From an optimization exercise on the open Yosys and OpenROAD flow, aimed at small area, a short achievable clock period and few clock cycles per item; shortcuts taken in it are not production practice.
Only simulation tests tie the RTL to the original design; equivalence was not proved.
The series may have gaps, and a smaller design here may also do less where the tests do not look.
The clock port is modelled as an ideal driver; clocking choices that lean on that would not hold on a real chip.
Power is estimated from default activity; no workload was simulated.

$ cat flow/design.v
module jpc_idecode(
    input  wire        clk,
    input  wire        rst,
    input  wire [31:0] instr_I,
    input  wire        instr_valid_I,
    input  wire        decode_ready_I,
    output reg         instr_ready_O,
    output reg  [6:0]  opcode_O,
    output reg  [2:0]  funct3_O,
    output reg  [4:0]  rd_O,
    output reg  [31:0] imm32_O,
    output reg  [4:0]  rs1_O,
    output reg  [4:0]  rs2_O,
    output reg  [6:0]  funct7_O,
    output reg         ecall_O,
    output reg         ebreak_O,
    output reg         fence_O,
    output reg         fence_i_O,
    output reg         error_O,
    output reg         decode_valid_O
);
    reg [31:0] instr_reg;
    reg        instr_reg_valid;
    reg [6:0]  opcode_dec;
    reg [2:0]  funct3_dec;
    reg [4:0]  rd_dec;
    reg [31:0] imm32_dec;
    reg [4:0]  rs1_dec;
    reg [4:0]  rs2_dec;
    reg [6:0]  funct7_dec;
    reg        ecall_dec;
    reg        ebreak_dec;
    reg        fence_dec;
    reg        fence_i_dec;
    reg        error_dec;
    reg [3-1:0] curr_state;
    wire [31:0] dec_src = (curr_state == 3'b001) ? instr_I : instr_reg;
    always @(*) begin
        opcode_dec    = 7'b0;
        funct3_dec    = 3'b0;
        rd_dec        = 5'b0;
        imm32_dec     = 32'b0;
        rs1_dec       = 5'b0;
        rs2_dec       = 5'b0;
        funct7_dec    = 7'b0;
        ecall_dec     = 1'b0;
        ebreak_dec    = 1'b0;
        fence_dec     = 1'b0;
        fence_i_dec   = 1'b0;
        error_dec     = 1'b0;
        opcode_dec    = dec_src[6:0];
        rd_dec        = dec_src[11:7];
        funct3_dec    = dec_src[14:12];
        rs1_dec       = dec_src[19:15];
        rs2_dec       = dec_src[24:20];
        funct7_dec    = dec_src[31:25];
        case (dec_src[6:0])
            7'b0010011, 7'b0000011:
                imm32_dec = {{20{dec_src[31]}}, dec_src[31:20]};
            7'b1100011: 
                imm32_dec = {{19{dec_src[31]}}, dec_src[31], dec_src[7], dec_src[30:25], dec_src[11:8], 1'b0};
            7'b0100011: 
                imm32_dec = {{20{dec_src[31]}}, dec_src[31:25], dec_src[11:7]};
            7'b0110111, 7'b0010111: 
                imm32_dec = {12'b0, dec_src[31:12]};
            7'b0110011:
                imm32_dec = 32'b0;
            7'b1101111: 
                imm32_dec = {{11{dec_src[31]}}, dec_src[31], dec_src[19:12], dec_src[20], dec_src[30:21], 1'b0};
            7'b1100111: begin
                rd_dec = dec_src[11:7];
                rs1_dec = dec_src[19:15];
                imm32_dec = {{20{dec_src[31]}}, dec_src[31:20]};
                if (dec_src[14:12] != 3'b000) begin
                    error_dec = 1'b1;
                end
            end
            7'b1110011: begin 
                if (dec_src[31:20] == 12'b000000000000) begin
                    ecall_dec = 1'b1;
                end else if (dec_src[31:20] == 12'b000000000001) begin
                    ebreak_dec = 1'b1; 
                end else begin
                    error_dec = 1'b1;
                end
            end
            7'b0001111: begin 
                case (dec_src[14:12])
                    3'b000: fence_dec = 1'b1;  
                    3'b001: fence_i_dec = 1'b1;
                    default:
                    error_dec = 1'b1;
                endcase
            end
            default: begin
                error_dec = 1'b1;
                imm32_dec = 32'b0;
            end
        endcase
    end
    always @(posedge clk or posedge rst) begin
        if (rst) begin
            instr_reg <= 32'b0;
            instr_reg_valid <= 1'b0;
            instr_ready_O <= 1'b1;
            opcode_O <= 7'b0;
            funct3_O <= 3'b0;
            rd_O <= 5'b0;
            imm32_O <= 32'b0;
            rs1_O <= 5'b0;
            rs2_O <= 5'b0;
            funct7_O <= 7'b0;
            ecall_O <= 1'b0;
            ebreak_O <= 1'b0;
            fence_O <= 1'b0;
            fence_i_O <= 1'b0;
            error_O <= 1'b0;
            decode_valid_O <= 1'b0;
            curr_state <= 3'b001;  
        end else begin
            instr_ready_O <= 1'b0;
            decode_valid_O <= 1'b0;
            opcode_O <= opcode_O;
            funct3_O <= funct3_O;
            rd_O <= rd_O;
            imm32_O <= imm32_O;
            rs1_O <= rs1_O;
            rs2_O <= rs2_O;
            funct7_O <= funct7_O;
            ecall_O <= ecall_O;
            ebreak_O <= ebreak_O;
            fence_O <= fence_O;
            fence_i_O <= fence_i_O;
            error_O <= error_O;
            curr_state <= 3'b000;
            case (curr_state)
                3'b000: begin
                    instr_ready_O <= 1'b1;
                    curr_state <= 3'b001;
                end
                3'b001: begin
                    if (instr_valid_I == 1'b1) begin
                        instr_reg <= instr_I;
                        instr_ready_O <= 1'b0;
                        curr_state <= 3'b011;
                        if (decode_ready_I == 1'b1) begin
                            opcode_O   <= opcode_dec;
                            funct3_O   <= funct3_dec;
                            rd_O       <= rd_dec;
                            imm32_O    <= imm32_dec;
                            rs1_O      <= rs1_dec;
                            rs2_O      <= rs2_dec;
                            funct7_O   <= funct7_dec;
                            ecall_O    <= ecall_dec;
                            ebreak_O   <= ebreak_dec;
                            fence_O    <= fence_dec;
                            fence_i_O  <= fence_i_dec;
                            error_O    <= error_dec;
                            decode_valid_O <= 1'b1;
                            curr_state <= 3'b000;
                        end else begin
                            curr_state <= 3'b011;
                        end
                    end else
                    begin
                        instr_ready_O <= 1'b1;
                        curr_state <= 3'b001;
                    end
                end
                3'b011: begin
                    if (decode_ready_I == 1'b1) begin
                        opcode_O   <= opcode_dec;
                        funct3_O   <= funct3_dec;
                        rd_O       <= rd_dec;
                        imm32_O    <= imm32_dec;
                        rs1_O      <= rs1_dec;
                        rs2_O      <= rs2_dec;
                        funct7_O   <= funct7_dec;
                        ecall_O    <= ecall_dec;
                        ebreak_O   <= ebreak_dec;
                        fence_O    <= fence_dec;
                        fence_i_O  <= fence_i_dec;
                        error_O    <= error_dec;
                        decode_valid_O <= 1'b1;
                        curr_state <= 3'b000;
                    end else
                    begin
                        decode_valid_O <= 1'b0;
                        curr_state <= 3'b011;
                    end
                end
                default: begin
                    curr_state <= 3'b000;
                end
            endcase
        end
    end
endmodule
$ cat flow/run.sh
#!/bin/bash
# synth_recipe.tcl (not shown) runs the flow's synth.tcl, then flattens the netlist and writes it again
# the make line also repeats each setting of config.mk as NAME=value (left out here)
make -C /OpenROAD-flow-scripts/flow DESIGN_CONFIG=/design/flow/config.mk WORK_HOME=/design/flow/orfs CLKGATE_MAP_FILE= SYNTH_SCRIPT=/design/flow/synth_recipe.tcl finish
$ cat flow/config.mk
export PLATFORM = sky130hd
export DESIGN_NAME = jpc_idecode
export DESIGN_NICKNAME = jpc_idecode
export VERILOG_FILES = /design/flow/design.v
export SDC_FILE = /design/flow/constraint.sdc
export NUM_CORES = 4
export LEC_CHECK = 0
export CAP_MARGIN = 20
export CORE_MARGIN = 2
export CORE_UTILIZATION = 40
export SLEW_MARGIN = 20
$ cat flow/constraint.sdc
create_clock -name core_clock -period 5.0 [get_ports {clk}]
set_input_delay 1.0000 -clock core_clock [delete_from_list [all_inputs] [get_ports {clk}]]
set_output_delay 1.0000 -clock core_clock [all_outputs]
set_load 0.01 [all_outputs]
Figure 1. Nets reached from selected ports (run 1).
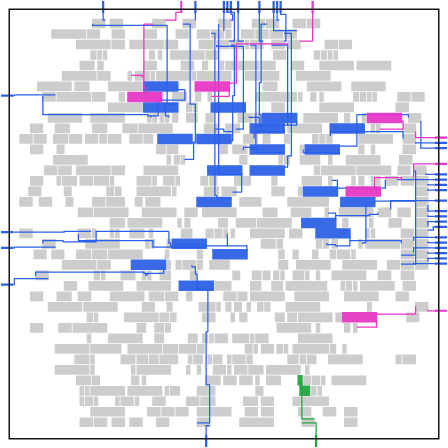
legend:
  decode_ready_I:
    colour: green
    bits: 1
    direction: input
    end_cells: 2
    buffers: 1
    wire: 21.2 um
  rs2_O:
    colour: magenta
    bits: 5
    direction: output
    end_cells: 5
    buffers: 5
    wire: 137 um
  imm32_O:
    colour: blue
    bits: 32
    direction: output
    end_cells: 21
    buffers: 32
    wire: 1,040 um
port bufs: 106
IO Pins: 107

Figure 2. Drive-strength map (run 1).
The bar under the picture is 20 um long.
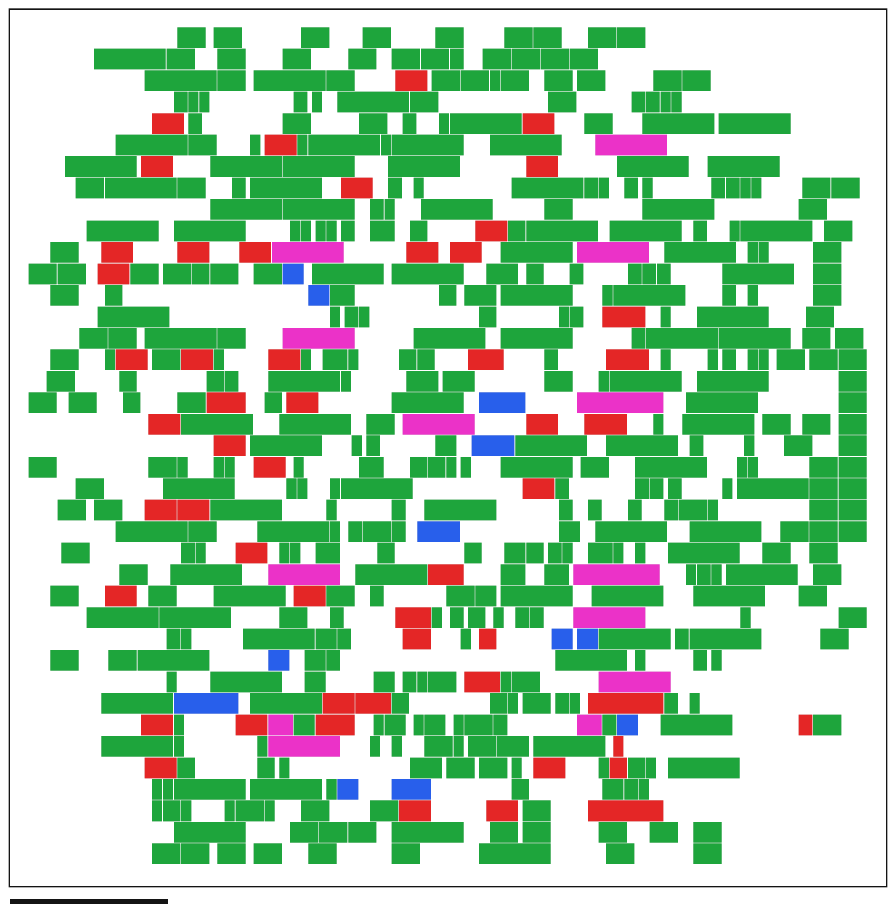
legend:
  x2:
    colour: red
    cells: 52
  x3 and x4:
    colour: blue
    cells: 12
  x6 and larger:
    colour: magenta
    cells: 13
  x1 and smaller:
    colour: green
    cells: 440

==> run_results.csv, run 1 <==
group,metric,value,unit
cts,htree_levels,3,
layout,seq_area_share,39.4,%
layout,biggestCellCategory,"sequential cells",
global_routing,antenna_found_initial,0,
layout,clock_buffers,10,
power_and_ir_drop,power.leakage,0.00250,uW
detailed_routing,drt_iter0_markers,195,
die,die_w,111,um
layout,multi_input_area,2000,um^2
cts,clk_pin_slew,0.07,ns
layout,syn_to_final_growth,30.5,%
detailed_routing,drtPass1Iterations,4,
worst_setup_path,cp.required,5.28,ns
synthesis,syn_area,4570,um^2
layout,buffer_area_share,18.4,%
cts,postCtsResizedCells,0,
cts,cts_buffer_depth,2,
timing,hold_viol,0,
synthesis,ys_ff_latch,94,
cts,cts_made_buffers,9,
global_routing,grt_use_met2,29.6,%
worst_setup_path,start_kind,"flop",
place,dp.cells,644,
timing,fin_crit,3.17,ns
detailed_routing,wl_per_cell,18.1,um
layout,largest_register_ffs,32,
layout,seq_cell_count,94,
layout,buffers_excl_clock,111,
timing,layout_setup_ws,1.83,ns
cts,cts_setup_buffers,0,
die,rows,39,
timing,final-max-slew-violation-count,0,
detailed_routing,routed-via-count,3547,
die,nWellTaps,143,
detailed_routing,drt_wl_total,12.0,mm
cts,root_buffer,"clkbuf_16",
synthesis,synth_enable_flop_cells,0,
die,dieArea,12300,um^2
die,core,11300,um^2
run,max-cap-violations,0,
synthesis,synthFlopType,"dfrtp_1",
place,place_area,5650,um^2
layout,diodes,0,
hold_path,hold_class,"flop to flop",
detailed_routing,drcViolationCount,0,
status,status,"no timing/DRC/antenna violations",
timing,max_freq,316,MHz
layout,final_nets,548,
global_routing,top_usage_layer,"met1",
synthesis,syn_avg_cell_area,10.8,um^2
global_routing,grt_use_met1,29.7,%
layout,multi_input_area_share,33.4,%
layout,drive_above_1_share,14.9,%
global_routing,grt-ovfl-total,0,
worst_setup_path,crit_path_max_incr_delay,0.67,ns
Testbench counts for the RTL of run 1, summed over its fixed seeds: cycles 24,640, items 12,000.
Figure 3. Path with the least slack (run 1).
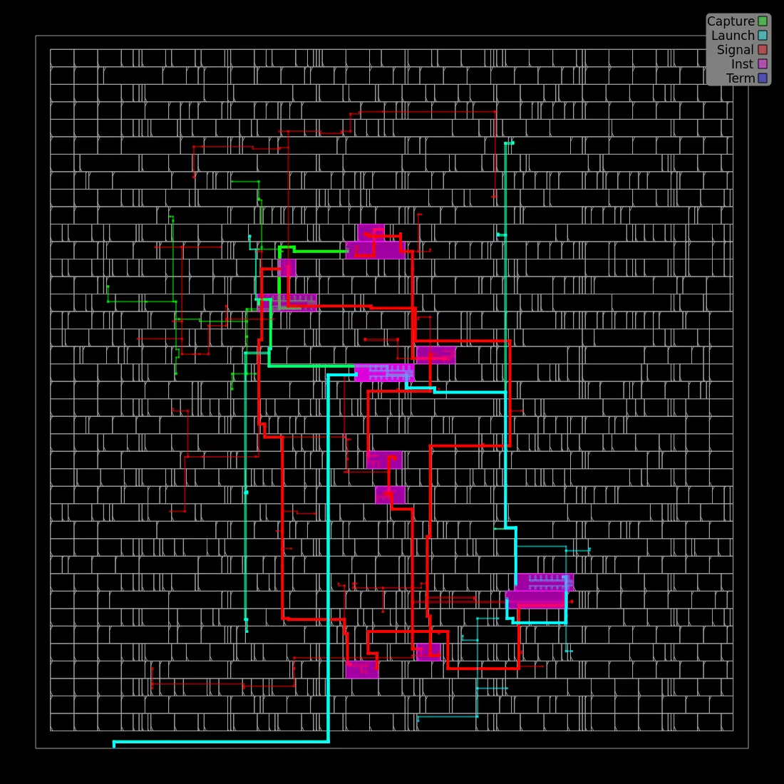
Final Core Density: 53.0%
setup tns final: 0 ns
Finished Layout Cells: 660

==> run 1: placed cells by master (no fill, tap or decap), types with 2 or more instances in the layout <==
master           count
o221ai_2             3
nand2b_1             6
nand4_1              3
nor2_1              20
o221a_2              3
nand2_1             75
nor3_1               9
mux2_2              32
or4b_1               2
nand4_2              2
inv_1                3
mux2i_2              2
a21oi_1             10
bufinv_16            2
inv_6                2
o221ai_1             5
o211ai_1             3
o22ai_1              8
buf_4                5
dfstp_2              2
clkbuf_16            9
a31oi_1              4
clkdlybuf4s50_1    106
o21ai_1              8
clkinvlp_4           2
o21ai_0             32
nor3b_1              6
dfrtp_1             92
mux2i_1             28
nor4_1               4
o221a_1              4
==> run 1: power breakdown <==
part | internal [uW] | total (uW) | switching (uW) | leakage (uW)
registers | 955 | 1090 | 137 | 0.00115
logic | 443 | 861 | 419 | 0.00120
clock network | 442 | 744 | 302 | 0.000150
total | 1840 | 2700 | 858 | 0.00250
==> run 1: logic make-up after synthesis <==
group	count (synthesis)	share of synthesized area, %
DFF	94	51.5
buffers and inverters	40	5.03
muxes	63	15.1
AOI/OAI and AO/OA	93	14.4
and+or+nand+nor	135	13.9
==> run 1: Yosys cell counts (all sizes together), types with 5 or more instances <==
| cell | number | area (um^2) |
|---|---|---|
| dfrtp | 92 | 2300 |
| nand2 | 76 | 288 |
| o21ai | 41 | 216 |
| mux2 | 32 | 360 |
| mux2i | 31 | 330 |
| buf | 26 | 178 |
| nor2 | 20 | 75.1 |
| a21oi | 10 | 50.1 |
| clkbuf | 9 | 33.8 |
| nor3 | 9 | 45.0 |
| o221ai | 8 | 88.8 |
| o22ai | 8 | 50.1 |
| o221a | 7 | 78.8 |
| nand2b | 6 | 37.5 |
| nor3b | 6 | 45.0 |
| inv | 5 | 18.8 |
| nand4 | 5 | 43.8 |
==> run 1: path summary, 6_finish.rpt <==
check / from / endpoint / slack (ns) / cells past startpoint
setup reg to reg: curr_state[0] / imm32_O[15] / 1.83 / 7
hold / removal: rs2_O[2] / rs2_O[2] / 0.48 / 2
hold reg to reg: rs2_O[2] / rs2_O[2] / 0.48 / 2
setup / recovery: curr_state[0] / imm32_O[15] / 1.83 / 7
min in group asynchronous: rst / opcode_O[2] / 1.11 / 2
max in group asynchronous: rst / instr_reg[0] / 3.01 / 3
==> run 1: layer usage <==
layer	vias up	routed length, um
li1	1701	-
met1	1719	5600
met2	116	5420
met3	11	779
met4	0	178
met5	-	0
==> run 2, diff against run 1 <==
==> flow/design.v (replaced) <==
module jpc_idecode(
    input  wire        clk,
    input  wire        rst,
    input  wire [31:0] instr_I,
    input  wire        instr_valid_I,
    input  wire        decode_ready_I,
    output wire        instr_ready_O,
    output wire [6:0]  opcode_O,
    output wire [2:0]  funct3_O,
    output wire [4:0]  rd_O,
    output reg  [31:0] imm32_O,
    output wire [4:0]  rs1_O,
    output wire [4:0]  rs2_O,
    output wire [6:0]  funct7_O,
    output reg         ecall_O,
    output reg         ebreak_O,
    output reg         fence_O,
    output reg         fence_i_O,
    output reg         error_O,
    output reg         decode_valid_O
);
    reg [31:0] instr_reg;
    assign instr_ready_O = decode_ready_I;
    always @(posedge clk)
        instr_reg <= instr_I;
    always @(posedge clk or posedge rst) begin
        if (rst)
            decode_valid_O <= 1'b0;
        else
            decode_valid_O <= instr_valid_I & decode_ready_I;
    end
    assign opcode_O = instr_reg[6:0];
    assign rd_O     = instr_reg[11:7];
    assign funct3_O = instr_reg[14:12];
    assign rs1_O    = instr_reg[19:15];
    assign rs2_O    = instr_reg[24:20];
    assign funct7_O = instr_reg[31:25];
    always @(*) begin
        imm32_O   = 32'b0;
        ecall_O   = 1'b0;
        ebreak_O  = 1'b0;
        fence_O   = 1'b0;
        fence_i_O = 1'b0;
        error_O   = 1'b0;
        case (instr_reg[6:0])
            7'b0010011, 7'b0000011:
                imm32_O = {{20{instr_reg[31]}}, instr_reg[31:20]};
            7'b1100111: begin
                imm32_O = {{20{instr_reg[31]}}, instr_reg[31:20]};
                if (instr_reg[14:12] != 3'b000)
                    error_O = 1'b1;
            end
            7'b1100011:
                imm32_O = {{19{instr_reg[31]}}, instr_reg[31], instr_reg[7], instr_reg[30:25], instr_reg[11:8], 1'b0};
            7'b0100011:
                imm32_O = {{20{instr_reg[31]}}, instr_reg[31:25], instr_reg[11:7]};
            7'b0110111, 7'b0010111:
                imm32_O = {12'b0, instr_reg[31:12]};
            7'b0110011:
                imm32_O = 32'b0;
            7'b1101111:
                imm32_O = {{11{instr_reg[31]}}, instr_reg[31], instr_reg[19:12], instr_reg[20], instr_reg[30:21], 1'b0};
            7'b1110011: begin
                if (instr_reg[31:20] == 12'd0)
                    ecall_O = 1'b1;
                else if (instr_reg[31:20] == 12'd1)
                    ebreak_O = 1'b1;
                else
                    error_O = 1'b1;
            end
            7'b0001111: begin
                case (instr_reg[14:12])
                    3'b000:  fence_O = 1'b1;
                    3'b001:  fence_i_O = 1'b1;
                    default: error_O = 1'b1;
                endcase
            end
            default:
                error_O = 1'b1;
        endcase
    end
endmodule
==> flow/flow/run.sh (new file) <==
#!/bin/bash
# Standard layout, except that the port buffers are the platform's smallest plain buffer
# (the default pick is a delay cell, clkdlybuf4s50_1) and timing repair aims for positive
# setup slack. Full tool output goes to flow_standard.log.
set -euo pipefail
bash standard.sh "BUFFER_PORTS_ARGS=-buffer_cell sky130_fd_sc_hd__buf_1" finish > flow_standard.log 2>&1
==> flow/standard.sh (new file) <==
#!/bin/bash
# synth_recipe.tcl (not shown) runs the flow's synth.tcl, then flattens the netlist and writes it again
# the make line also repeats each setting of config.mk as NAME=value (left out here)
make -C /OpenROAD-flow-scripts/flow DESIGN_CONFIG=/design/flow/config.mk WORK_HOME=/design/flow/orfs CLKGATE_MAP_FILE= SYNTH_SCRIPT=/design/flow/synth_recipe.tcl "${@:-finish}"
removed: flow/run.sh
Figure 4. Path with the least slack (run 2).
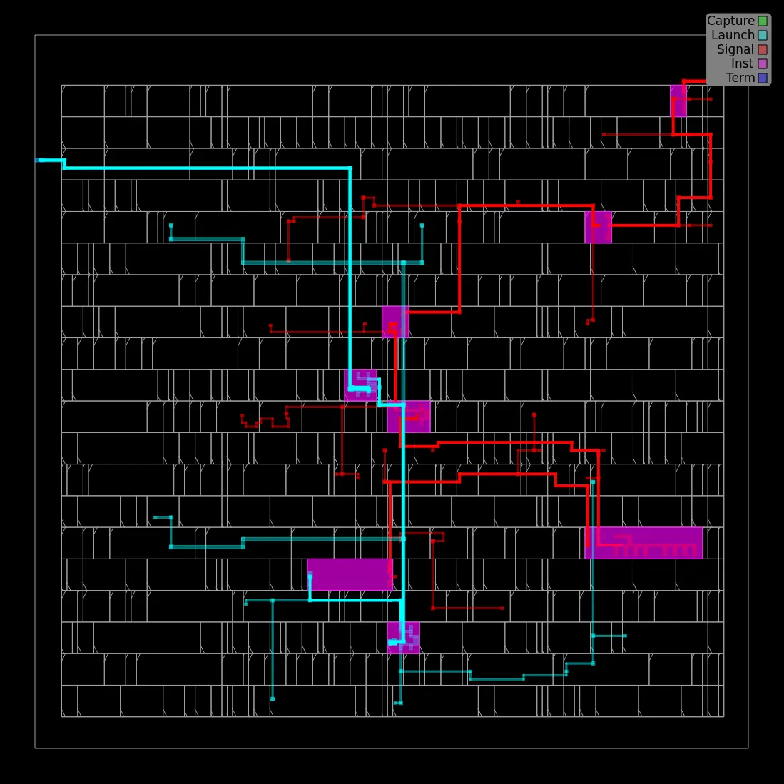
min cycle time layout: 3.26 ns
Final Core Density: 56.0%
Finished Layout Cells: 266
worst setup margin: 1.74 ns

==> run 2 against run 1 <==
- final area decreased by 71%
- via count decreased by 62%
- clock power decreased by 77%
- first-iteration DRC count decreased by 69%
- synthesized area decreased by 71%
- sequential power decreased by 73%
- critical endpoint is now imm32_O[21]
==> run_results.csv, run 2 <==
group,metric,value,unit
power_and_ir_drop,clockPowerShare,32.8,%
run,max-cap-violations,0,
die,dieArea,3780,um^2
layout,layout_common_cells,"buf_1, dfxtp_1, inv_1, a221o_1",
place,dp.cells,258,
detailed_routing,drcViolationCount,0,
detailed_routing,drt_wl_total,3.65,mm
detailed_routing,wl_met1,1.55,mm
status,status,"no timing/DRC/antenna violations",
die,die_w,61.4,um
layout,multi_input_area,513,um^2
synthesis,synth_top_area_share,48.5,%
synthesis,synth-simple-area-share,17.6,%
worst_setup_path,cp.required,4.00,ns
die,core,3100,um^2
detailed_routing,wl_met2,1.70,mm
synthesis,syn_avg_cell_area,10.6,um^2
worst_setup_path,crit_start,"instr_reg[3]",
power_and_ir_drop,p_comb_share,10.1,%
global_routing,antenna_found_initial,0,
power_and_ir_drop,power.switching,135,uW
synthesis,synth_mux_area_share,0,%
power_and_ir_drop,power.leakage,0.000666,uW
layout,diodes,0,
hold_path,hold_class,"input port to async pin",
synthesis,synth.largest_area_cell,"dfxtp_1",
layout,drive_above_1_share,6.76,%
layout,largest_register_ffs,32,
Testbench counts for the RTL of run 2, summed over its fixed seeds: cycles 12,646, items 12,000.
Figure 5. Nets reached from selected ports (run 2).
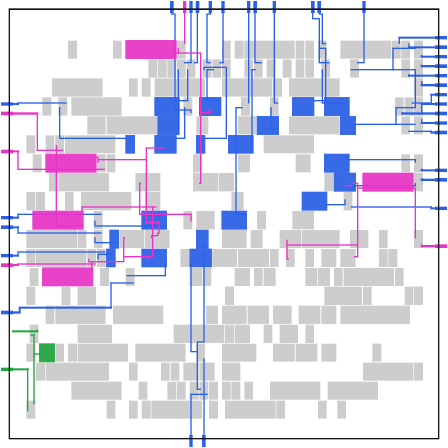
legend:
  imm32_O:
    colour: blue
    bits: 32
    direction: output
    end_cells: 21
    buffers: 32
    wire: 485 um
  decode_ready_I:
    colour: green
    bits: 1
    direction: input
    end_cells: 1
    buffers: 2
    wire: 22.9 um
  rs2_O:
    colour: magenta
    bits: 5
    direction: output
    end_cells: 5
    buffers: 5
    wire: 202 um

## run 2: kinds of logic after synthesis
group | after synthesis
buffers and inverters | 25
DFF | 33
AOI/OAI and AO/OA | 30
and+or+nand+nor | 36
## run 2: through the flow
step	util [%]	power, uW	hold slack [ns]
CTS	56.0	522	0.447
detailed placement	53.8	354	0.809
floorplan	-	327	0.729
global route	56.0	543	0.445
finish	56.0	517	0.455
global placement	53.8	354	0.809
## run 2: cell type report
| type | instances | area share (%) |
|---|---|---|
| Timing Repair Buffer | 107 | 23.3 |
| Clock inverter | 1 | 0.288 |
| Multi-Input combinational cell | 66 | 29.5 |
| Clock buffer | 7 | 3.74 |
| Inverter | 8 | 1.73 |
| Sequential cell | 33 | 38.3 |
| Tap cell | 44 | 3.17 |
## run 2: final timing paths
| path | end | slack, ns | cells past startpoint |
|---|---|---|---|
| setup / recovery | imm32_O[21] | 1.74 | 5 |
| hold / removal | decode_valid_O | 0.46 | 2 |
| max in group asynchronous | decode_valid_O | 4.46 | 2 |
| min in group core_clock | instr_reg[26] | 0.75 | 1 |
## run 2: metal layers
metal  GRT usage (%)  vias up
met2            28.9       81
met5               0        -
li1                -      651
met3            6.93        6
met1            25.1      600
met4            7.29        0
## run 2: power groups by stage
| stage | registers (uW) | clock network, uW | logic, uW |
|---|---|---|---|
| after global routing | 298 | 186 | 58.7 |
| after floorplan | 303 | 0 | 23.4 |
| final | 295 | 170 | 52.5 |
| after CTS | 295 | 174 | 53.1 |
| after detailed placement | 301 | 0 | 52.7 |
| after global placement | 301 | 0 | 52.7 |
## run 2: critical path, delay by kind of cell, from the launching register on
kind	cells	cell delay (ns)
buffers and inverters	1	0.19
flip-flops	1	0.41
AND/OR/NAND/NOR	4	1.31
==> run 3, diff against run 2 <==
--- a/flow/config.mk
+++ b/flow/config.mk
@@ -8,4 +8,5 @@
 export CAP_MARGIN = 20
 export CORE_MARGIN = 2
 export CORE_UTILIZATION = 40
+export SETUP_SLACK_MARGIN = 3.0
 export SLEW_MARGIN = 20
Figure 6. Path with the least slack (run 3).
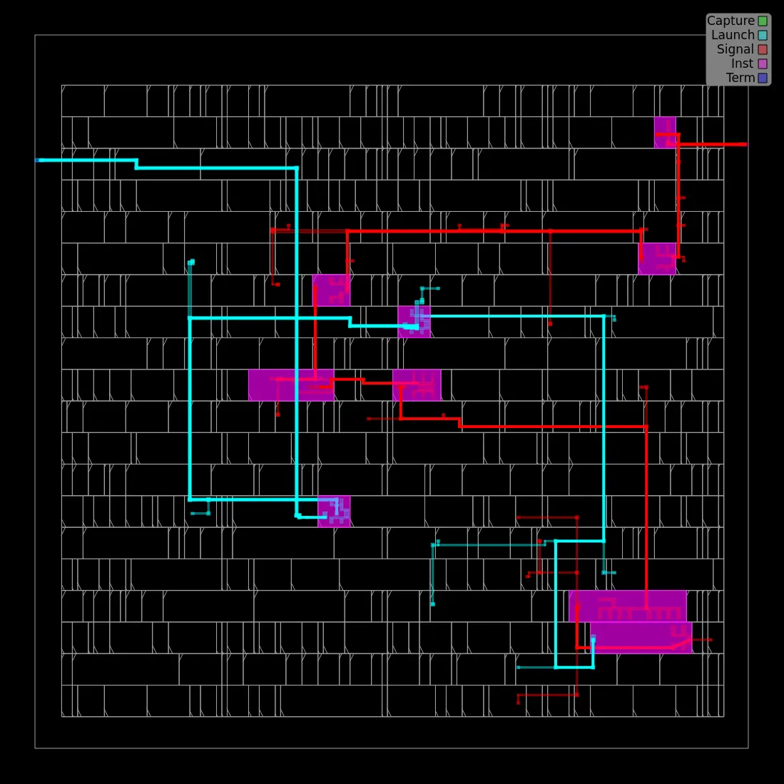
worst setup margin: 2.25 ns
min cycle time layout: 2.75 ns

==> run 3 against run 2 <==
- via count is 15% higher
- still clean on timing, DRC and antenna
- synthesized cell count is the same
- first-iteration DRC count increased by 23%
- sequential power is essentially flat
- critical endpoint is now imm32_O[28]
- worst hold slack lost 0.0050 ns
- wire length grew 26%
- sequential share of layout area is 7.8 points lower
- total power is 4.5% higher
==> run_results.csv, run 3 <==
group,metric,value,unit
run,max-cap-violations,0,
synthesis,synth.most_common_cell,"dfxtp_1",
power_and_ir_drop,power.leakage,0.00103,uW
hold_path,hold_class,"input port to async pin",
worst_setup_path,path_delay_family,"simple AND/OR/NAND/NOR gates",
layout,multi_input_area,748,um^2
synthesis,synth_mux_area_share,0,%
power_and_ir_drop,p_comb_share,15.2,%
layout,diodes,0,
place,dp.cells,257,
layout,layout_common_cells,"buf_1, buf_2, buf_4, dfxtp_1, buf_6",
power_and_ir_drop,clockPowerShare,29.7,%
global_routing,antenna_found_initial,0,
detailed_routing,drcViolationCount,0,
status,status,"no timing/DRC/antenna violations",
layout,final_cells,292,
layout,drive_above_1_share,48.8,%
synthesis,synth_top_area_share,48.5,%
die,dieArea,3780,um^2
detailed_routing,drt_wl_total,4.59,mm
die,die_w,61.4,um
die,core,3100,um^2
worst_setup_path,crit_path_max_incr_delay,0.38,ns
power_and_ir_drop,power.switching,154,uW
layout,fin_util,74.6,%
worst_setup_path,cp.required,4.00,ns
Figure 7. Drive-strength map (run 3).
The bar under the picture is 20 um long.
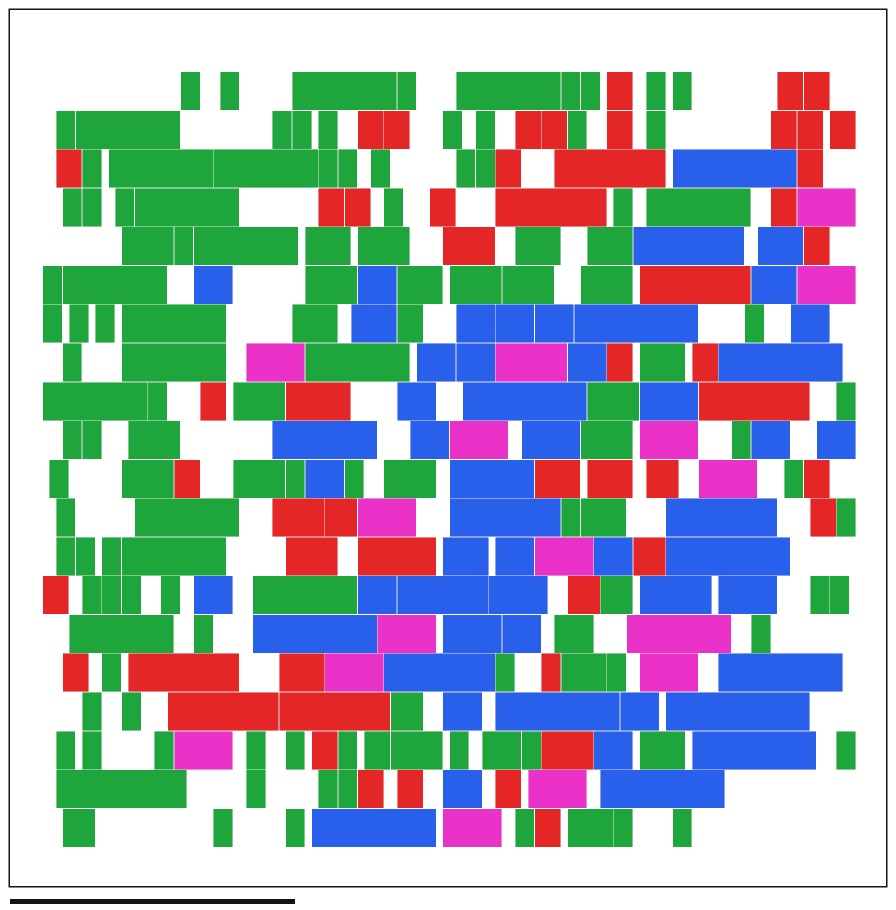
legend:
  x6 and larger:
    colour: magenta
    cells: 16
  x1 and smaller:
    colour: green
    cells: 127
  x2:
    colour: red
    cells: 53
  x3 and x4:
    colour: blue
    cells: 52

## run 3: cell types whose count changed in the layout (fill, tap and decap cells not counted), moves of 3 or more
cell | before | now
buf_1 | 106 | 66
buf_2 | 0 | 30
buf_4 | 1 | 17
dfxtp_1 | 32 | 17
buf_6 | 0 | 14
dfxtp_4 | 0 | 8
dfxtp_2 | 0 | 7
nand3_1 | 5 | 0
nor4_1 | 5 | 0
nand3_2 | 0 | 4
nor4_4 | 0 | 4
nand2_1 | 6 | 3
nor2_1 | 4 | 1
## run 3: area by class of cell
type / count / share of cell area [%]
clock buffers: 7 / 2.38
clock inverters: 1 / 0.324
inverters: 8 / 1.30
well taps: 44 / 2.38
flip-flops and latches: 33 / 30.4
repair buffers: 130 / 30.8
multi-input cells: 69 / 32.3
## run 3: worst paths after layout
kind / startpoint / endpoint / depth (start not counted)
worst max-delay path: instr_reg[2] / imm32_O[28] / 6
worst min-delay path: rst / decode_valid_O / 2
max in group asynchronous: rst / decode_valid_O / 2
min in group core_clock: instr_I[3] / instr_reg[3] / 1
## run 3: metrics by stage
step | hold slack (ns) | total power [uW]
floorplan | 0.729 | 331
global placement | 0.807 | 357
detailed placement | 0.812 | 358
CTS | 0.450 | 532
global route | 0.426 | 572
finish | 0.450 | 541
## run 3: logic make-up (layout without fill, tap and decap cells)
group / after synthesis / after routing
AND/OR/NAND/NOR: 36 / 39
AO/OA/AOI/OAI: 30 / 30
buffers and inverters: 25 / 146
flip-flops: 33 / 33
## run 3: layer usage
metal	GRT usage (%)	vias to the layer above	wire length, um
met5	0	-	0
met4	8.81	0	50
met3	9.66	5	473
met2	38.3	97	2280
met1	29.2	724	1790
li1	-	711	-
## run 3: power by group through the flow
stage	Sequential, uW	Combinational (uW)	Clock (uW)
2_1_floorplan	304	26.7	0
3_5_place_dp	303	55.2	0
3_3_place_gp	302	54.7	0
6_report	298	82.3	161
4_1_cts	296	75.2	161
5_1_grt	300	88.3	184
## run 3: timing repair
item / CTS / global route
setup buffers: 22 / 1
gates resized for setup: 71 / 41
cloned: 4 / 0
pin swaps: 20 / 14
endpoints found under the setup margin: 38 / 48
==> run 4, diff against run 3 <==
==> flow/run.sh (new file) <==
#!/bin/bash
# synth_recipe.tcl (not shown) runs the flow's synth.tcl, then flattens the netlist and writes it again
# the make line also repeats each setting of config.mk as NAME=value (left out here)
make -C /OpenROAD-flow-scripts/flow DESIGN_CONFIG=/design/flow/config.mk WORK_HOME=/design/flow/orfs CLKGATE_MAP_FILE= SYNTH_SCRIPT=/design/flow/synth_recipe.tcl finish
--- a/flow/config.mk
+++ b/flow/config.mk
@@ -8,5 +8,4 @@
 export CAP_MARGIN = 20
 export CORE_MARGIN = 2
 export CORE_UTILIZATION = 40
-export SETUP_SLACK_MARGIN = 3.0
 export SLEW_MARGIN = 20
removed: flow/flow/run.sh
removed: flow/standard.sh
Figure 8. Nets reached from selected ports (run 4).
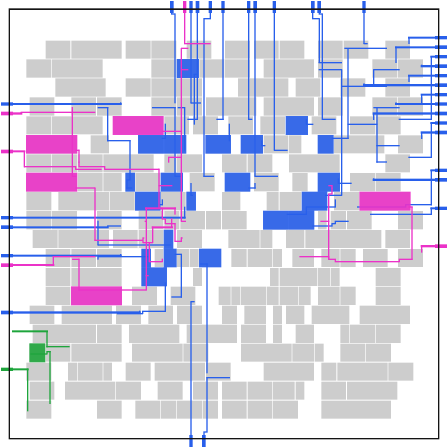
legend:
  decode_ready_I:
    colour: green
    bits: 1
    direction: input
    end_cells: 1
    buffers: 2
    wire: 28.9 um
  imm32_O:
    colour: blue
    bits: 32
    direction: output
    end_cells: 21
    buffers: 32
    wire: 631 um
  rs2_O:
    colour: magenta
    bits: 5
    direction: output
    end_cells: 5
    buffers: 5
    wire: 225 um

==> run 4 against run 3 <==
- first-iteration DRC count grew 65%
- die area unchanged
- sequential share of layout area decreased by 2.8 points
- non-clock buffer count shrank 23
- critical path depth decreased by 1
- sequential power about the same
- synthesized cell count unchanged
- combinational power grew 16%
==> run_results.csv, run 4 <==
group,metric,value,unit
status,status,"no timing/DRC/antenna violations",
synthesis,synthFlopType,"dfxtp_1",
timing,hold_slack,0.794,ns
cts,postCtsResizedCells,0,
detailed_routing,drt_wl_total,4.16,mm
die,dieArea,3780,um^2
synthesis,synth.most_common_cell,"dfxtp_1",
layout,layout_commonest_cell,"clkdlybuf4s50_1",
timing,fin_crit,3.67,ns
worst_setup_path,path_delay_family,"simple AND/OR/NAND/NOR gates",
global_routing,track_usage,22.7,%
worst_setup_path,cp.required,4.00,ns
layout,diodes,0,
synthesis,ys_warn_count,1,
layout,layout_common_cells,"clkdlybuf4s50_1, dfxtp_1, inv_1, a221o_1",
global_routing,grt_pass1_wl,6.26,mm
die,core,3100,um^2
detailed_routing,drt_iter0_markers,122,
synthesis,synth_top_area_share,48.5,%
power_and_ir_drop,power.switching,135,uW
worst_setup_path,crit_path_max_incr_delay,0.61,ns
global_routing,antenna_found_initial,0,
worst_setup_path,cp_slowest_cell,"clkdlybuf4s50_1",
timing,grt_setup_unrepaired,"false",
layout,drive_above_1_share,6.31,%
run,max-cap-violations,0,
detailed_routing,drcViolationCount,0,
power_and_ir_drop,p_comb_share,16.4,%
synthesis,synth_top_cells_by_count,"dfxtp_1, buf_4, a221o_1, inv_1",
hold_path,hold_class,"input port to async pin",
cts,cts_setup_buffers,0,
power_and_ir_drop,clockPowerShare,32.8,%
power_and_ir_drop,power.leakage,0.000939,uW
Figure 9. Drive-strength map (run 4).
The bar under the picture is 20 um long.
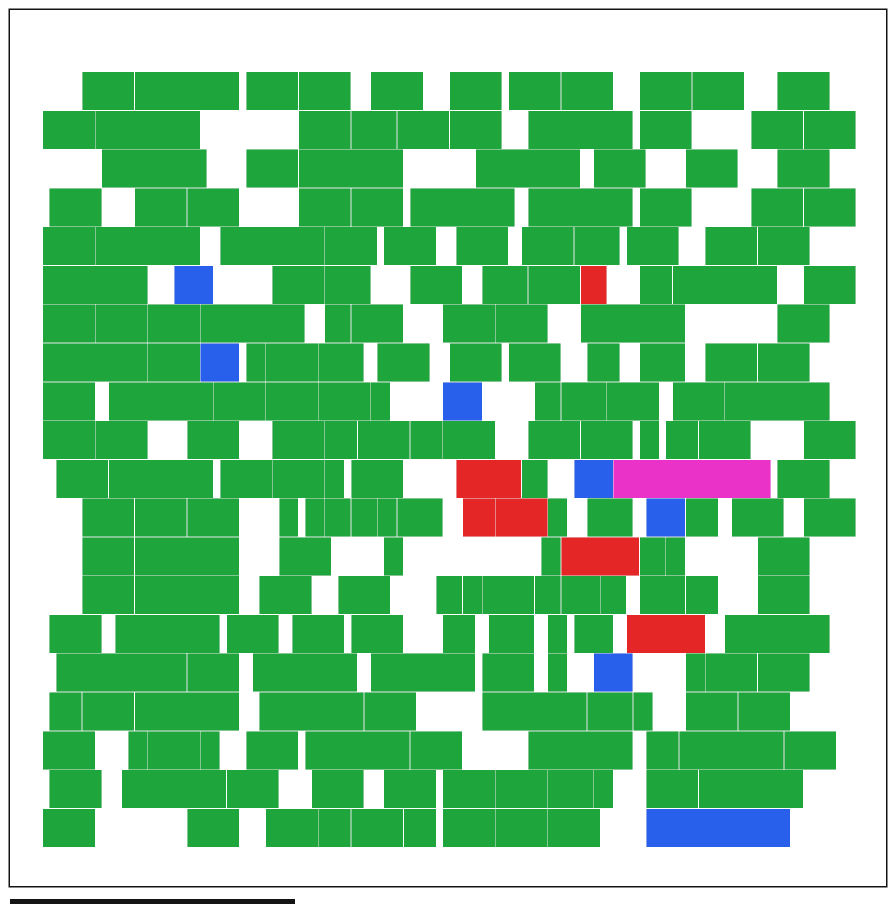
legend:
  x3 and x4:
    colour: blue
    cells: 7
  x6 and larger:
    colour: magenta
    cells: 1
  x1 and smaller:
    colour: green
    cells: 208
  x2:
    colour: red
    cells: 6

-- run 4: cell types whose count changed in the layout (fill, tap and decap cells not counted), moves of 14 or more --
cell and delta:
buf_6 -14, buf_4 -16, dfxtp_1 +15, clkdlybuf4s50_1 +106, buf_2 -30, buf_1 -66
-- run 4: kinds of logic (layout without fill, tap and decap cells) --
logic type	count (synthesis)	count (layout)	synth area share (%)
AO/OA/AOI/OAI	30	30	20.8
buffers and inverters	25	123	11.2
flip-flops	33	33	50.4
AND/OR/NAND/NOR	36	36	17.6
-- run 4: path summary, 6_finish.rpt --
| check | from | endpoint | slack [ns] | depth (start not counted) |
|---|---|---|---|---|
| hold / removal | rst | decode_valid_O | 0.79 | 2 |
| setup / recovery | instr_reg[3] | imm32_O[23] | 1.33 | 5 |
| max in group asynchronous | rst | decode_valid_O | 4.12 | 2 |
| min in group core_clock | instr_I[24] | instr_reg[24] | 1.10 | 1 |
-- run 4: cell type report --
cell class / count / area (um^2)
clock buffer: 6 / 41.3
multi-input combinational: 66 / 513
clock inverter: 2 / 35.0
sequential: 33 / 666
tap: 44 / 55.1
timing repair buffer: 107 / 1070
fill: 227 / 694
inverter: 8 / 30.0
-- run 4: stage by stage --
stage | total power, uW | worst slack [ns] | cells | util (%)
final | 582 | 1.33 | 266 | 77.6
after global placement | 395 | 1.81 | 258 | 75.2
after detailed placement | 397 | 1.69 | 258 | 75.2
after floorplan | 327 | 2.24 | 124 | -
after global routing | 615 | 1.10 | 266 | 77.6
after CTS | 587 | 1.32 | 266 | 77.6
-- run 4: routing by layer --
layer / track usage [%] / up-vias / wire length (um)
li1: - / 649 / -
met1: 27.3 / 626 / 1520
met2: 37.4 / 87 / 2170
met3: 9.66 / 4 / 439
met4: 6.38 / 0 / 26
met5: 0 / - / 0
-- run 4: power groups by stage --
stage | clock [uW] | sequential (uW) | combinational [uW]
floorplan | 0 | 303 | 23.4
global placement | 0 | 301 | 94.3
detailed placement | 0 | 302 | 95.7
CTS | 195 | 295 | 96.4
global route | 215 | 298 | 102
finish | 191 | 296 | 95.7
==> run 5, diff against run 4 <==
==> flow/design.v (replaced) <==
module jpc_idecode(
    input  wire        clk,
    input  wire        rst,
    input  wire [31:0] instr_I,
    input  wire        instr_valid_I,
    input  wire        decode_ready_I,
    output wire        instr_ready_O,
    output wire [6:0]  opcode_O,
    output wire [2:0]  funct3_O,
    output wire [4:0]  rd_O,
    output wire [31:0] imm32_O,
    output wire [4:0]  rs1_O,
    output wire [4:0]  rs2_O,
    output wire [6:0]  funct7_O,
    output wire        ecall_O,
    output wire        ebreak_O,
    output wire        fence_O,
    output wire        fence_i_O,
    output wire        error_O,
    output reg         decode_valid_O
);
    assign instr_ready_O = decode_ready_I;
    always @(posedge clk or posedge rst) begin
        if (rst)
            decode_valid_O <= 1'b0;
        else
            decode_valid_O <= instr_valid_I & decode_ready_I;
    end
    wire [31:0] i  = instr_I;
    wire [6:0]  op = i[6:0];
    wire        s  = i[31];
    wire op_opimm = (op == 7'b0010011);
    wire op_load  = (op == 7'b0000011);
    wire op_jalr  = (op == 7'b1100111);
    wire op_store = (op == 7'b0100011);
    wire op_br    = (op == 7'b1100011);
    wire op_jal   = (op == 7'b1101111);
    wire op_lui   = (op == 7'b0110111);
    wire op_auipc = (op == 7'b0010111);
    wire op_op    = (op == 7'b0110011);
    wire op_sys   = (op == 7'b1110011);
    wire op_fence = (op == 7'b0001111);
    wire fmt_i = op_opimm | op_load | op_jalr;
    wire fmt_u = op_lui | op_auipc;
    wire upper_zero = (i[31:21] == 11'd0);
    wire d_imm0  = (fmt_i & i[20]) | (op_store & i[7]) | (fmt_u & i[12]);
    wire d_imm11 = ((fmt_i | op_store) & s) | (op_br & i[7]) | (op_jal & i[20]) | (fmt_u & i[23]);
    wire d_hi    = (fmt_i | op_store | op_br | op_jal) & s;
    wire d_mid   = (fmt_i | op_store | op_br) & s;
    wire d_ij    = fmt_i | op_jal;
    wire d_sb    = op_store | op_br;
    wire d_isbj  = fmt_i | op_store | op_br | op_jal;
    wire d_sysz  = op_sys & upper_zero;
    wire d_fen   = op_fence & (i[14:13] == 2'b00);
    wire d_err   = ~(fmt_i | op_store | op_br | op_jal | fmt_u | op_op | op_sys | op_fence)
                 | (op_jalr & (i[14:12] != 3'b000))
                 | (op_sys & ~upper_zero)
                 | (op_fence & (i[14:13] != 2'b00));
    reg [31:0] ir;
    reg        imm0_r, imm11_r, hi_r, mid_r, ij_r, sb_r, isbj_r, j_r, u_r;
    reg        sysz_r, fen_r, err_r;
    always @(posedge clk) begin
        ir      <= instr_I;
        imm0_r  <= d_imm0;
        imm11_r <= d_imm11;
        hi_r    <= d_hi;
        mid_r   <= d_mid;
        ij_r    <= d_ij;
        sb_r    <= d_sb;
        isbj_r  <= d_isbj;
        j_r     <= op_jal;
        u_r     <= fmt_u;
        sysz_r  <= d_sysz;
        fen_r   <= d_fen;
        err_r   <= d_err;
    end
    assign opcode_O = ir[6:0];
    assign rd_O     = ir[11:7];
    assign funct3_O = ir[14:12];
    assign rs1_O    = ir[19:15];
    assign rs2_O    = ir[24:20];
    assign funct7_O = ir[31:25];
    assign imm32_O[0]     = imm0_r;
    assign imm32_O[4:1]   = ({4{ij_r}} & ir[24:21]) | ({4{sb_r}} & ir[11:8]) | ({4{u_r}} & ir[16:13]);
    assign imm32_O[10:5]  = ({6{isbj_r}} & ir[30:25]) | ({6{u_r}} & ir[22:17]);
    assign imm32_O[11]    = imm11_r;
    assign imm32_O[19:12] = {8{mid_r}} | ({8{j_r}} & ir[19:12]) | ({8{u_r}} & ir[31:24]);
    assign imm32_O[31:20] = {12{hi_r}};
    assign ecall_O   = sysz_r & ~ir[20];
    assign ebreak_O  = sysz_r &  ir[20];
    assign fence_O   = fen_r  & ~ir[12];
    assign fence_i_O = fen_r  &  ir[12];
    assign error_O   = err_r;
endmodule
==> flow/flow/run.sh (new file) <==
#!/bin/bash
# Standard layout, except that the port buffers are the platform's smallest plain buffer
# (the default pick is a delay cell, clkdlybuf4s50_1) and timing repair aims for positive
# setup slack. Full tool output goes to flow_standard.log.
set -euo pipefail
bash standard.sh "BUFFER_PORTS_ARGS=-buffer_cell sky130_fd_sc_hd__buf_1" finish > flow_standard.log 2>&1
==> flow/standard.sh (new file) <==
#!/bin/bash
# synth_recipe.tcl (not shown) runs the flow's synth.tcl, then flattens the netlist and writes it again
# the make line also repeats each setting of config.mk as NAME=value (left out here)
make -C /OpenROAD-flow-scripts/flow DESIGN_CONFIG=/design/flow/config.mk WORK_HOME=/design/flow/orfs CLKGATE_MAP_FILE= SYNTH_SCRIPT=/design/flow/synth_recipe.tcl "${@:-finish}"
--- a/flow/config.mk
+++ b/flow/config.mk
@@ -8,4 +8,5 @@
 export CAP_MARGIN = 20
 export CORE_MARGIN = 2
 export CORE_UTILIZATION = 40
+export SETUP_SLACK_MARGIN = 3.0
 export SLEW_MARGIN = 20
removed: flow/run.sh
Figure 10. Drive-strength map (run 5).
The bar under the picture is 20 um long.
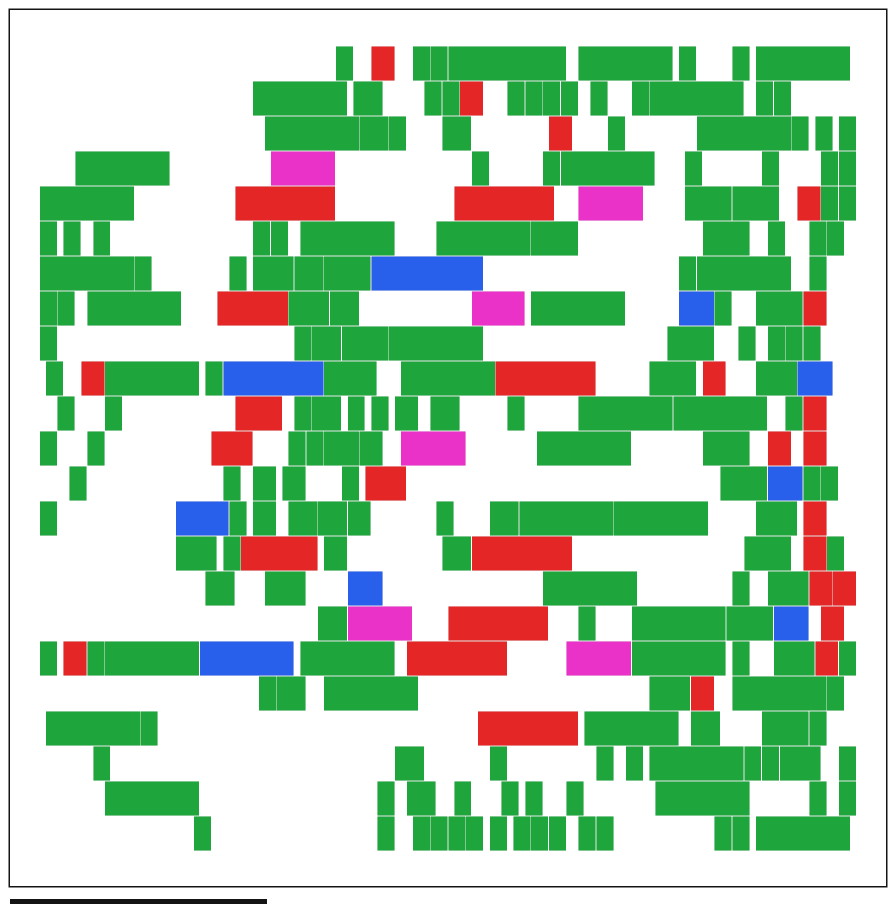
legend:
  x2:
    colour: red
    cells: 30
  x3 and x4:
    colour: blue
    cells: 9
  x1 and smaller:
    colour: green
    cells: 198
  x6 and larger:
    colour: magenta
    cells: 6

==> run 5 against run 4 <==
- total power rose by 13%
- worst hold slack lost 0.30 ns
- critical path depth shrank 2
- setup slack improved by 1.4 ns
- largest power group unchanged
- critical endpoint is now imm32_O[16]
- still clean
==> run_results.csv, run 5 <==
group,metric,value,unit
status,status,"no timing/DRC/antenna violations",
run,max-cap-violations,0,
synthesis,synth_top_cells_by_count,"dfxtp_1, buf_4, a221o_1, nand2_1, inv_1",
synthesis,synth_fa_ha_area_share,0,%
synthesis,synthFlopType,"dfxtp_1",
global_routing,track_usage,18.1,%
layout,layout_commonest_cell,"buf_1",
layout,fin_util,53.1,%
layout,diodes,0,
global_routing,antenna_found_initial,0,
worst_setup_path,crit_chain,"buf_4 -> a221o_1 -> buf_2",
synthesis,synth_mux_area_share,0.609,%
synthesis,synth_top_family_by_area,"compound AO/OA/AOI/OAI gates",
place,portBuffers,106,
layout,drive_above_1_share,18.5,%
worst_setup_path,cp_num_cells,3,
synthesis,synth.most_common_cell,"dfxtp_1",
place,gp_congestion,0.887,
synthesis,synth-simple-area-share,15.5,%
global_routing,grt_pass1_wl,5.93,mm
timing,hold_slack,0.498,ns
global_routing,grt_max_degree,18,
synthesis,synth_top_area_share,53.6,%
synthesis,yosys.area_share.xor_xnor,0,%
power_and_ir_drop,power.leakage,0.000868,uW
worst_setup_path,crit_start,"u_r",
worst_setup_path,cp.required,4.00,ns
synthesis,ys_warn_count,1,
detailed_routing,drt_wl_total,4.39,mm
worst_setup_path,path_delay_family,"flip-flops",
detailed_routing,drcViolationCount,0,
detailed_routing,drt_iter0_markers,74,
synthesis,synth_compound_area_share,17.4,%
cts,cts_buffer_depth,2,
die,core,3970,um^2
worst_setup_path,crit_path_max_incr_delay,0.38,ns
timing,grt_setup_unrepaired,"true",
cts,htree_levels,2,
cts,root_buffer,"clkbuf_8",
layout,layout_common_cells,"buf_1, dfxtp_1",
timing,hold_viol,0,
timing,fin_crit,2.26,ns
detailed_routing,vias_per_cell,5.16,
worst_setup_path,crit_end,"imm32_O[16]",
Testbench counts for the RTL of run 5, summed over its fixed seeds: cycles 12,646, items 12,000.
Figure 11. Clock routing (run 5).
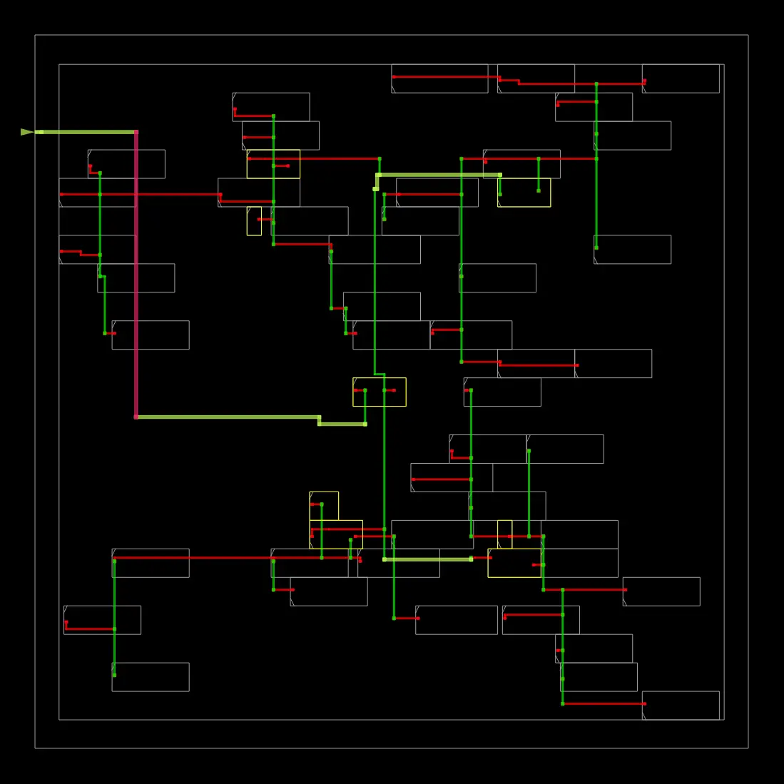
clock buf count: 7
total CTS buffers: 5

run 5: per-stage QoR:
step                      instances  worst slack [ns]  cell area (um^2)  total power [uW]
after floorplan                 146              2.90              1650               426
after global placement          280              2.68              1950               459
after detailed placement        280              2.70              1950               458
after CTS                       289              2.76              2050               671
after global routing            293              2.69              2110               698
final                           293              2.74              2110               660
run 5: per-layer routing:
layer  routed length [um]  GRT usage (%)
met1                 1860           22.5
met2                 1970           27.3
met3                  503           6.41
met4                   63           9.75
met5                    0              0
run 5: repair_timing:
item	in CTS	in global routing
pin swaps	1	10
endpoints found under the setup margin	19	35
gates resized for setup	6	31
setup buffers	1	4
run 5: worst min-delay path by stage:
stage	startpoint	end	slack [ns]	cells past startpoint
floorplan	rst	decode_valid_O	0.73	1
global placement	rst	decode_valid_O	0.81	2
detailed placement	rst	decode_valid_O	0.81	2
CTS	rst	decode_valid_O	0.48	2
global route	rst	decode_valid_O	0.50	2
finish	rst	decode_valid_O	0.50	2
run 5: logic make-up (layout without fill, tap and decap cells):
group,Yosys count,in the layout
and+or+nand+nor,39,39
DFF,45,45
AOI/OAI and AO/OA,31,31
buffers and inverters,30,127
muxes,1,1
run 5: final cells by class:
type / count / area [um^2]
Tap cell: 50 / 62.6
Sequential cell: 45 / 918
Multi-Input combinational cell: 71 / 551
Clock buffer: 7 / 76.3
Inverter: 8 / 30.0
Clock inverter: 1 / 7.51
Timing Repair Buffer: 111 / 462
Fill cell: 373 / 1860
run 5: report_power, final:
part           switching, uW  leakage, uW  total [uW]  internal, uW
logic                   41.1     0.000447        65.6          24.4
registers               11.6     0.000383         386           374
clock network            110    0.0000385         209          98.8
==> run 6, diff against run 5 <==
--- a/flow/config.mk
+++ b/flow/config.mk
@@ -8,5 +8,4 @@
 export CAP_MARGIN = 20
 export CORE_MARGIN = 2
 export CORE_UTILIZATION = 40
-export SETUP_SLACK_MARGIN = 3.0
 export SLEW_MARGIN = 20
Figure 12. The metal 2 layer (run 6).
Cells faint in the background.
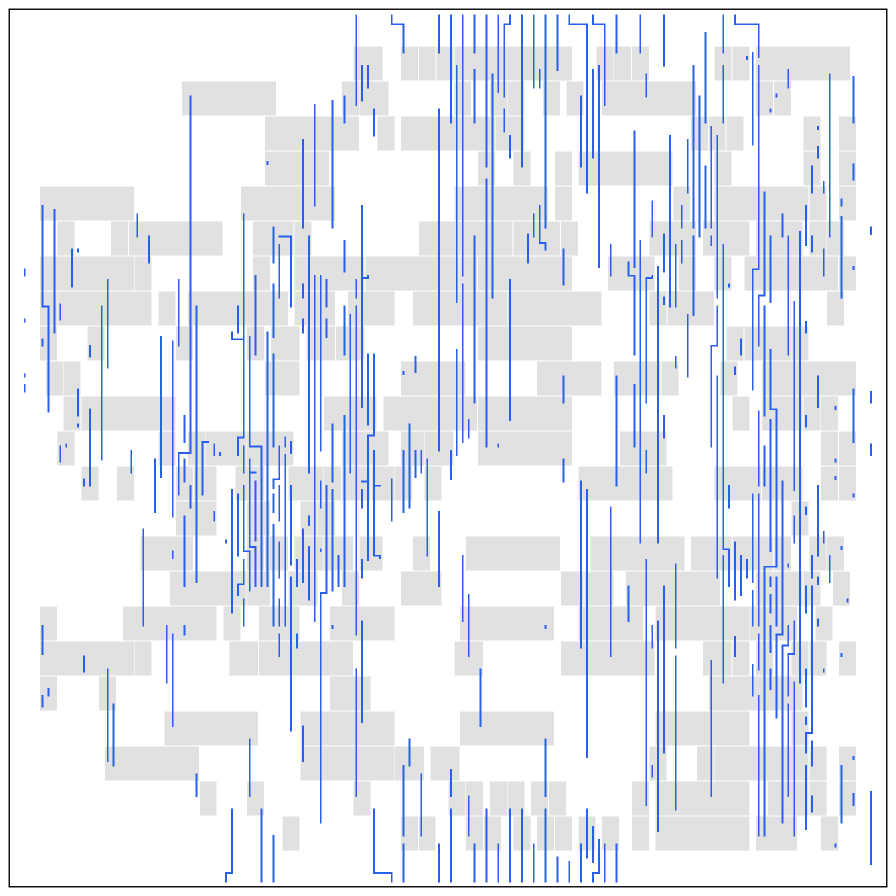
longest straight run: 35.0 um
main direction: vertical

==> run 6 against run 5 <==
- count of clock-buffer cells in the layout decreased by 2
- sequential power about the same
- die area unchanged
- critical path type unchanged
==> run_results.csv, run 6 <==
group,metric,value,unit
worst_setup_path,crit_path_max_incr_delay,0.73,ns
power_and_ir_drop,p_seq_share,57.2,%
cts,htree_levels,2,
run,max-cap-violations,0,
power_and_ir_drop,power.leakage,0.000776,uW
global_routing,grt_pass1_wl,5.97,mm
layout,layout_common_cells,"buf_1, dfxtp_1, a221o_1, nand2_1, inv_1",
power_and_ir_drop,clockPowerShare,33.3,%
detailed_routing,vias_per_cell,5.16,
layout,drive_above_1_share,6.72,%
worst_setup_path,cp.required,4.00,ns
synthesis,ys_types,36,
timing,hold_viol,0,
power_and_ir_drop,power.switching,178,uW
worst_setup_path,crit_chain,"a222oi_1 -> inv_1 -> buf_1",
synthesis,synth_top_area_share,53.6,%
cts,root_buffer,"clkbuf_8",
layout,layout_commonest_cell,"buf_1",
synthesis,synth_top_cells_by_count,"dfxtp_1, buf_4, a221o_1, nand2_1, inv_1",
layout,fin_util,51.3,%
synthesis,syn_avg_cell_area,11.3,um^2
synthesis,ys_warn_count,1,
cts,cts_hold_buffers,0,
global_routing,grt_max_degree,19,
timing,fin_crit,2.52,ns
place,gp_congestion,0.896,
detailed_routing,drt_iter0_markers,99,
cts,postCtsResizedCells,0,
cts,cts_made_buffers,5,
detailed_routing,drcViolationCount,0,
power_and_ir_drop,swShare,26.4,%
die,core,3970,um^2
timing,setup_viol,0,
cts,cts_buffer_depth,2,
cts,cts_setup_buffers,0,
synthesis,synthFlopType,"dfxtp_1",
power_and_ir_drop,power.internal,496,uW
status,status,"no timing/DRC/antenna violations",
global_routing,track_usage,18.0,%
timing,grt_setup_unrepaired,"false",
place,portBuffers,106,
layout,n_fill_cell,399,
global_routing,antenna_found_initial,0,
detailed_routing,drt_wl_total,4.35,mm
Figure 13. Drive-strength map (run 6).
The bar under the picture is 20 um long.
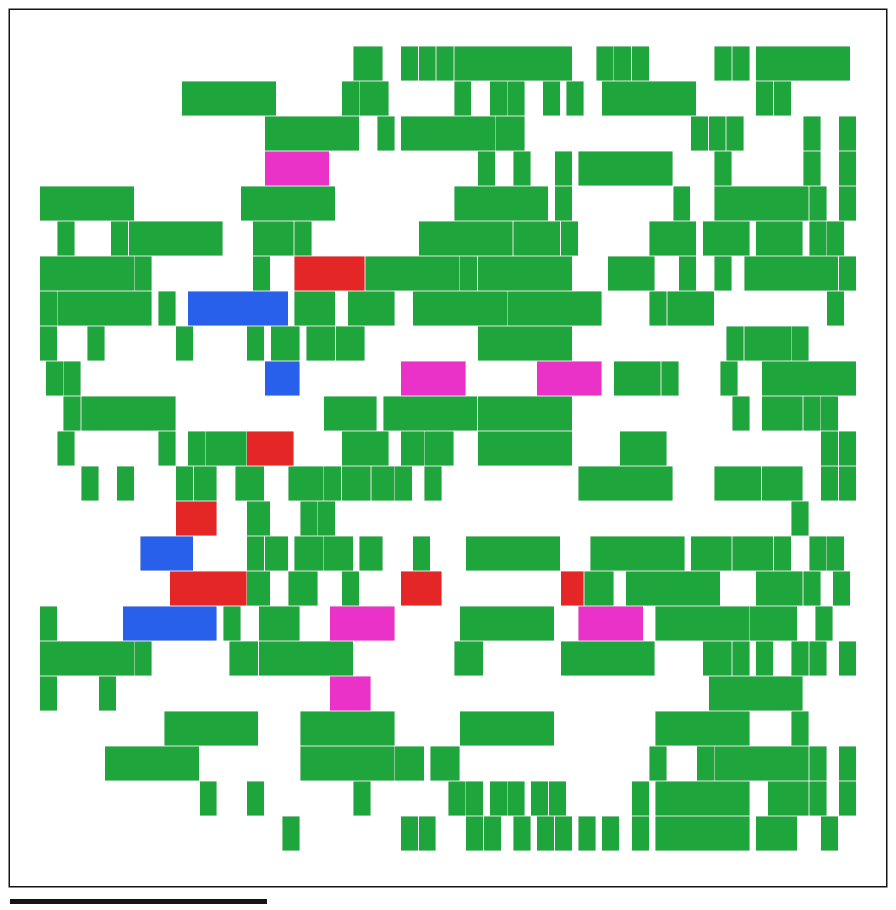
legend:
  x2:
    colour: red
    cells: 6
  x1 and smaller:
    colour: green
    cells: 222
  x6 and larger:
    colour: magenta
    cells: 6
  x3 and x4:
    colour: blue
    cells: 4

[run 6: cell count changes in the layout (fill, tap and decap cells not counted), sizes merged]
cell / before / now
clkinv: 0 / 1
inv: 8 / 9
clkbuf: 16 / 5
buf: 102 / 106
[run 6: routing by layer]
layer / global-route usage, % / vias to the layer above / wire length (um)
li1: - / 710 / -
met1: 22.8 / 683 / 1870
met2: 28.9 / 88 / 1960
met3: 5.59 / 5 / 468
met4: 6.75 / 0 / 55
met5: 0 / - / 0
[run 6: power by group through the flow]
stage | Sequential, uW | Clock (uW) | Combinational (uW)
floorplan | 398 | 0 | 28.1
global route | 387 | 247 | 70.4
global placement | 394 | 0 | 64.4
detailed placement | 394 | 0 | 63.8
CTS | 386 | 235 | 64.0
finish | 386 | 224 | 63.8
[run 6: layout make-up]
type	count	area [um^2]	share of cell area, %
clock inverter	3	21.3	1.04
sequential	45	906	44.5
tap	50	62.6	3.07
clock buffer	5	68.8	3.38
multi-input combinational	71	551	27.0
timing repair buffer	106	398	19.5
inverter	8	30.0	1.47
[run 6: cell families after synthesis]
family | count (synthesis) | synth area share (%)
flip-flops | 45 | 55.1
AO/OA/AOI/OAI | 31 | 17.4
multiplexers | 1 | 0.609
AND/OR/NAND/NOR | 39 | 15.5
buffers and inverters | 30 | 11.3
[run 6: path summary, 6_finish.rpt]
check,startpoint,to,slack (ns),depth (start not counted)
worst max-delay path,u_r,imm32_O[2],2.48,3
worst min-delay path,rst,decode_valid_O,0.48,2
max in group asynchronous,rst,decode_valid_O,4.43,2
min in group core_clock,instr_I[16],ir[16],0.78,1
[run 6: metrics by stage]
stage,hold slack (ns),instances,cell area [um^2],setup WS (ns),power [uW]
after floorplan,0.729,146,1640,2.88,426
after global placement,0.807,280,1950,2.71,458
after detailed placement,0.808,280,1950,2.66,458
after CTS,0.471,288,2040,2.51,685
after global routing,0.481,288,2040,2.36,705
final,0.485,288,2040,2.48,674
[run 6: worst max-delay path, delay by kind of cell (launching register included)]
family                 cells  cell delay (ns)
buffers and inverters      2             0.24
AO/OA/AOI/OAI              1             0.24
flip-flops                 1             0.73
==> run 7, diff against run 6 <==
--- a/flow/config.mk
+++ b/flow/config.mk
@@ -7,5 +7,8 @@
 export LEC_CHECK = 0
 export CAP_MARGIN = 20
 export CORE_MARGIN = 2
-export CORE_UTILIZATION = 40
+export CORE_UTILIZATION = 70
+export CTS_BUF_LIST = sky130_fd_sc_hd__clkbuf_8 sky130_fd_sc_hd__clkbuf_16
+export CTS_CLUSTER_SIZE = 50
+export SETUP_SLACK_MARGIN = 3.0
 export SLEW_MARGIN = 20
Figure 14. Drive-strength map (run 7).
The bar under the picture is 20 um long.
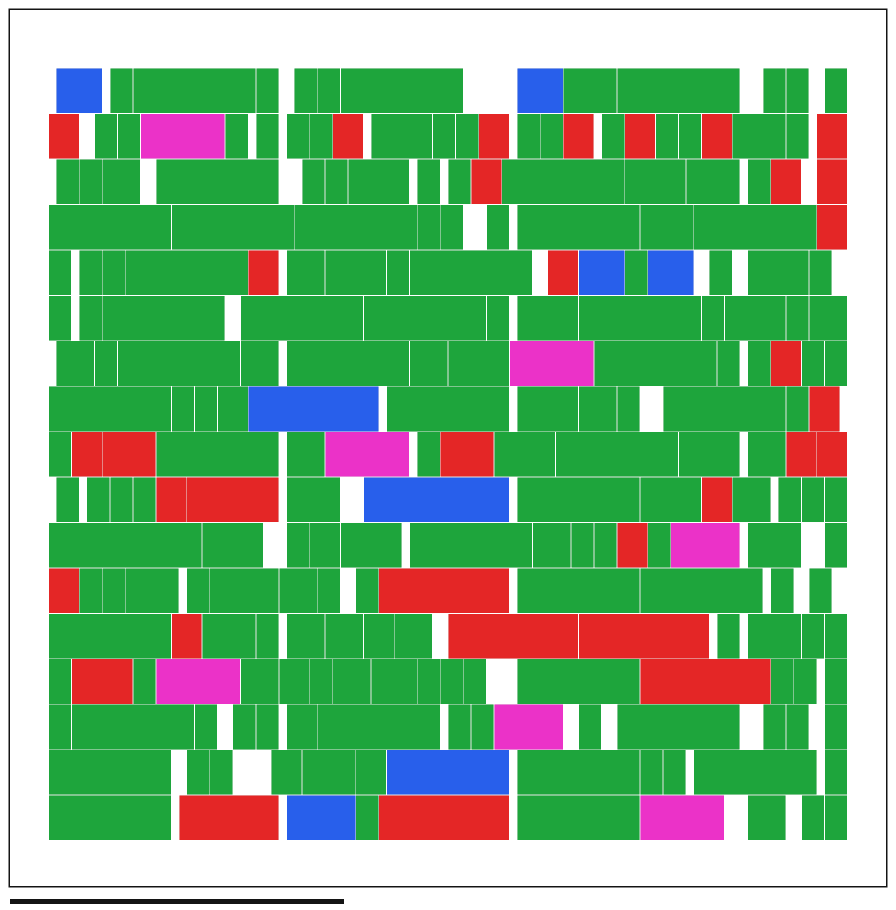
legend:
  x6 and larger:
    colour: magenta
    cells: 7
  x1 and smaller:
    colour: green
    cells: 194
  x3 and x4:
    colour: blue
    cells: 8
  x2:
    colour: red
    cells: 33
worst setup margin: 2.72 ns
Design Area, Final: 2080 um^2
Area Growth Syn to Fin: 26.8%
bufs w/o clock: 112

==> run 7 against run 6 <==
- still clean
- core utilization grew 43 points
- total power shrank 1.8%
- final area grew 2.3%
- maximum frequency grew 10%
- via count grew 15%
- synthesized cell count is the same
- largest power group unchanged
- highest routed layer unchanged
==> run_results.csv, run 7 <==
group,metric,value,unit
worst_setup_path,path_buf_inv,2,
cts,htree_levels,2,
cts,cts_buffer_depth,2,
place,gp_congestion,1.02,
synthesis,synthFlopType,"dfxtp_1",
detailed_routing,vias_per_cell,6.34,
layout,layout_commonest_cell,"buf_1",
synthesis,synth-simple-area-share,15.5,%
synthesis,synth_top_cells_by_count,"dfxtp_1, buf_4, a221o_1, nand2_1, inv_1",
run,max-cap-violations,0,
synthesis,syn_avg_cell_area,11.3,um^2
cts,root_buffer,"clkbuf_8",
die,core,2210,um^2
global_routing,grt_pass1_wl,6.54,mm
timing,relSlewSlack,66.9,%
place,portBuffers,106,
detailed_routing,drt_wl_total,5.28,mm
synthesis,synth_top_family_by_area,"compound AO/OA/AOI/OAI gates",
synthesis,ys_warn_count,1,
status,status,"no timing/DRC/antenna violations",
place,place_ws,2.69,ns
timing,setup_viol,0,
worst_setup_path,cp.required,4.00,ns
timing,tightest_slew,0.497,ns
timing,grt_setup_unrepaired,"true",
synthesis,syn_area,1640,um^2
synthesis,synth_mux_area_share,0.609,%
hold_path,hold_class,"input port to async pin",
layout,final_nets,279,
layout,fin_util,94.2,%
layout,drive_above_1_share,19.8,%
synthesis,synth_top_area_share,53.6,%
worst_setup_path,crit_path_max_incr_delay,0.39,ns
power_and_ir_drop,power.leakage,0.000890,uW
worst_setup_path,path_delay_family,"flip-flops",
global_routing,antenna_found_initial,0,
detailed_routing,drcViolationCount,0,
synthesis,ys_types,36,
layout,n_fill_cell,68,
worst_setup_path,crit_chain,"buf_4 -> a221o_1 -> buf_1",
cts,cts_made_buffers,5,
timing,hold_viol,0,
layout,layout_common_cells,"buf_1, dfxtp_1, buf_2",
Figure 15. Path with the least slack (run 7).
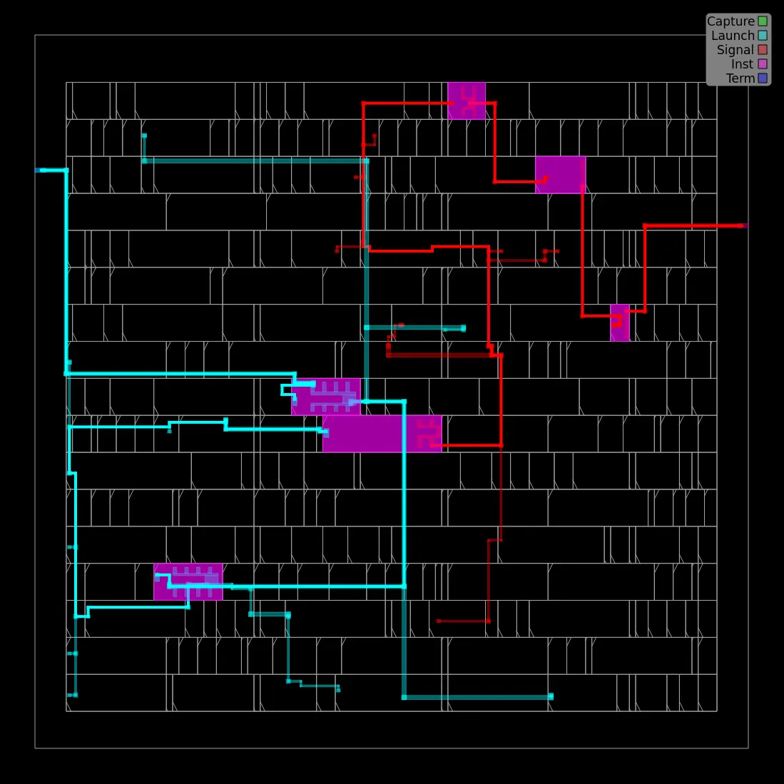
min cycle time layout: 2.28 ns
Finished Layout Cells: 270

[run 7: cell types whose count changed in the layout (fill, tap and decap cells not counted), sizes merged]
cell      before  now
inv            9    8
buf          106  102
clkbuf         5   15
clkinvlp       1    0
[run 7: path summary, 6_finish.rpt]
check	startpoint	end	slack (ns)	cells past startpoint
max in group asynchronous	rst	decode_valid_O	4.38	2
worst min-delay path	rst	decode_valid_O	0.51	2
min in group core_clock	instr_I[16]	ir[16]	0.79	1
worst max-delay path	u_r	imm32_O[15]	2.72	3
[run 7: final cells by class]
type | instances | area, um^2 | area share, %
timing repair buffer | 112 | 478 | 22.9
clock inverter | 1 | 5.00 | 0.240
sequential | 45 | 916 | 44.0
tap | 28 | 35.0 | 1.68
multi-input combinational | 71 | 551 | 26.4
inverter | 8 | 30.0 | 1.44
clock buffer | 5 | 68.8 | 3.30
[run 7: kinds of logic (layout without fill, tap and decap cells)]
group,Yosys count,count (layout)
buffers and inverters,30,126
AOI/OAI and AO/OA,31,31
muxes,1,1
DFF,45,45
and+or+nand+nor,39,39
[run 7: power by group]
part           switching (uW)  total (uW)  internal (uW)
clock                     114         206           92.0
sequential               12.5         386            374
combinational            44.1        69.3           25.3
total                     171         662            491
[run 7: what timing repair did]
item                                    4_1_cts  5_1_grt
resized for setup                             8       34
buffers inserted                              2        4
endpoints found under the setup margin       21       35
pin swaps                                     0       13
[run 7: layer usage]
metal,up-vias,part of all wire (%),track usage [%]
met4,0,5.3,22.2
met5,-,0,0
li1,719,-,-
met3,41,12,10.3
met1,789,32,34.8
met2,162,51,58.5
[run 7: through the flow]
step / hold slack, ns / power [uW] / instance area (um^2) / instances
6_report: 0.509 / 662 / 2080 / 270
5_1_grt: 0.526 / 679 / 2080 / 270
4_1_cts: 0.506 / 656 / 2020 / 266
3_5_place_dp: 0.821 / 457 / 1920 / 258
3_3_place_gp: 0.806 / 454 / 1920 / 258
2_1_floorplan: 0.729 / 426 / 1650 / 146
==> run 8, diff against run 7 <==
==> flow/flow/run.sh (replaced) <==
#!/bin/bash
# The standard layout with two changes:
#  - the port buffers are the platform's smallest plain buffer (buf_1) instead of the
#    default pick, a delay cell;
#  - clock tree synthesis is replaced by flow/clock.tcl: a few clock buffers, each at the
#    centre of a group of nearby flip-flops, driven directly by the clock port.
# Each tool's full output goes to a log of its own in this folder.
set -euo pipefail
PORTS="BUFFER_PORTS_ARGS=-buffer_cell sky130_fd_sc_hd__buf_1"
bash standard.sh "$PORTS" place > flow_place.log 2>&1
MARGIN=$(sed -n "s/^export SETUP_SLACK_MARGIN *= *//p" config.mk)
SETUP_SLACK_MARGIN=${MARGIN:-0} RES_DIR=orfs/results/$FLOW_PLATFORM/jpc_idecode/base \
  CLOCK_GROUPS=2 CLOCK_BUF=sky130_fd_sc_hd__clkbuf_16 \
  openroad -no_init -exit flow/clock.tcl > flow_clock.log 2>&1
bash standard.sh "$PORTS" finish > flow_finish.log 2>&1
==> flow/flow/clock.tcl (new file) <==
# Clock distribution in place of ORFS's clock tree synthesis: the flip-flops are split into
# a few groups by position (k-means), and one clock buffer at the centre of each group drives
# that group's clock pins; the clock port drives only these buffers. Then the same timing
# repair and legalisation as ORFS's CTS step, and its outputs (4_1_cts.odb, 4_cts.sdc).
set res $::env(RES_DIR)
set k $::env(CLOCK_GROUPS)
set buf_cell $::env(CLOCK_BUF)
read_liberty $::env(FLOW_HOME)/platforms/sky130hd/lib/sky130_fd_sc_hd__tt_025C_1v80.lib
read_db $res/3_place.odb
read_sdc $res/3_place.sdc
source $::env(FLOW_HOME)/platforms/sky130hd/setRC.tcl

set block [ord::get_db_block]
set dbu [$block getDbUnitsPerMicron]

# clock pin of each flip-flop and its position in um
set pts {}
foreach pin [all_registers -clock_pins] {
  set bbox [[sta::sta_to_db_inst [get_cells -of_objects $pin]] getBBox]
  lappend pts [list $pin [expr {([$bbox xMin] + [$bbox xMax]) / 2.0 / $dbu}] \
                         [expr {([$bbox yMin] + [$bbox yMax]) / 2.0 / $dbu}]]
}
set n [llength $pts]

# k-means, seeded with points spread along x+y
set sorted [lsort -real -command {apply {{a b} {
  set d [expr {[lindex $a 1] + [lindex $a 2] - [lindex $b 1] - [lindex $b 2]}]
  expr {$d < 0 ? -1 : ($d > 0 ? 1 : 0)}}}} $pts]
set cents {}
for {set c 0} {$c < $k} {incr c} {
  set p [lindex $sorted [expr {int(($c + 0.5) * $n / $k)}]]
  lappend cents [list [lindex $p 1] [lindex $p 2]]
}
for {set it 0} {$it < 50} {incr it} {
  for {set c 0} {$c < $k} {incr c} { set grp($c) {}; set sx($c) 0.0; set sy($c) 0.0 }
  foreach p $pts {
    set best 0; set bd 1e30
    for {set c 0} {$c < $k} {incr c} {
      set dx [expr {[lindex $p 1] - [lindex $cents $c 0]}]
      set dy [expr {[lindex $p 2] - [lindex $cents $c 1]}]
      set d [expr {$dx * $dx + $dy * $dy}]
      if {$d < $bd} { set bd $d; set best $c }
    }
    lappend grp($best) [lindex $p 0]
    set sx($best) [expr {$sx($best) + [lindex $p 1]}]
    set sy($best) [expr {$sy($best) + [lindex $p 2]}]
  }
  set new {}
  for {set c 0} {$c < $k} {incr c} {
    set m [llength $grp($c)]
    if {$m == 0} { lappend new [lindex $cents $c] } else {
      lappend new [list [expr {$sx($c) / $m}] [expr {$sy($c) / $m}]]
    }
  }
  set cents $new
}

# final assignment with at most ceil(n/k) flip-flops per group: nearest pairs first
set cap [expr {($n + $k - 1) / $k}]
set pairs {}
foreach p $pts {
  for {set c 0} {$c < $k} {incr c} {
    set dx [expr {[lindex $p 1] - [lindex $cents $c 0]}]
    set dy [expr {[lindex $p 2] - [lindex $cents $c 1]}]
    lappend pairs [list [expr {$dx * $dx + $dy * $dy}] [lindex $p 0] $c [lindex $p 1] [lindex $p 2]]
  }
}
for {set c 0} {$c < $k} {incr c} { set grp($c) {}; set sx($c) 0.0; set sy($c) 0.0 }
set done [dict create]
foreach q [lsort -real -index 0 $pairs] {
  lassign $q d pin c x y
  if {[dict exists $done $pin] || [llength $grp($c)] >= $cap} { continue }
  dict set done $pin 1
  lappend grp($c) $pin
  set sx($c) [expr {$sx($c) + $x}]
  set sy($c) [expr {$sy($c) + $y}]
}
set cents {}
for {set c 0} {$c < $k} {incr c} {
  set m [llength $grp($c)]
  if {$m == 0} { lappend cents {0 0} } else { lappend cents [list [expr {$sx($c) / $m}] [expr {$sy($c) / $m}]] }
}

for {set c 0} {$c < $k} {incr c} {
  if {[llength $grp($c)] == 0} { continue }
  lassign [lindex $cents $c] x y
  puts "clock group $c: [llength $grp($c)] flip-flops, buffer at $x $y"
  set sta_buf [insert_buffer -buffer_cell $buf_cell -net clk -load_pins $grp($c) \
    -location [list $x $y] -buffer_name clkbuf_$c -net_name clknet_$c]
  set buf [sta::sta_to_db_inst $sta_buf]
  foreach term {A X} { [[$buf findITerm $term] getNet] setSigType CLOCK }
}

set_propagated_clock [all_clocks]
estimate_parasitics -placement
detailed_placement
estimate_parasitics -placement
set margin 0
if {[info exists ::env(SETUP_SLACK_MARGIN)]} { set margin $::env(SETUP_SLACK_MARGIN) }
repair_timing -setup -setup_margin $margin -repair_tns 100
repair_timing -hold -hold_margin 0
detailed_placement
check_placement -verbose
report_checks -path_delay max -group_path_count 5 -format end
report_check_types -max_slew -max_capacitance -violators
foreach pin [all_registers -clock_pins] {
  set s [get_property $pin slew_max]
  if {![info exists worst] || $s > $worst} { set worst $s }
}
puts "worst flip-flop clock slew (estimated): $worst"
write_db $res/4_1_cts.odb
write_sdc -no_timestamp $res/4_cts.sdc
==> flow/config.mk (replaced) <==
export PLATFORM = sky130hd
export DESIGN_NAME = jpc_idecode
export DESIGN_NICKNAME = jpc_idecode
export VERILOG_FILES = /design/flow/design.v
export SDC_FILE = /design/flow/constraint.sdc
export NUM_CORES = 4
export LEC_CHECK = 0
export CAP_MARGIN = 20
export CORE_MARGIN = 2
export CORE_UTILIZATION = 40
export SETUP_SLACK_MARGIN = 2.75
export SLEW_MARGIN = 20
Figure 16. Drive-strength map (run 8).
The bar under the picture is 20 um long.
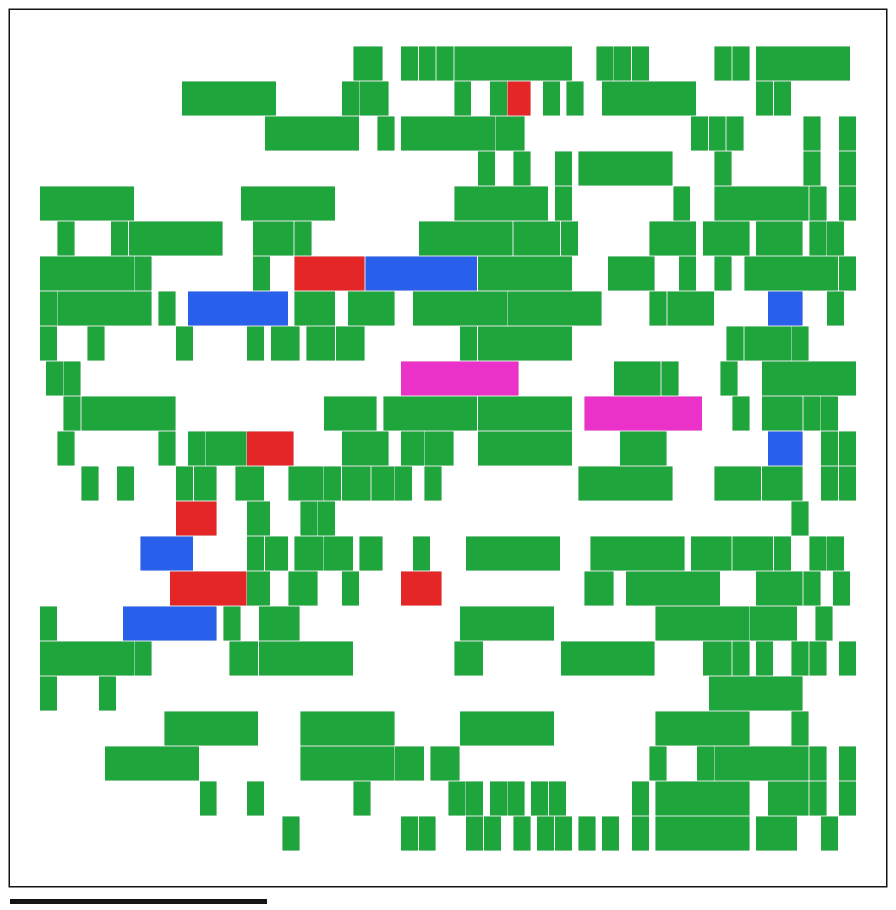
legend:
  x1 and smaller:
    colour: green
    cells: 220
  x3 and x4:
    colour: blue
    cells: 6
  x2:
    colour: red
    cells: 6
  x6 and larger:
    colour: magenta
    cells: 2

==> run 8 against run 7 <==
- flip-flop and latch count unchanged
- wire length is 18% lower
- core utilization down 43 points
- maximum frequency grew 3.4%
- non-clock buffer count shrank 4
- highest routed layer unchanged
- sequential power barely moved
- clock power decreased by about 20%
- setup slack improved by 0.075 ns
- synthesized cell count is the same
- die area grew 69%
- global-route usage decreased by 17 points
==> run_results.csv, run 8 <==
group,metric,value,unit
detailed_routing,vias_per_cell,5.20,
timing,setup_viol,0,
layout,regArea,910,um^2
synthesis,synth_top_cells_by_count,"dfxtp_1, buf_4, a221o_1, nand2_1, inv_1",
worst_setup_path,crit_path_max_incr_delay,0.13,ns
timing,fin_crit,2.21,ns
power_and_ir_drop,p_seq_share,62.8,%
layout,multi_input_area,551,um^2
synthesis,synth_top_area_share,53.6,%
timing,layout_setup_ws,2.79,ns
place,portBuffers,106,
layout,final_nets,272,
layout,n_fill_cell,396,
status,status,"no timing/DRC/antenna violations",
timing,hold_viol,0,
place,place_ws,2.66,ns
layout,fin_util,50.8,%
worst_setup_path,crit_chain,"buf_1 -> clkbuf_2",
worst_setup_path,path_delay_family,"buffers and inverters",
layout,drive_above_1_share,5.98,%
power_and_ir_drop,swShare,23.3,%
synthesis,ys_warn_count,1,
place,gp_congestion,0.896,
power_and_ir_drop,power.leakage,0.000771,uW
hold_path,hold_class,"input port to async pin",
run,max-cap-violations,0,
detailed_routing,drcViolationCount,0,
timing,grt_setup_unrepaired,"false",
power_and_ir_drop,clockPowerShare,26.7,%
synthesis,synthFlopType,"dfxtp_1",
layout,layout_common_cells,"buf_1, dfxtp_1, a221o_1, nand2_1, inv_1",
Figure 17. Wiring by layer (run 8).
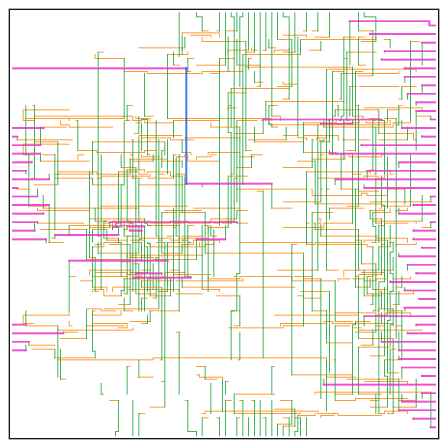
legend:
  M2:
    colour: green
    wire_length: 1,990 um
  M1:
    colour: orange
    wire_length: 1,840 um
  M4:
    colour: blue
    wire_length: 18.4 um
  M3:
    colour: magenta
    wire_length: 481 um
wirelength, routed: 4.33 mm
WL/cell: 15.2 um

run 8: power by group through the flow:
stage                     sequential (uW)  combinational (uW)  clock (uW)
final                                 385                64.4         164
after global routing                  387                71.0         181
after detailed placement              394                63.8           0
after global placement                394                64.4           0
after floorplan                       398                28.1           0
run 8: path summary, 6_finish.rpt:
kind | from | to | slack (ns) | cells past startpoint
worst max-delay path | decode_ready_I | instr_ready_O | 2.79 | 2
max in group asynchronous | rst | decode_valid_O | 4.28 | 2
worst min-delay path | rst | decode_valid_O | 0.63 | 2
min in group core_clock | instr_I[16] | ir[16] | 0.93 | 1
run 8: cell families (layout without fill, tap and decap cells):
kind of cell / Yosys count / after routing / share of synthesized area, %
DFF: 45 / 45 / 55.1
buffers and inverters: 30 / 118 / 11.3
and+or+nand+nor: 39 / 39 / 15.5
AOI/OAI and AO/OA: 31 / 31 / 17.4
muxes: 1 / 1 / 0.609
run 8: final cells by class:
class / count / area share [%]
sequential: 45 / 45.1
multi-input combinational: 71 / 27.3
timing repair buffer: 108 / 20.5
tap: 50 / 3.10
clock buffer: 2 / 2.48
inverter: 8 / 1.49
run 8: layer usage:
layer	routed length, um	global-route usage, %	up-vias
li1	-	-	702
met1	1840	23.0	681
met2	1990	29.4	93
met3	481	1.64	2
met4	18	0.750	0
met5	0	0	-
run 8: per-stage QoR:
stage	hold WS, ns	std cells
after floorplan	0.729	146
after global placement	0.807	280
after detailed placement	0.808	280
after global routing	0.639	284
final	0.633	284
==> run 9, diff against run 8 <==
--- a/flow/flow/run.sh
+++ b/flow/flow/run.sh
@@ -10,6 +10,6 @@
 bash standard.sh "$PORTS" place > flow_place.log 2>&1
 MARGIN=$(sed -n "s/^export SETUP_SLACK_MARGIN *= *//p" config.mk)
 SETUP_SLACK_MARGIN=${MARGIN:-0} RES_DIR=orfs/results/$FLOW_PLATFORM/jpc_idecode/base \
-  CLOCK_GROUPS=2 CLOCK_BUF=sky130_fd_sc_hd__clkbuf_16 \
+  CLOCK_GROUPS=3 CLOCK_BUF=sky130_fd_sc_hd__clkbuf_8 \
   openroad -no_init -exit flow/clock.tcl > flow_clock.log 2>&1
 bash standard.sh "$PORTS" finish > flow_finish.log 2>&1
Figure 18. Wiring by layer (run 9).
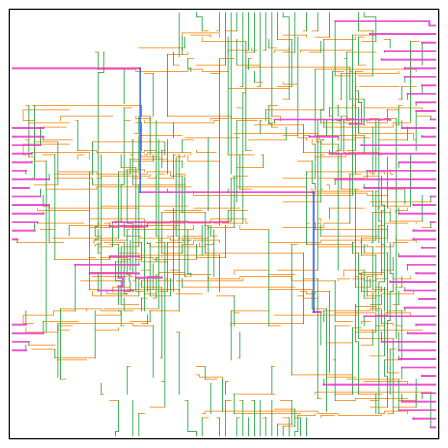
legend:
  M3:
    colour: magenta
    wire_length: 479 um
  M1:
    colour: orange
    wire_length: 1,850 um
  M4:
    colour: blue
    wire_length: 38.8 um
  M2:
    colour: green
    wire_length: 1,990 um
WL/cell: 15.3 um
DR vias: 1,495
wirelength, routed: 4.35 mm
GRT Overall Usage: 16.7%

==> run 9 against run 8 <==
- non-clock buffer count stayed put
- final cell count is 0.35% higher
- clock power is about 10% lower
- critical endpoint unchanged
==> run_results.csv, run 9 <==
group,metric,value,unit
synthesis,synthFlopType,"dfxtp_1",
detailed_routing,antenna_left,0,
layout,regArea,910,um^2
place,gp_congestion,0.896,
synthesis,synth.largest_area_cell,"dfxtp_1",
synthesis,synth.most_common_cell,"dfxtp_1",
layout,diodes,0,
timing,tightest_slew,0.506,ns
global_routing,antenna_found_initial,0,
layout,syn_to_final_growth,22.3,%
layout,fin_area,2010,um^2
worst_setup_path,crit_fanout,2,
synthesis,synth_enable_flop_cells,0,
hold_path,hold_class,"input port to async pin",
synthesis,ys_warn_count,1,
timing,grt_setup_unrepaired,"false",
layout,multi_input_area,551,um^2
place,dp_hpwl,3.38,mm
timing,max_freq,453,MHz
timing,relSlewSlack,66.2,%
layout,layout_commonest_cell,"buf_1",
timing,final-max-slew-violation-count,0,
die,pin_count,107,
detailed_routing,drtPass1Iterations,4,
synthesis,ys_types,36,
status,status,"no timing/DRC/antenna violations",
layout,final_cells,285,
place,dp.cells,280,
worst_setup_path,crit_start,"decode_ready_I",
power_and_ir_drop,max-vdd-ir-drop,0.171,mV
synthesis,ys_seq_area_share,55.1,%
worst_setup_path,crit_chain,"buf_1 -> clkbuf_2",
die,rows,23,
detailed_routing,drcViolationCount,0,
synthesis,syn_nets,182,
synthesis,synth_top_cells_by_count,"dfxtp_1, buf_4, a221o_1, nand2_1, inv_1",
worst_setup_path,cp_num_cells,2,
worst_setup_path,crit_path_max_incr_delay,0.13,ns
timing,hold_viol,0,
worst_setup_path,start_kind,"input port",
synthesis,synth_top_area_share,53.6,%
synthesis,async_flop_share,2.22,%
power_and_ir_drop,power.leakage,0.000771,uW
worst_setup_path,path_delay_family,"buffers and inverters",
layout,fin_util,50.6,%
layout,n_fill_cell,396,
run,max-cap-violations,0,
timing,hold_slack,0.642,ns
layout,layout_common_cells,"buf_1, dfxtp_1, a221o_1, nand2_1, inv_1",
timing,setup_viol,0,
place,portBuffers,106,
die,die_w,68.1,um
synthesis,ys_ff_latch,45,
synthesis,yosys-top-cells-area,"dfxtp_1, buf_4, a221o_1, a22o_1, a222oi_1",
timing,fin_crit,2.21,ns
layout,final_nets,273,
detailed_routing,vias_per_cell,5.25,
layout,drive_above_1_share,6.81,%
Figure 19. Nets reached from selected ports (run 9).
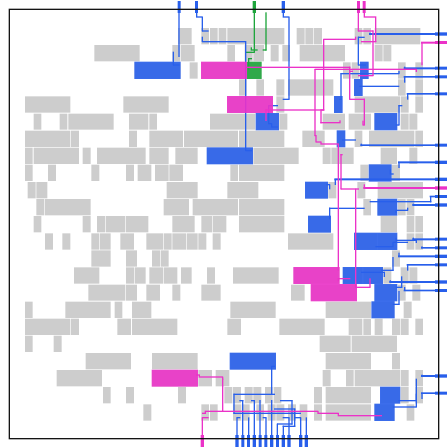
legend:
  imm32_O:
    colour: blue
    bits: 32
    direction: output
    end_cells: 21
    buffers: 32
    wire: 341 um
  rs2_O:
    colour: magenta
    bits: 5
    direction: output
    end_cells: 5
    buffers: 5
    wire: 229 um
  decode_ready_I:
    colour: green
    bits: 1
    direction: input
    end_cells: 1
    buffers: 2
    wire: 17.5 um

[run 9: area by class of cell]
class                      instances  area share, %
sequential                        45           45.3
clock buffer                       3           2.05
tap                               50           3.11
timing repair buffer             108           20.7
inverter                           8           1.49
multi-input combinational         71           27.4
[run 9: path summary, 6_finish.rpt]
kind,slack [ns],endpoint
max,2.79,instr_ready_O
min,0.64,decode_valid_O
max in group asynchronous,4.27,decode_valid_O
min in group core_clock,0.92,ir[16]
[run 9: cell families after synthesis]
| kind of cell | count (synthesis) | synth area share, % |
|---|---|---|
| flops | 45 | 55.1 |
| simple gates | 39 | 15.5 |
| compound gates | 31 | 17.4 |
| buf+inv | 30 | 11.3 |
| mux | 1 | 0.609 |
[run 9: routing by layer]
layer / global-route usage (%) / vias up / part of all wire, % / routed length (um)
met5: 0 / - / 0 / 0
li1: - / 706 / - / -
met1: 22.9 / 693 / 42 / 1850
met2: 29.2 / 92 / 46 / 1990
met3: 1.81 / 4 / 11 / 478
met4: 1.50 / 0 / 0.87 / 38
[run 9: report_power, final]
part,internal [uW],leakage [uW],switching (uW)
logic,23.4,0.000368,40.9
clock network,55.5,0.0000216,91.7
registers,374,0.000381,11.2
total,453,0.000771,144
[run 9: stage by stage]
stage / total power (uW) / worst slack, ns
6_report: 597 / 2.79
5_1_grt: 620 / 2.78
3_3_place_gp: 458 / 2.71
3_5_place_dp: 458 / 2.66
2_1_floorplan: 426 / 2.88
==> run 10, diff against run 9 <==
==> flow/flow/run.sh (replaced) <==
#!/bin/bash
# The standard layout with three changes:
#  - synthesis maps the logic with an area-oriented ABC script (flow/synth.tcl is the standard flow's
#    standard synthesis script with only ABC's script replaced by flow/abc_area.script);
#  - the port buffers are the platform's smallest plain buffer (buf_1) instead of the
#    default pick, a delay cell;
#  - clock tree synthesis is replaced by flow/clock.tcl: a few clock buffers, each at the
#    centre of a group of nearby flip-flops, driven directly by the clock port.
# Each tool's full output goes to a log of its own in this folder.
set -euo pipefail
HERE=$(pwd)
export MY_ABC_SCRIPT=$HERE/flow/abc_area.script
SYN="SYNTH_SCRIPT=$HERE/flow/synth.tcl"
PORTS="BUFFER_PORTS_ARGS=-buffer_cell sky130_fd_sc_hd__buf_1"
bash standard.sh "$SYN" "$PORTS" place > flow_place.log 2>&1
MARGIN=$(sed -n "s/^export SETUP_SLACK_MARGIN *= *//p" config.mk)
SETUP_SLACK_MARGIN=${MARGIN:-0} RES_DIR=orfs/results/$FLOW_PLATFORM/jpc_idecode/base \
  CLOCK_GROUPS=3 CLOCK_BUF=sky130_fd_sc_hd__clkbuf_8 \
  openroad -no_init -exit flow/clock.tcl > flow_clock.log 2>&1
bash standard.sh "$SYN" "$PORTS" finish > flow_finish.log 2>&1
==> flow/flow/abc_area.script (new file) <==
&get -n
&st
&dch
&nf
&put
==> flow/flow/synth.tcl (new file) <==
proc synth {args} { yosys synth -nofsm -noshare {*}$args }
# Technology mapping with an area-oriented ABC script (flow/abc_area.script) in place of
# ORFS's; everything else is the standard synthesis.
proc abc {args} {
  set i [lsearch -exact $args -script]
  if {$i >= 0} { lset args [expr {$i + 1}] $::env(MY_ABC_SCRIPT) }
  yosys abc {*}$args
}
source $::env(SCRIPTS_DIR)/synth.tcl
# left out here: clear keep_hierarchy, flatten, clean up, hide names made inside functions, write 1_2_yosys.v
--- a/flow/config.mk
+++ b/flow/config.mk
@@ -8,5 +8,5 @@
 export CAP_MARGIN = 20
 export CORE_MARGIN = 2
 export CORE_UTILIZATION = 40
-export SETUP_SLACK_MARGIN = 2.75
+export SETUP_SLACK_MARGIN = 2.85
 export SLEW_MARGIN = 20
Figure 20. Wiring by layer (run 10).
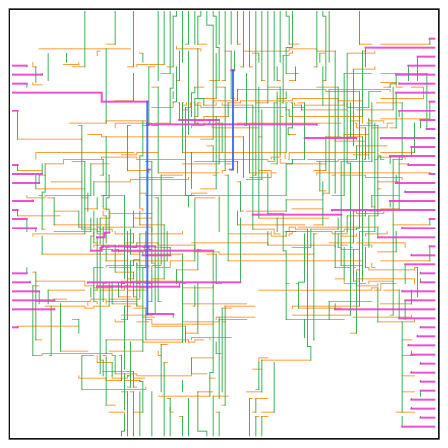
legend:
  M1:
    colour: orange
    wire_length: 1,540 um
  M3:
    colour: magenta
    wire_length: 385 um
  M4:
    colour: blue
    wire_length: 46.9 um
  M2:
    colour: green
    wire_length: 1,850 um
wirelength, routed: 3.82 mm
WL/cell: 14.2 um
GRT Overall Usage: 16.7%
DR vias: 1,363

==> run 10 against run 9 <==
- still clean
- synthesized cell count fell by 14%
- sequential share of layout area rose by 1.7 points
- wire length fell by 12%
- clock power fell by 5%
- total power fell by 3.1%
- combinational power fell by 16%
- count of clock-buffer cells in the layout did not move
- global-route usage barely moved
- critical path depth did not move
- first-iteration DRC count fell by 16%
- core utilization rose by 6.1 points
- setup slack improved by 0.0036 ns
- critical path type unchanged
- largest cell class unchanged
==> run_results.csv, run 10 <==
group,metric,value,unit
synthesis,syn_nets,161,
power_and_ir_drop,p_comb_share,9.4,%
power_and_ir_drop,power.leakage,0.000711,uW
layout,layout_common_cells,"buf_1, dfxtp_1, a221o_1",
synthesis,ys_seq_area_share,61.9,%
global_routing,antenna_found_initial,0,
worst_setup_path,crit_chain,"buf_1 -> buf_2",
synthesis,synth_enable_flop_cells,0,
power_and_ir_drop,power.internal,451,uW
die,die_w,64.5,um
timing,hold_viol,0,
run,max-cap-violations,0,
timing,setup_viol,0,
synthesis,yosys-top-cells-area,"dfxtp_1, buf_4, a221o_1, a22o_1, a222oi_1",
die,rows,21,
power_and_ir_drop,power.switching,127,uW
layout,drive_above_1_share,9.82,%
power_and_ir_drop,clockPowerShare,24.1,%
detailed_routing,antenna_left,0,
timing,relSlewSlack,68.3,%
hold_path,hold_class,"input port to async pin",
timing,fin_crit,2.20,ns
timing,grt_setup_unrepaired,"true",
place,gp_congestion,0.882,
detailed_routing,drtPass1Iterations,4,
synthesis,synthFlopType,"dfxtp_1",
synthesis,synth.most_common_cell,"dfxtp_1",
power_and_ir_drop,finalPower,578,uW
layout,diodes,0,
synthesis,ys_warn_count,1,
synthesis,ys_types,29,
status,status,"no timing/DRC/antenna violations",
synthesis,ys_ff_latch,45,
place,dp_hpwl,2.95,mm
worst_setup_path,path_delay_family,"buffers and inverters",
Figure 21. Clock routing (run 10).
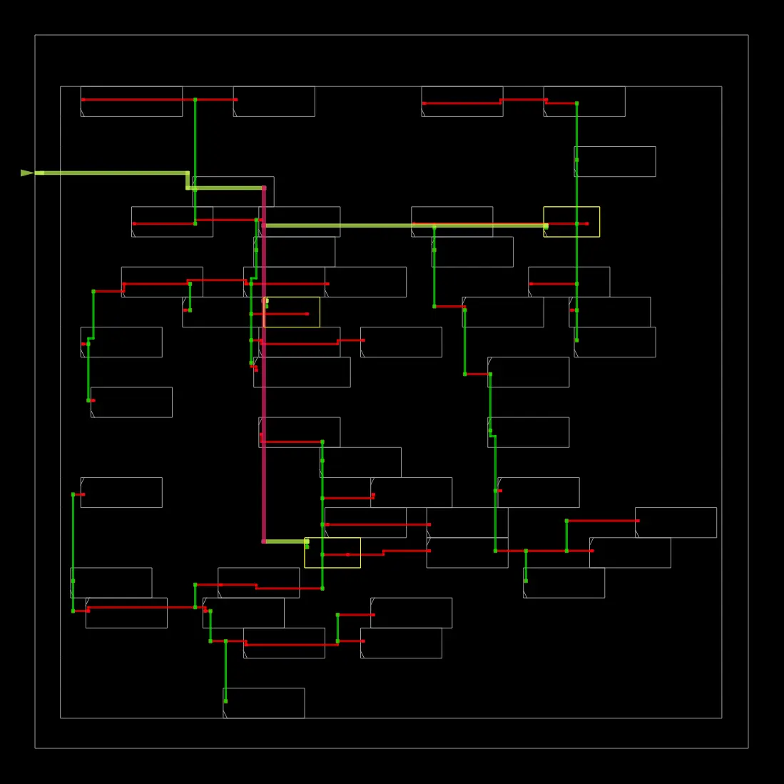
clock buf count: 3
FF+latch count: 45
clock group power: 139 uW

[run 10: logic make-up after synthesis]
family	share of synthesized area (%)
AOI/OAI and AO/OA	15.8
buffers and inverters	8.97
DFF	61.9
and+or+nand+nor	13.3
[run 10: metrics by stage]
stage	hold WS, ns	instances	setup slack [ns]	instance area, um^2
after floorplan	0.723	125	2.88	1460
after global placement	0.806	262	2.71	1810
after detailed placement	0.807	262	2.61	1810
after global routing	0.642	270	2.76	1940
final	0.640	270	2.80	1940
[run 10: worst max path at each step]
| stage | from | to | cells past startpoint |
|---|---|---|---|
| floorplan | decode_ready_I | instr_ready_O | 1 |
| global placement | instr_I[2] | err_r | 5 |
| finish | decode_ready_I | instr_ready_O | 2 |
| global route | u_r | imm32_O[2] | 3 |
| detailed placement | instr_I[2] | err_r | 5 |
[run 10: power groups by stage]
stage	Combinational [uW]	Clock (uW)	Sequential, uW
finish	54.3	139	385
detailed placement	50.6	0	394
global placement	49.8	0	394
global route	59.6	159	387
floorplan	15.6	0	399
[run 10: layer usage]
layer | global-route usage (%) | up-vias | part of all wire (%)
met5 | 0 | - | 0
met4 | 2.93 | 0 | 1.2
met3 | 1.74 | 6 | 10
met2 | 31.0 | 85 | 48
met1 | 21.0 | 623 | 40
li1 | - | 649 | -
[run 10: final cells by class]
cell class	count	area, um^2	area share (%)
Tap cell	46	57.6	2.97
Timing Repair Buffer	111	442	22.8
Sequential cell	45	910	47.0
Inverter	5	18.8	0.969
Multi-Input combinational cell	60	468	24.2
Clock buffer	3	41.3	2.13
==> run 11, diff against run 10 <==
--- a/flow/config.mk
+++ b/flow/config.mk
@@ -8,5 +8,5 @@
 export CAP_MARGIN = 20
 export CORE_MARGIN = 2
 export CORE_UTILIZATION = 40
-export SETUP_SLACK_MARGIN = 2.85
+export SETUP_SLACK_MARGIN = 2.3
 export SLEW_MARGIN = 20
Figure 22. The metal 2 layer (run 11).
Cells faint in the background.
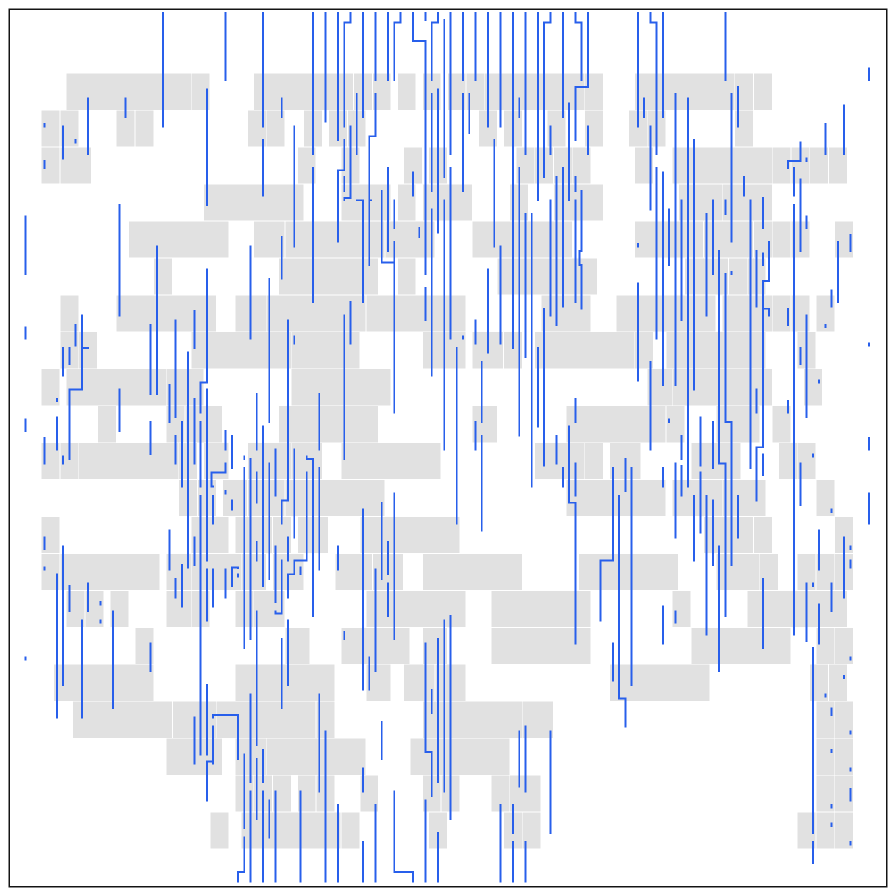
longest straight run: 31.6 um
nets with wire on the layer: 232
main direction: vertical
wire length on this layer: 1,790 um

==> run 11 against run 10 <==
- still clean
- core utilization decreased by 2.6 points
- final cell count down 1.9%
- via count down 2.4%
- synthesized cell count unchanged
- critical path type is now flop to output pin
- synthesized area did not move
- final area fell by 4.6%
==> run_results.csv, run 11 <==
group,metric,value,unit
layout,layout_common_cells,"buf_1, dfxtp_1, a221o_1",
timing,grt_setup_unrepaired,"false",
run,max-cap-violations,0,
worst_setup_path,crit_chain,"a222oi_1 -> clkinv_1 -> buf_1",
synthesis,ys_seq_area_share,61.9,%
layout,drive_above_1_share,1.37,%
power_and_ir_drop,power.switching,126,uW
worst_setup_path,path_delay_family,"flip-flops",
layout,largest_register_ffs,32,
synthesis,synthFlopType,"dfxtp_1",
die,die_w,64.5,um
worst_setup_path,cp_num_cells,3,
layout,diodes,0,
detailed_routing,drtPass1Iterations,4,
detailed_routing,routed-via-count,1330,
power_and_ir_drop,clockPowerShare,24.2,%
place,gp_congestion,0.882,
power_and_ir_drop,power.internal,449,uW
synthesis,synth.most_common_cell,"dfxtp_1",
synthesis,ys_ff_latch,45,
timing,relSlewSlack,60.0,%
power_and_ir_drop,p_comb_share,8.7,%
detailed_routing,drt_wl_total,3.69,mm
place,dp_hpwl,2.95,mm
global_routing,antenna_found_initial,0,
synthesis,syn_nets,161,
hold_path,hold_class,"input port to async pin",
status,status,"no timing/DRC/antenna violations",
die,rows,21,
global_routing,track_usage,16.5,%
synthesis,yosys-top-cells-area,"dfxtp_1, buf_4, a221o_1, a22o_1, a222oi_1",
timing,hold_viol,0,
synthesis,ys_types,29,
detailed_routing,antenna_left,0,
detailed_routing,wl_per_cell,13.9,um
synthesis,ys_warn_count,1,
Figure 23. Path with the least slack (run 11).
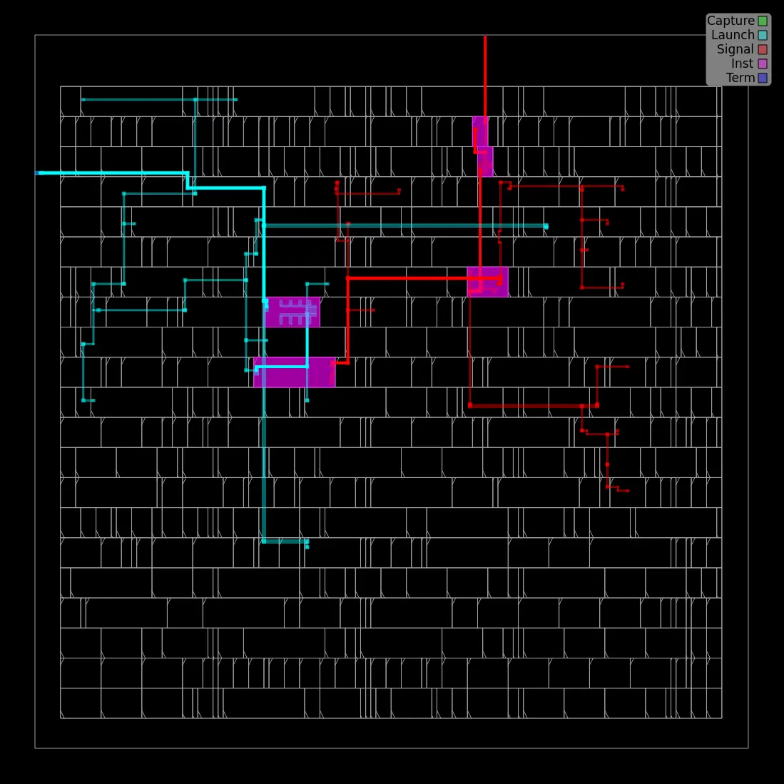
min cycle time layout: 2.33 ns
Finished Layout Cells: 265
worst setup margin: 2.67 ns

run 11: area by class of cell:
| cell class | instances | area (um^2) |
|---|---|---|
| clock buffer | 3 | 41.3 |
| fill | 328 | 1570 |
| inverter | 5 | 18.8 |
| multi-input combinational | 60 | 427 |
| sequential | 45 | 906 |
| tap | 46 | 57.6 |
| timing repair buffer | 106 | 398 |
run 11: worst max-delay path by stage:
stage,from,to,slack (ns)
final,u_r,imm32_O[2],2.67
after floorplan,decode_ready_I,instr_ready_O,2.88
after global placement,instr_I[2],err_r,2.71
after detailed placement,instr_I[2],err_r,2.61
after global routing,u_r,imm32_O[2],2.54
run 11: kinds of logic (layout without fill, tap and decap cells):
logic type             Yosys count  after routing  share of synthesized area, %
AND/OR/NAND/NOR                 34             34                          13.3
flip-flops                      45             45                          61.9
AO/OA/AOI/OAI                   26             26                          15.8
buffers and inverters           20            114                          8.97
run 11: through the flow:
step	worst slack, ns	hold slack (ns)	utilization [%]	instance area (um^2)	power [uW]
after global placement	2.71	0.806	52.9	1810	443
after global routing	2.54	0.643	54.1	1850	601
after detailed placement	2.61	0.807	52.9	1810	445
after floorplan	2.88	0.723	-	1460	414
final	2.67	0.641	54.1	1850	575
run 11: power groups by stage:
stage                     Clock [uW]  Sequential (uW)  Combinational (uW)
after global routing             159              388                55.3
final                            139              386                50.2
after floorplan                    0              399                15.6
after global placement             0              394                49.8
after detailed placement           0              394                50.6
run 11: metal layers:
layer / global-route usage (%) / wire length [um]
met5: 0 / 0
met4: 2.93 / 46
met3: 1.74 / 396
met2: 30.6 / 1790
met1: 20.9 / 1450
==> run 12, diff against run 11 <==
--- a/flow/config.mk
+++ b/flow/config.mk
@@ -8,5 +8,5 @@
 export CAP_MARGIN = 20
 export CORE_MARGIN = 2
 export CORE_UTILIZATION = 40
-export SETUP_SLACK_MARGIN = 2.3
+export SETUP_SLACK_MARGIN = 2.5
 export SLEW_MARGIN = 20
Figure 24. Nets reached from selected ports (run 12).
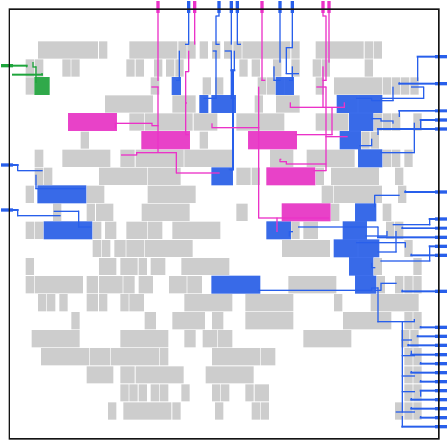
legend:
  rs2_O:
    colour: magenta
    bits: 5
    direction: output
    end_cells: 5
    buffers: 5
    wire: 187 um
  decode_ready_I:
    colour: green
    bits: 1
    direction: input
    end_cells: 1
    buffers: 2
    wire: 10.3 um
  imm32_O:
    colour: blue
    bits: 32
    direction: output
    end_cells: 21
    buffers: 32
    wire: 363 um

==> run 12 against run 11 <==
- sequential share of layout area stayed put
- maximum frequency stayed put
- count of clock-buffer cells in the layout stayed put
- largest power group unchanged
- final cell count stayed put
- non-clock buffer count stayed put
- global-route usage stayed put
- synthesized cell count stayed put
- still clean on timing, DRC and antenna
- combinational power hardly changed
- final area stayed put
==> run_results.csv, run 12 <==
group,metric,value,unit
power_and_ir_drop,power.switching,126,uW
synthesis,ys_types,29,
power_and_ir_drop,clockPowerShare,24.2,%
power_and_ir_drop,power.internal,449,uW
place,gp_congestion,0.882,
synthesis,yosys-top-cells-area,"dfxtp_1, buf_4, a221o_1, a22o_1, a222oi_1",
detailed_routing,drt_wl_total,3.69,mm
power_and_ir_drop,p_comb_share,8.7,%
synthesis,ys_seq_area_share,61.9,%
detailed_routing,routed-via-count,1330,
detailed_routing,wl_per_cell,13.9,um
layout,largest_register_ffs,32,
timing,grt_setup_unrepaired,"false",
synthesis,synthFlopType,"dfxtp_1",
layout,diodes,0,
die,rows,21,
run,max-cap-violations,0,
layout,fin_util,54.1,%
layout,drive_above_1_share,1.37,%
timing,hold_viol,0,
timing,fin_crit,2.33,ns
status,status,"no timing/DRC/antenna violations",
synthesis,ys_warn_count,1,
hold_path,hold_class,"input port to async pin",
synthesis,ys_ff_latch,45,
detailed_routing,drtPass1Iterations,4,
die,die_w,64.5,um
Figure 25. Wiring by layer (run 12).
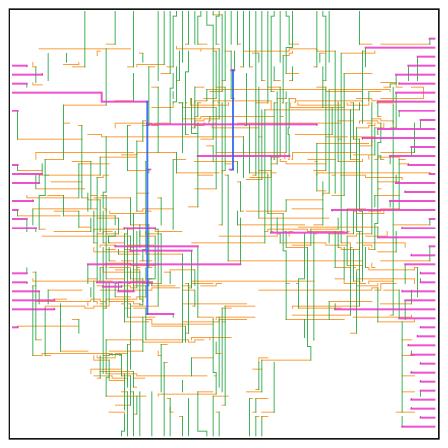
legend:
  M3:
    colour: magenta
    wire_length: 396 um
  M4:
    colour: blue
    wire_length: 46.9 um
  M2:
    colour: green
    wire_length: 1,790 um
  M1:
    colour: orange
    wire_length: 1,450 um

[run 12: area by class of cell]
cell class	instances	area [um^2]
Tap cell	46	57.6
Timing Repair Buffer	106	398
Fill cell	328	1570
Inverter	5	18.8
Multi-Input combinational cell	60	427
Sequential cell	45	906
Clock buffer	3	41.3
[run 12: worst max path at each step]
stage	start	endpoint	slack (ns)	depth (start not counted)
after detailed placement	instr_I[2]	err_r	2.61	5
after global routing	u_r	imm32_O[2]	2.54	3
after global placement	instr_I[2]	err_r	2.71	5
after floorplan	decode_ready_I	instr_ready_O	2.88	1
final	u_r	imm32_O[2]	2.67	3
[run 12: logic make-up (layout without fill, tap and decap cells)]
| family | after synthesis | after routing | share of synthesized area [%] |
|---|---|---|---|
| DFF | 45 | 45 | 61.9 |
| and+or+nand+nor | 34 | 34 | 13.3 |
| AOI/OAI and AO/OA | 26 | 26 | 15.8 |
| buffers and inverters | 20 | 114 | 8.97 |
[run 12: stage by stage]
step                      hold slack (ns)  instance area, um^2  total power, uW  worst slack, ns  cells
final                               0.641                 1850              575             2.67    265
after global routing                0.643                 1850              601             2.54    265
after detailed placement            0.807                 1810              445             2.61    262
after global placement              0.806                 1810              443             2.71    262
after floorplan                     0.723                 1460              414             2.88    125
[run 12: power groups by stage]
stage | Combinational [uW] | Clock, uW | Sequential (uW)
finish | 50.2 | 139 | 386
floorplan | 15.6 | 0 | 399
global placement | 49.8 | 0 | 394
global route | 55.3 | 159 | 388
detailed placement | 50.6 | 0 | 394
[run 12: critical path, stage by stage, from the launching register on]
cell and delay (ns):
dfxtp_1 0.50, a222oi_1 0.44, clkinv_1 0.11, buf_1 0.14
[run 12: routing by layer]
| metal | up-vias | share of wire (%) | routed length (um) | GRT usage (%) |
|---|---|---|---|---|
| met3 | 6 | 11 | 396 | 1.74 |
| met1 | 600 | 39 | 1450 | 20.9 |
| met2 | 86 | 49 | 1790 | 30.6 |
| li1 | 638 | - | - | - |
| met5 | - | 0 | 0 | 0 |
| met4 | 0 | 1.2 | 46 | 2.93 |
==> run 13, diff against run 12 <==
--- a/flow/config.mk
+++ b/flow/config.mk
@@ -8,5 +8,5 @@
 export CAP_MARGIN = 20
 export CORE_MARGIN = 2
 export CORE_UTILIZATION = 40
-export SETUP_SLACK_MARGIN = 2.5
+export SETUP_SLACK_MARGIN = 2.6
 export SLEW_MARGIN = 20
Figure 26. The metal 2 layer (run 13).
Cells faint in the background.
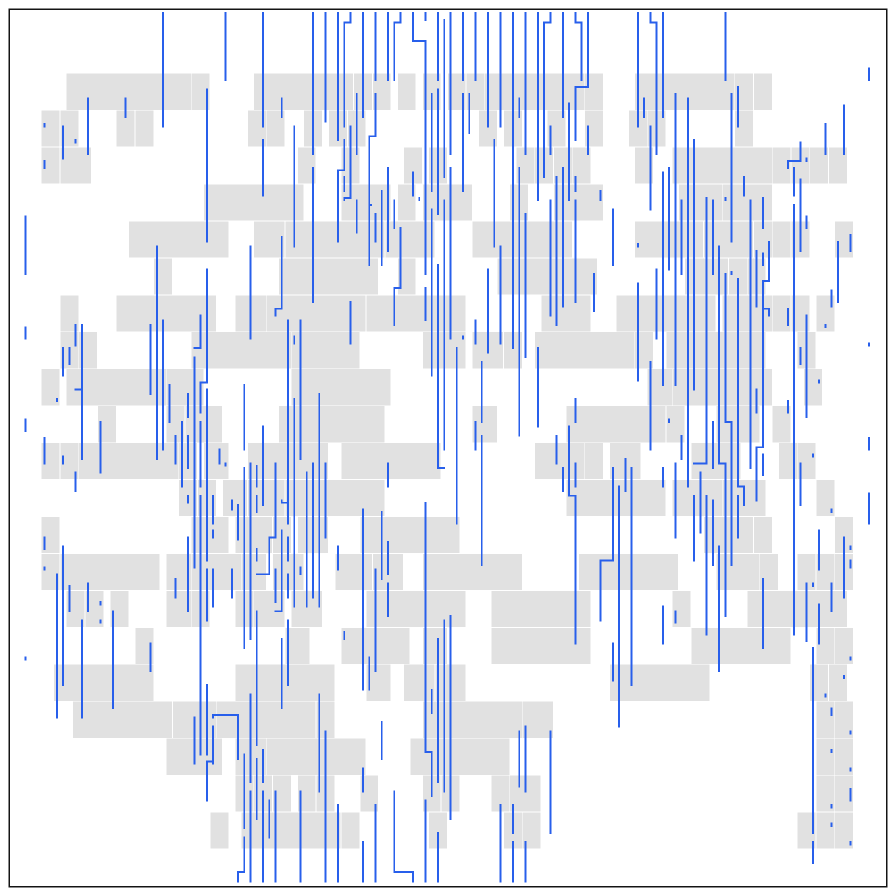
longest straight run: 31.6 um
main direction: vertical
nets with wire on the layer: 233
share of all routed wire: 48%
wire length on this layer: 1,770 um
wirelength, routed: 3.69 mm
DR vias: 1,322
met2 global-route usage: 30.6%

==> run 13 against run 12 <==
- via count down 0.60%
- global-route usage unchanged
- sequential power about the same
- clock power about the same
- die area unchanged
- flip-flop and latch count unchanged
- total power about the same
- synthesized area unchanged
- final cell count unchanged
- first-iteration DRC count up 10%
- critical path depth down 1
- largest cell class unchanged
- combinational power up 1%
==> run_results.csv, run 13 <==
group,metric,value,unit
worst_setup_path,path_delay_family,"buffers and inverters",
global_routing,grt_pass1_wl,5.58,mm
place,gp_congestion,0.882,
detailed_routing,vias_per_cell,4.99,
timing,max_freq,450,MHz
synthesis,synth_enable_flop_cells,0,
power_and_ir_drop,finalPower,575,uW
hold_path,hold_class,"input port to async pin",
layout,final_cells,265,
detailed_routing,wl_per_cell,13.9,um
worst_setup_path,cp.required,4.00,ns
synthesis,ys_types,29,
synthesis,ys_warn_count,1,
timing,fin_crit,2.22,ns
place,dp.cells,262,
synthesis,synthFlopType,"dfxtp_1",
synthesis,async_flop_share,2.22,%
worst_setup_path,crit_chain,"buf_1 -> buf_1",
detailed_routing,drcViolationCount,0,
synthesis,synth_top_cells_by_count,"dfxtp_1, buf_4, a221o_1",
worst_setup_path,arrival,1.22,ns
detailed_routing,drtPass1Iterations,4,
synthesis,ys_seq_area_share,61.9,%
worst_setup_path,crit_top_cell,"buf_1",
worst_setup_path,path_buf_inv,2,
timing,fin_crit_sh,44.5,%
layout,largest_register_ffs,32,
global_routing,first_global_vias,1196,
detailed_routing,antenna_left,0,
layout,diodes,0,
synthesis,yosys-top-cells-area,"dfxtp_1, buf_4, a221o_1, a22o_1, a222oi_1",
timing,finalSetupTns,0,ns
layout,final_nets,257,
worst_setup_path,crit_path_max_incr_delay,0.15,ns
timing,grt_setup_unrepaired,"false",
status,status,"no timing/DRC/antenna violations",
synthesis,ys_ff_latch,45,
die,die_y,64.5,um
timing,relSlewSlack,68.5,%
power_and_ir_drop,power.leakage,0.000661,uW
layout,drive_above_1_share,2.28,%
timing,hold_viol,0,
synthesis,syn_avg_cell_area,11.7,um^2
run,max-cap-violations,0,
die,die_w,64.5,um
place,dp_hpwl,2.95,mm
worst_setup_path,cp_slowest_cell,"buf_1",
die,rows,21,
global_routing,grt-ovfl-total,0,
Figure 27. Wiring by layer (run 13).
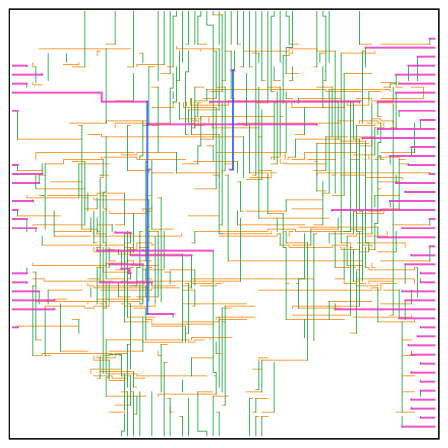
legend:
  M2:
    colour: green
    wire_length: 1,770 um
  M1:
    colour: orange
    wire_length: 1,500 um
  M3:
    colour: magenta
    wire_length: 375 um
  M4:
    colour: blue
    wire_length: 46.9 um

## run 13: cell count changes in the layout (fill, tap and decap cells not counted)
| cell | before | now |
|---|---|---|
| dfxtp_1 | 44 | 43 |
| o32ai_2 | 0 | 1 |
| o32ai_1 | 1 | 0 |
| dfxtp_2 | 0 | 1 |
## run 13: cell type report
type	count	area, um^2
inverters	5	18.8
fillers	328	1560
repair buffers	106	398
multi-input cells	60	434
flip-flops and latches	45	907
well taps	46	57.6
clock buffers	3	41.3
## run 13: cell families after synthesis
group	count (synthesis)	synth area share, %
DFF	45	61.9
AOI/OAI and AO/OA	26	15.8
and+or+nand+nor	34	13.3
buffers and inverters	20	8.97
## run 13: worst max-delay path by stage
stage / slack, ns / startpoint / to / cells past startpoint
final: 2.78 / decode_ready_I / instr_ready_O / 2
after global routing: 2.68 / u_r / imm32_O[2] / 3
after detailed placement: 2.61 / instr_I[2] / err_r / 5
after global placement: 2.71 / instr_I[2] / err_r / 5
after floorplan: 2.88 / decode_ready_I / instr_ready_O / 1
## run 13: per-stage QoR
stage | hold WS (ns) | utilization, % | cell area [um^2] | setup slack, ns
floorplan | 0.723 | - | 1460 | 2.88
global placement | 0.806 | 52.9 | 1810 | 2.71
detailed placement | 0.807 | 52.9 | 1810 | 2.61
global route | 0.643 | 54.4 | 1860 | 2.68
finish | 0.641 | 54.4 | 1860 | 2.78
## run 13: metal layers
| metal | track usage, % | part of all wire, % | up-vias |
|---|---|---|---|
| met5 | 0 | 0 | - |
| met3 | 1.74 | 10 | 6 |
| met4 | 2.93 | 1.2 | 0 |
| met1 | 20.9 | 41 | 596 |
| li1 | - | - | 639 |
| met2 | 30.6 | 48 | 81 |
## run 13: where the power goes
part	internal [uW]	switching, uW
Clock	55.3	83.7
Combinational	19.6	31.1
Sequential	374	11.3
Total	449	126

==> notes/layouts.md <==
Pictures saved along the way, in no particular order.

The metal 2 layer.
Cells faint in the background.
panel A
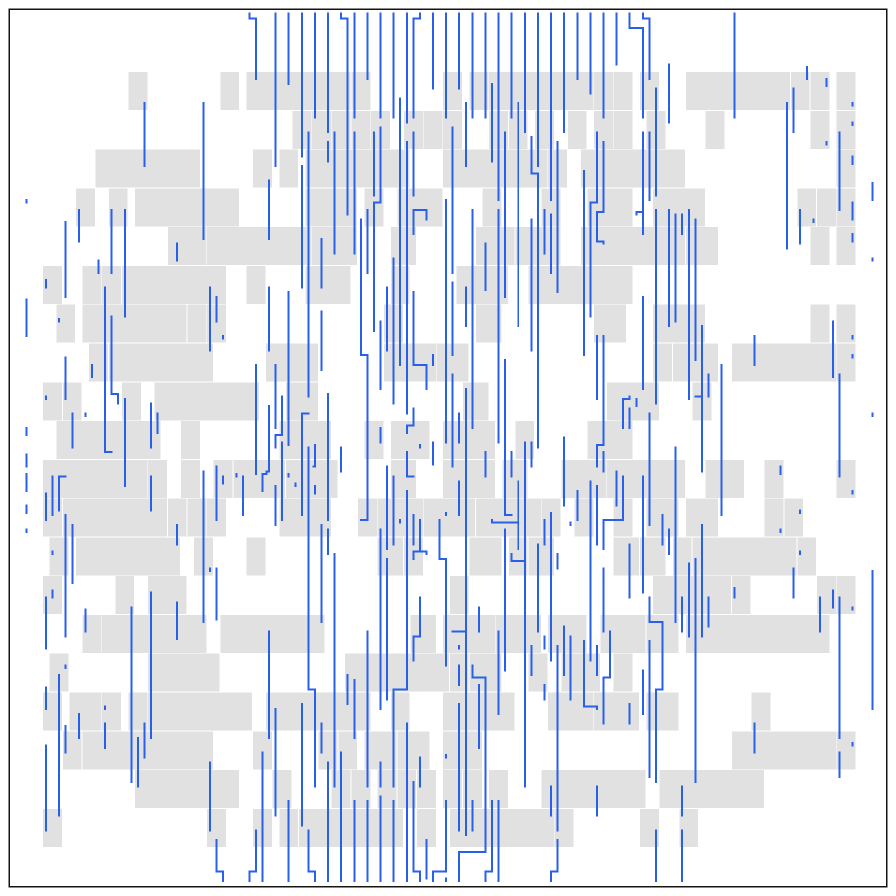
panel B
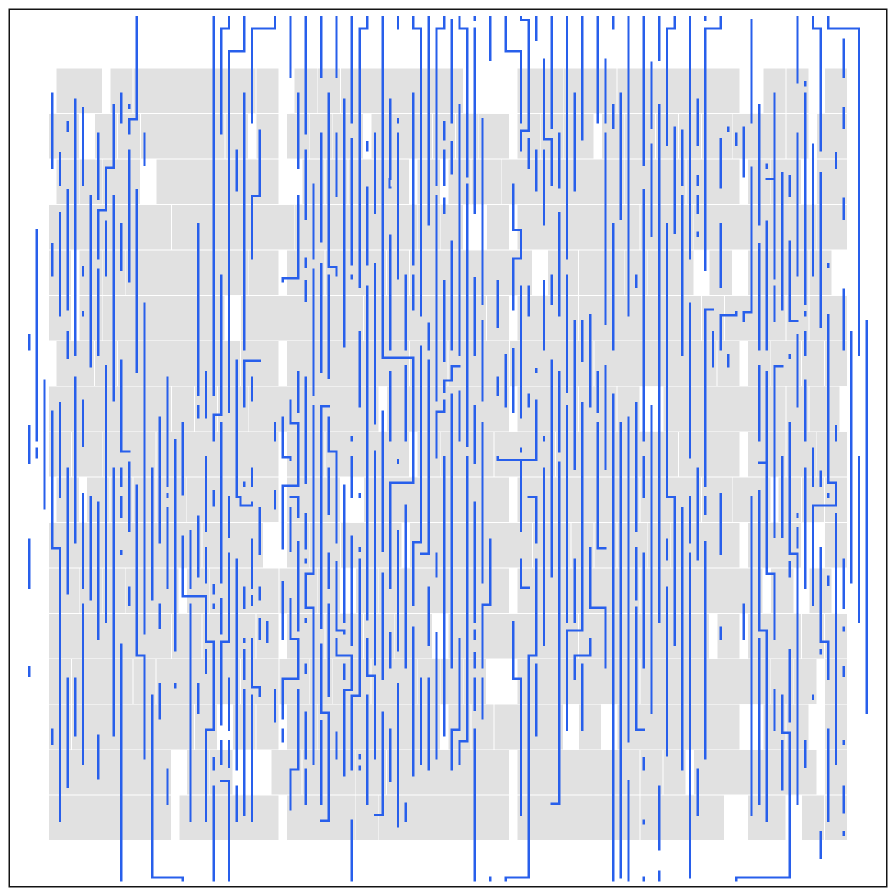
panel C
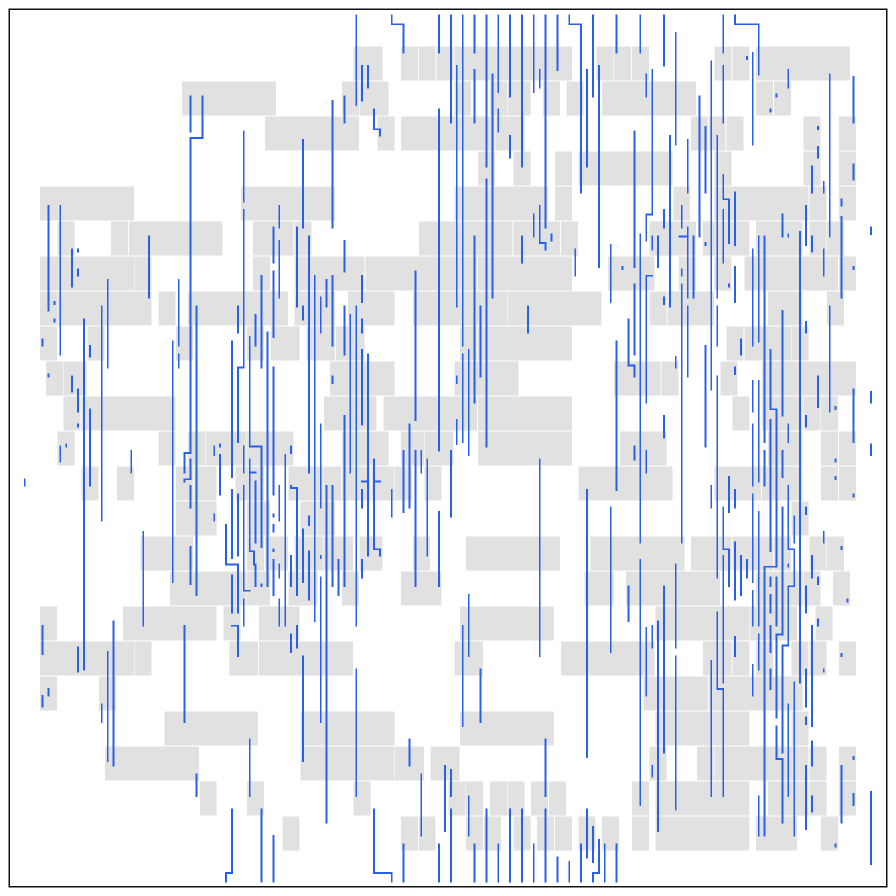
panel D
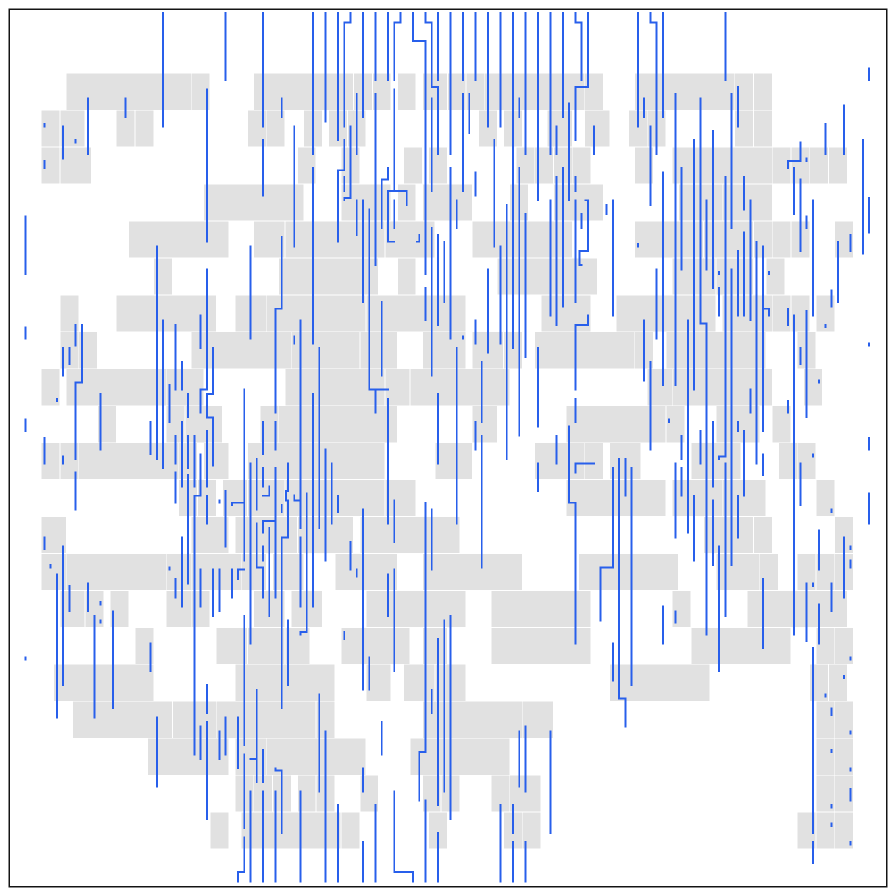
panel E
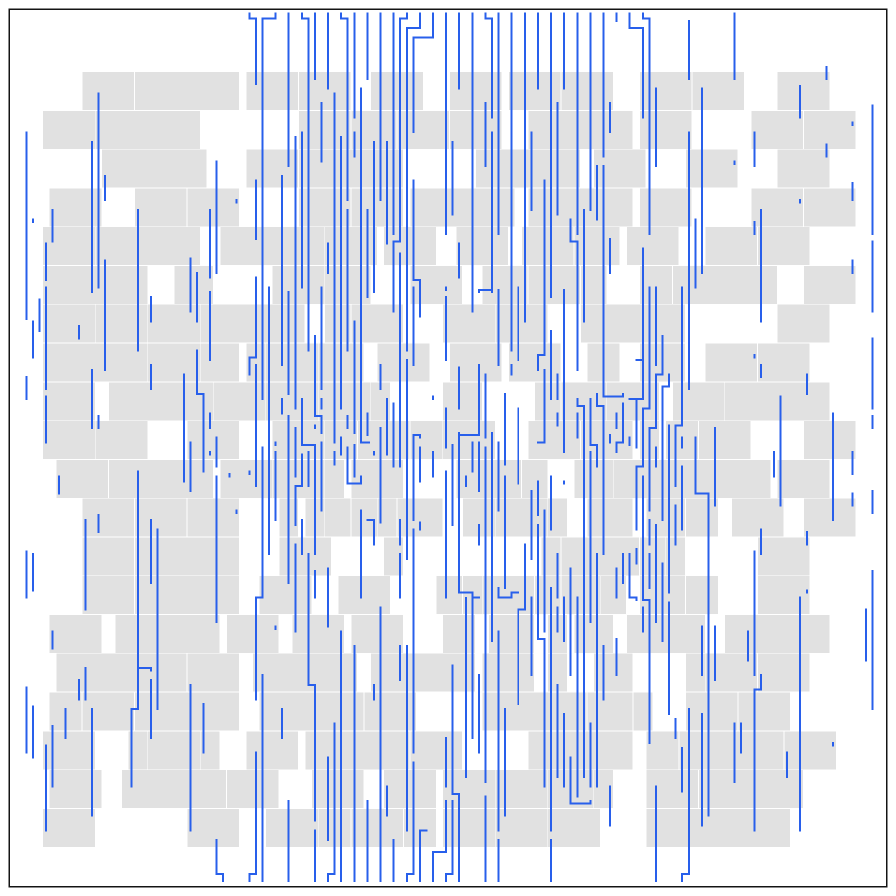
Run 10 is panel D.
Run 9 is panel C.
Run 2 is panel A.
Run 7 is panel B.
Run 4 is panel E.

==> re-timing with driven ports <==
The flow's constraints put no driver on any port. The routed layouts listed below were extracted and timed again, unchanged, in two steps. Step 1, drivers: a clkbuf_16 drives clk and a buf_2 each remaining input, both assumed. Step 2 also shifts input and output timing later by t, the mid clock arrival at the registers, as if the neighbouring blocks saw the same clock. a / b / c = no drivers / after step 1 / after step 2; a / b = the first two.
run | t, ns | slack for setup (ns)
run 1 | 0.377 | 1.834 / 1.834 / 1.630
run 2 | 0.356 | 1.740 / 1.717 / 2.073
run 3 | 0.349 | 2.249 / 2.224 / 2.573
run 4 | 0.344 | 1.334 / 1.311 / 1.654
run 5 | 0.312 | 2.744 / 2.717 / 2.771
run 6 | 0.319 | 2.483 / 2.458 / 2.638
run 7 | 0.320 | 2.719 / 2.693 / 2.757
run 8 | 0.192 | 2.794 / 2.768 / 2.647
run 9 | 0.197 | 2.794 / 2.769 / 2.768
run 10 | 0.189 | 2.798 / 2.779 / 2.778
run 11 | 0.188 | 2.670 / 2.627 / 2.594
run 12 | 0.188 | 2.670 / 2.627 / 2.594
run 13 | 0.189 | 2.775 / 2.747 / 2.717
After both steps setup and hold are still met in every run listed.
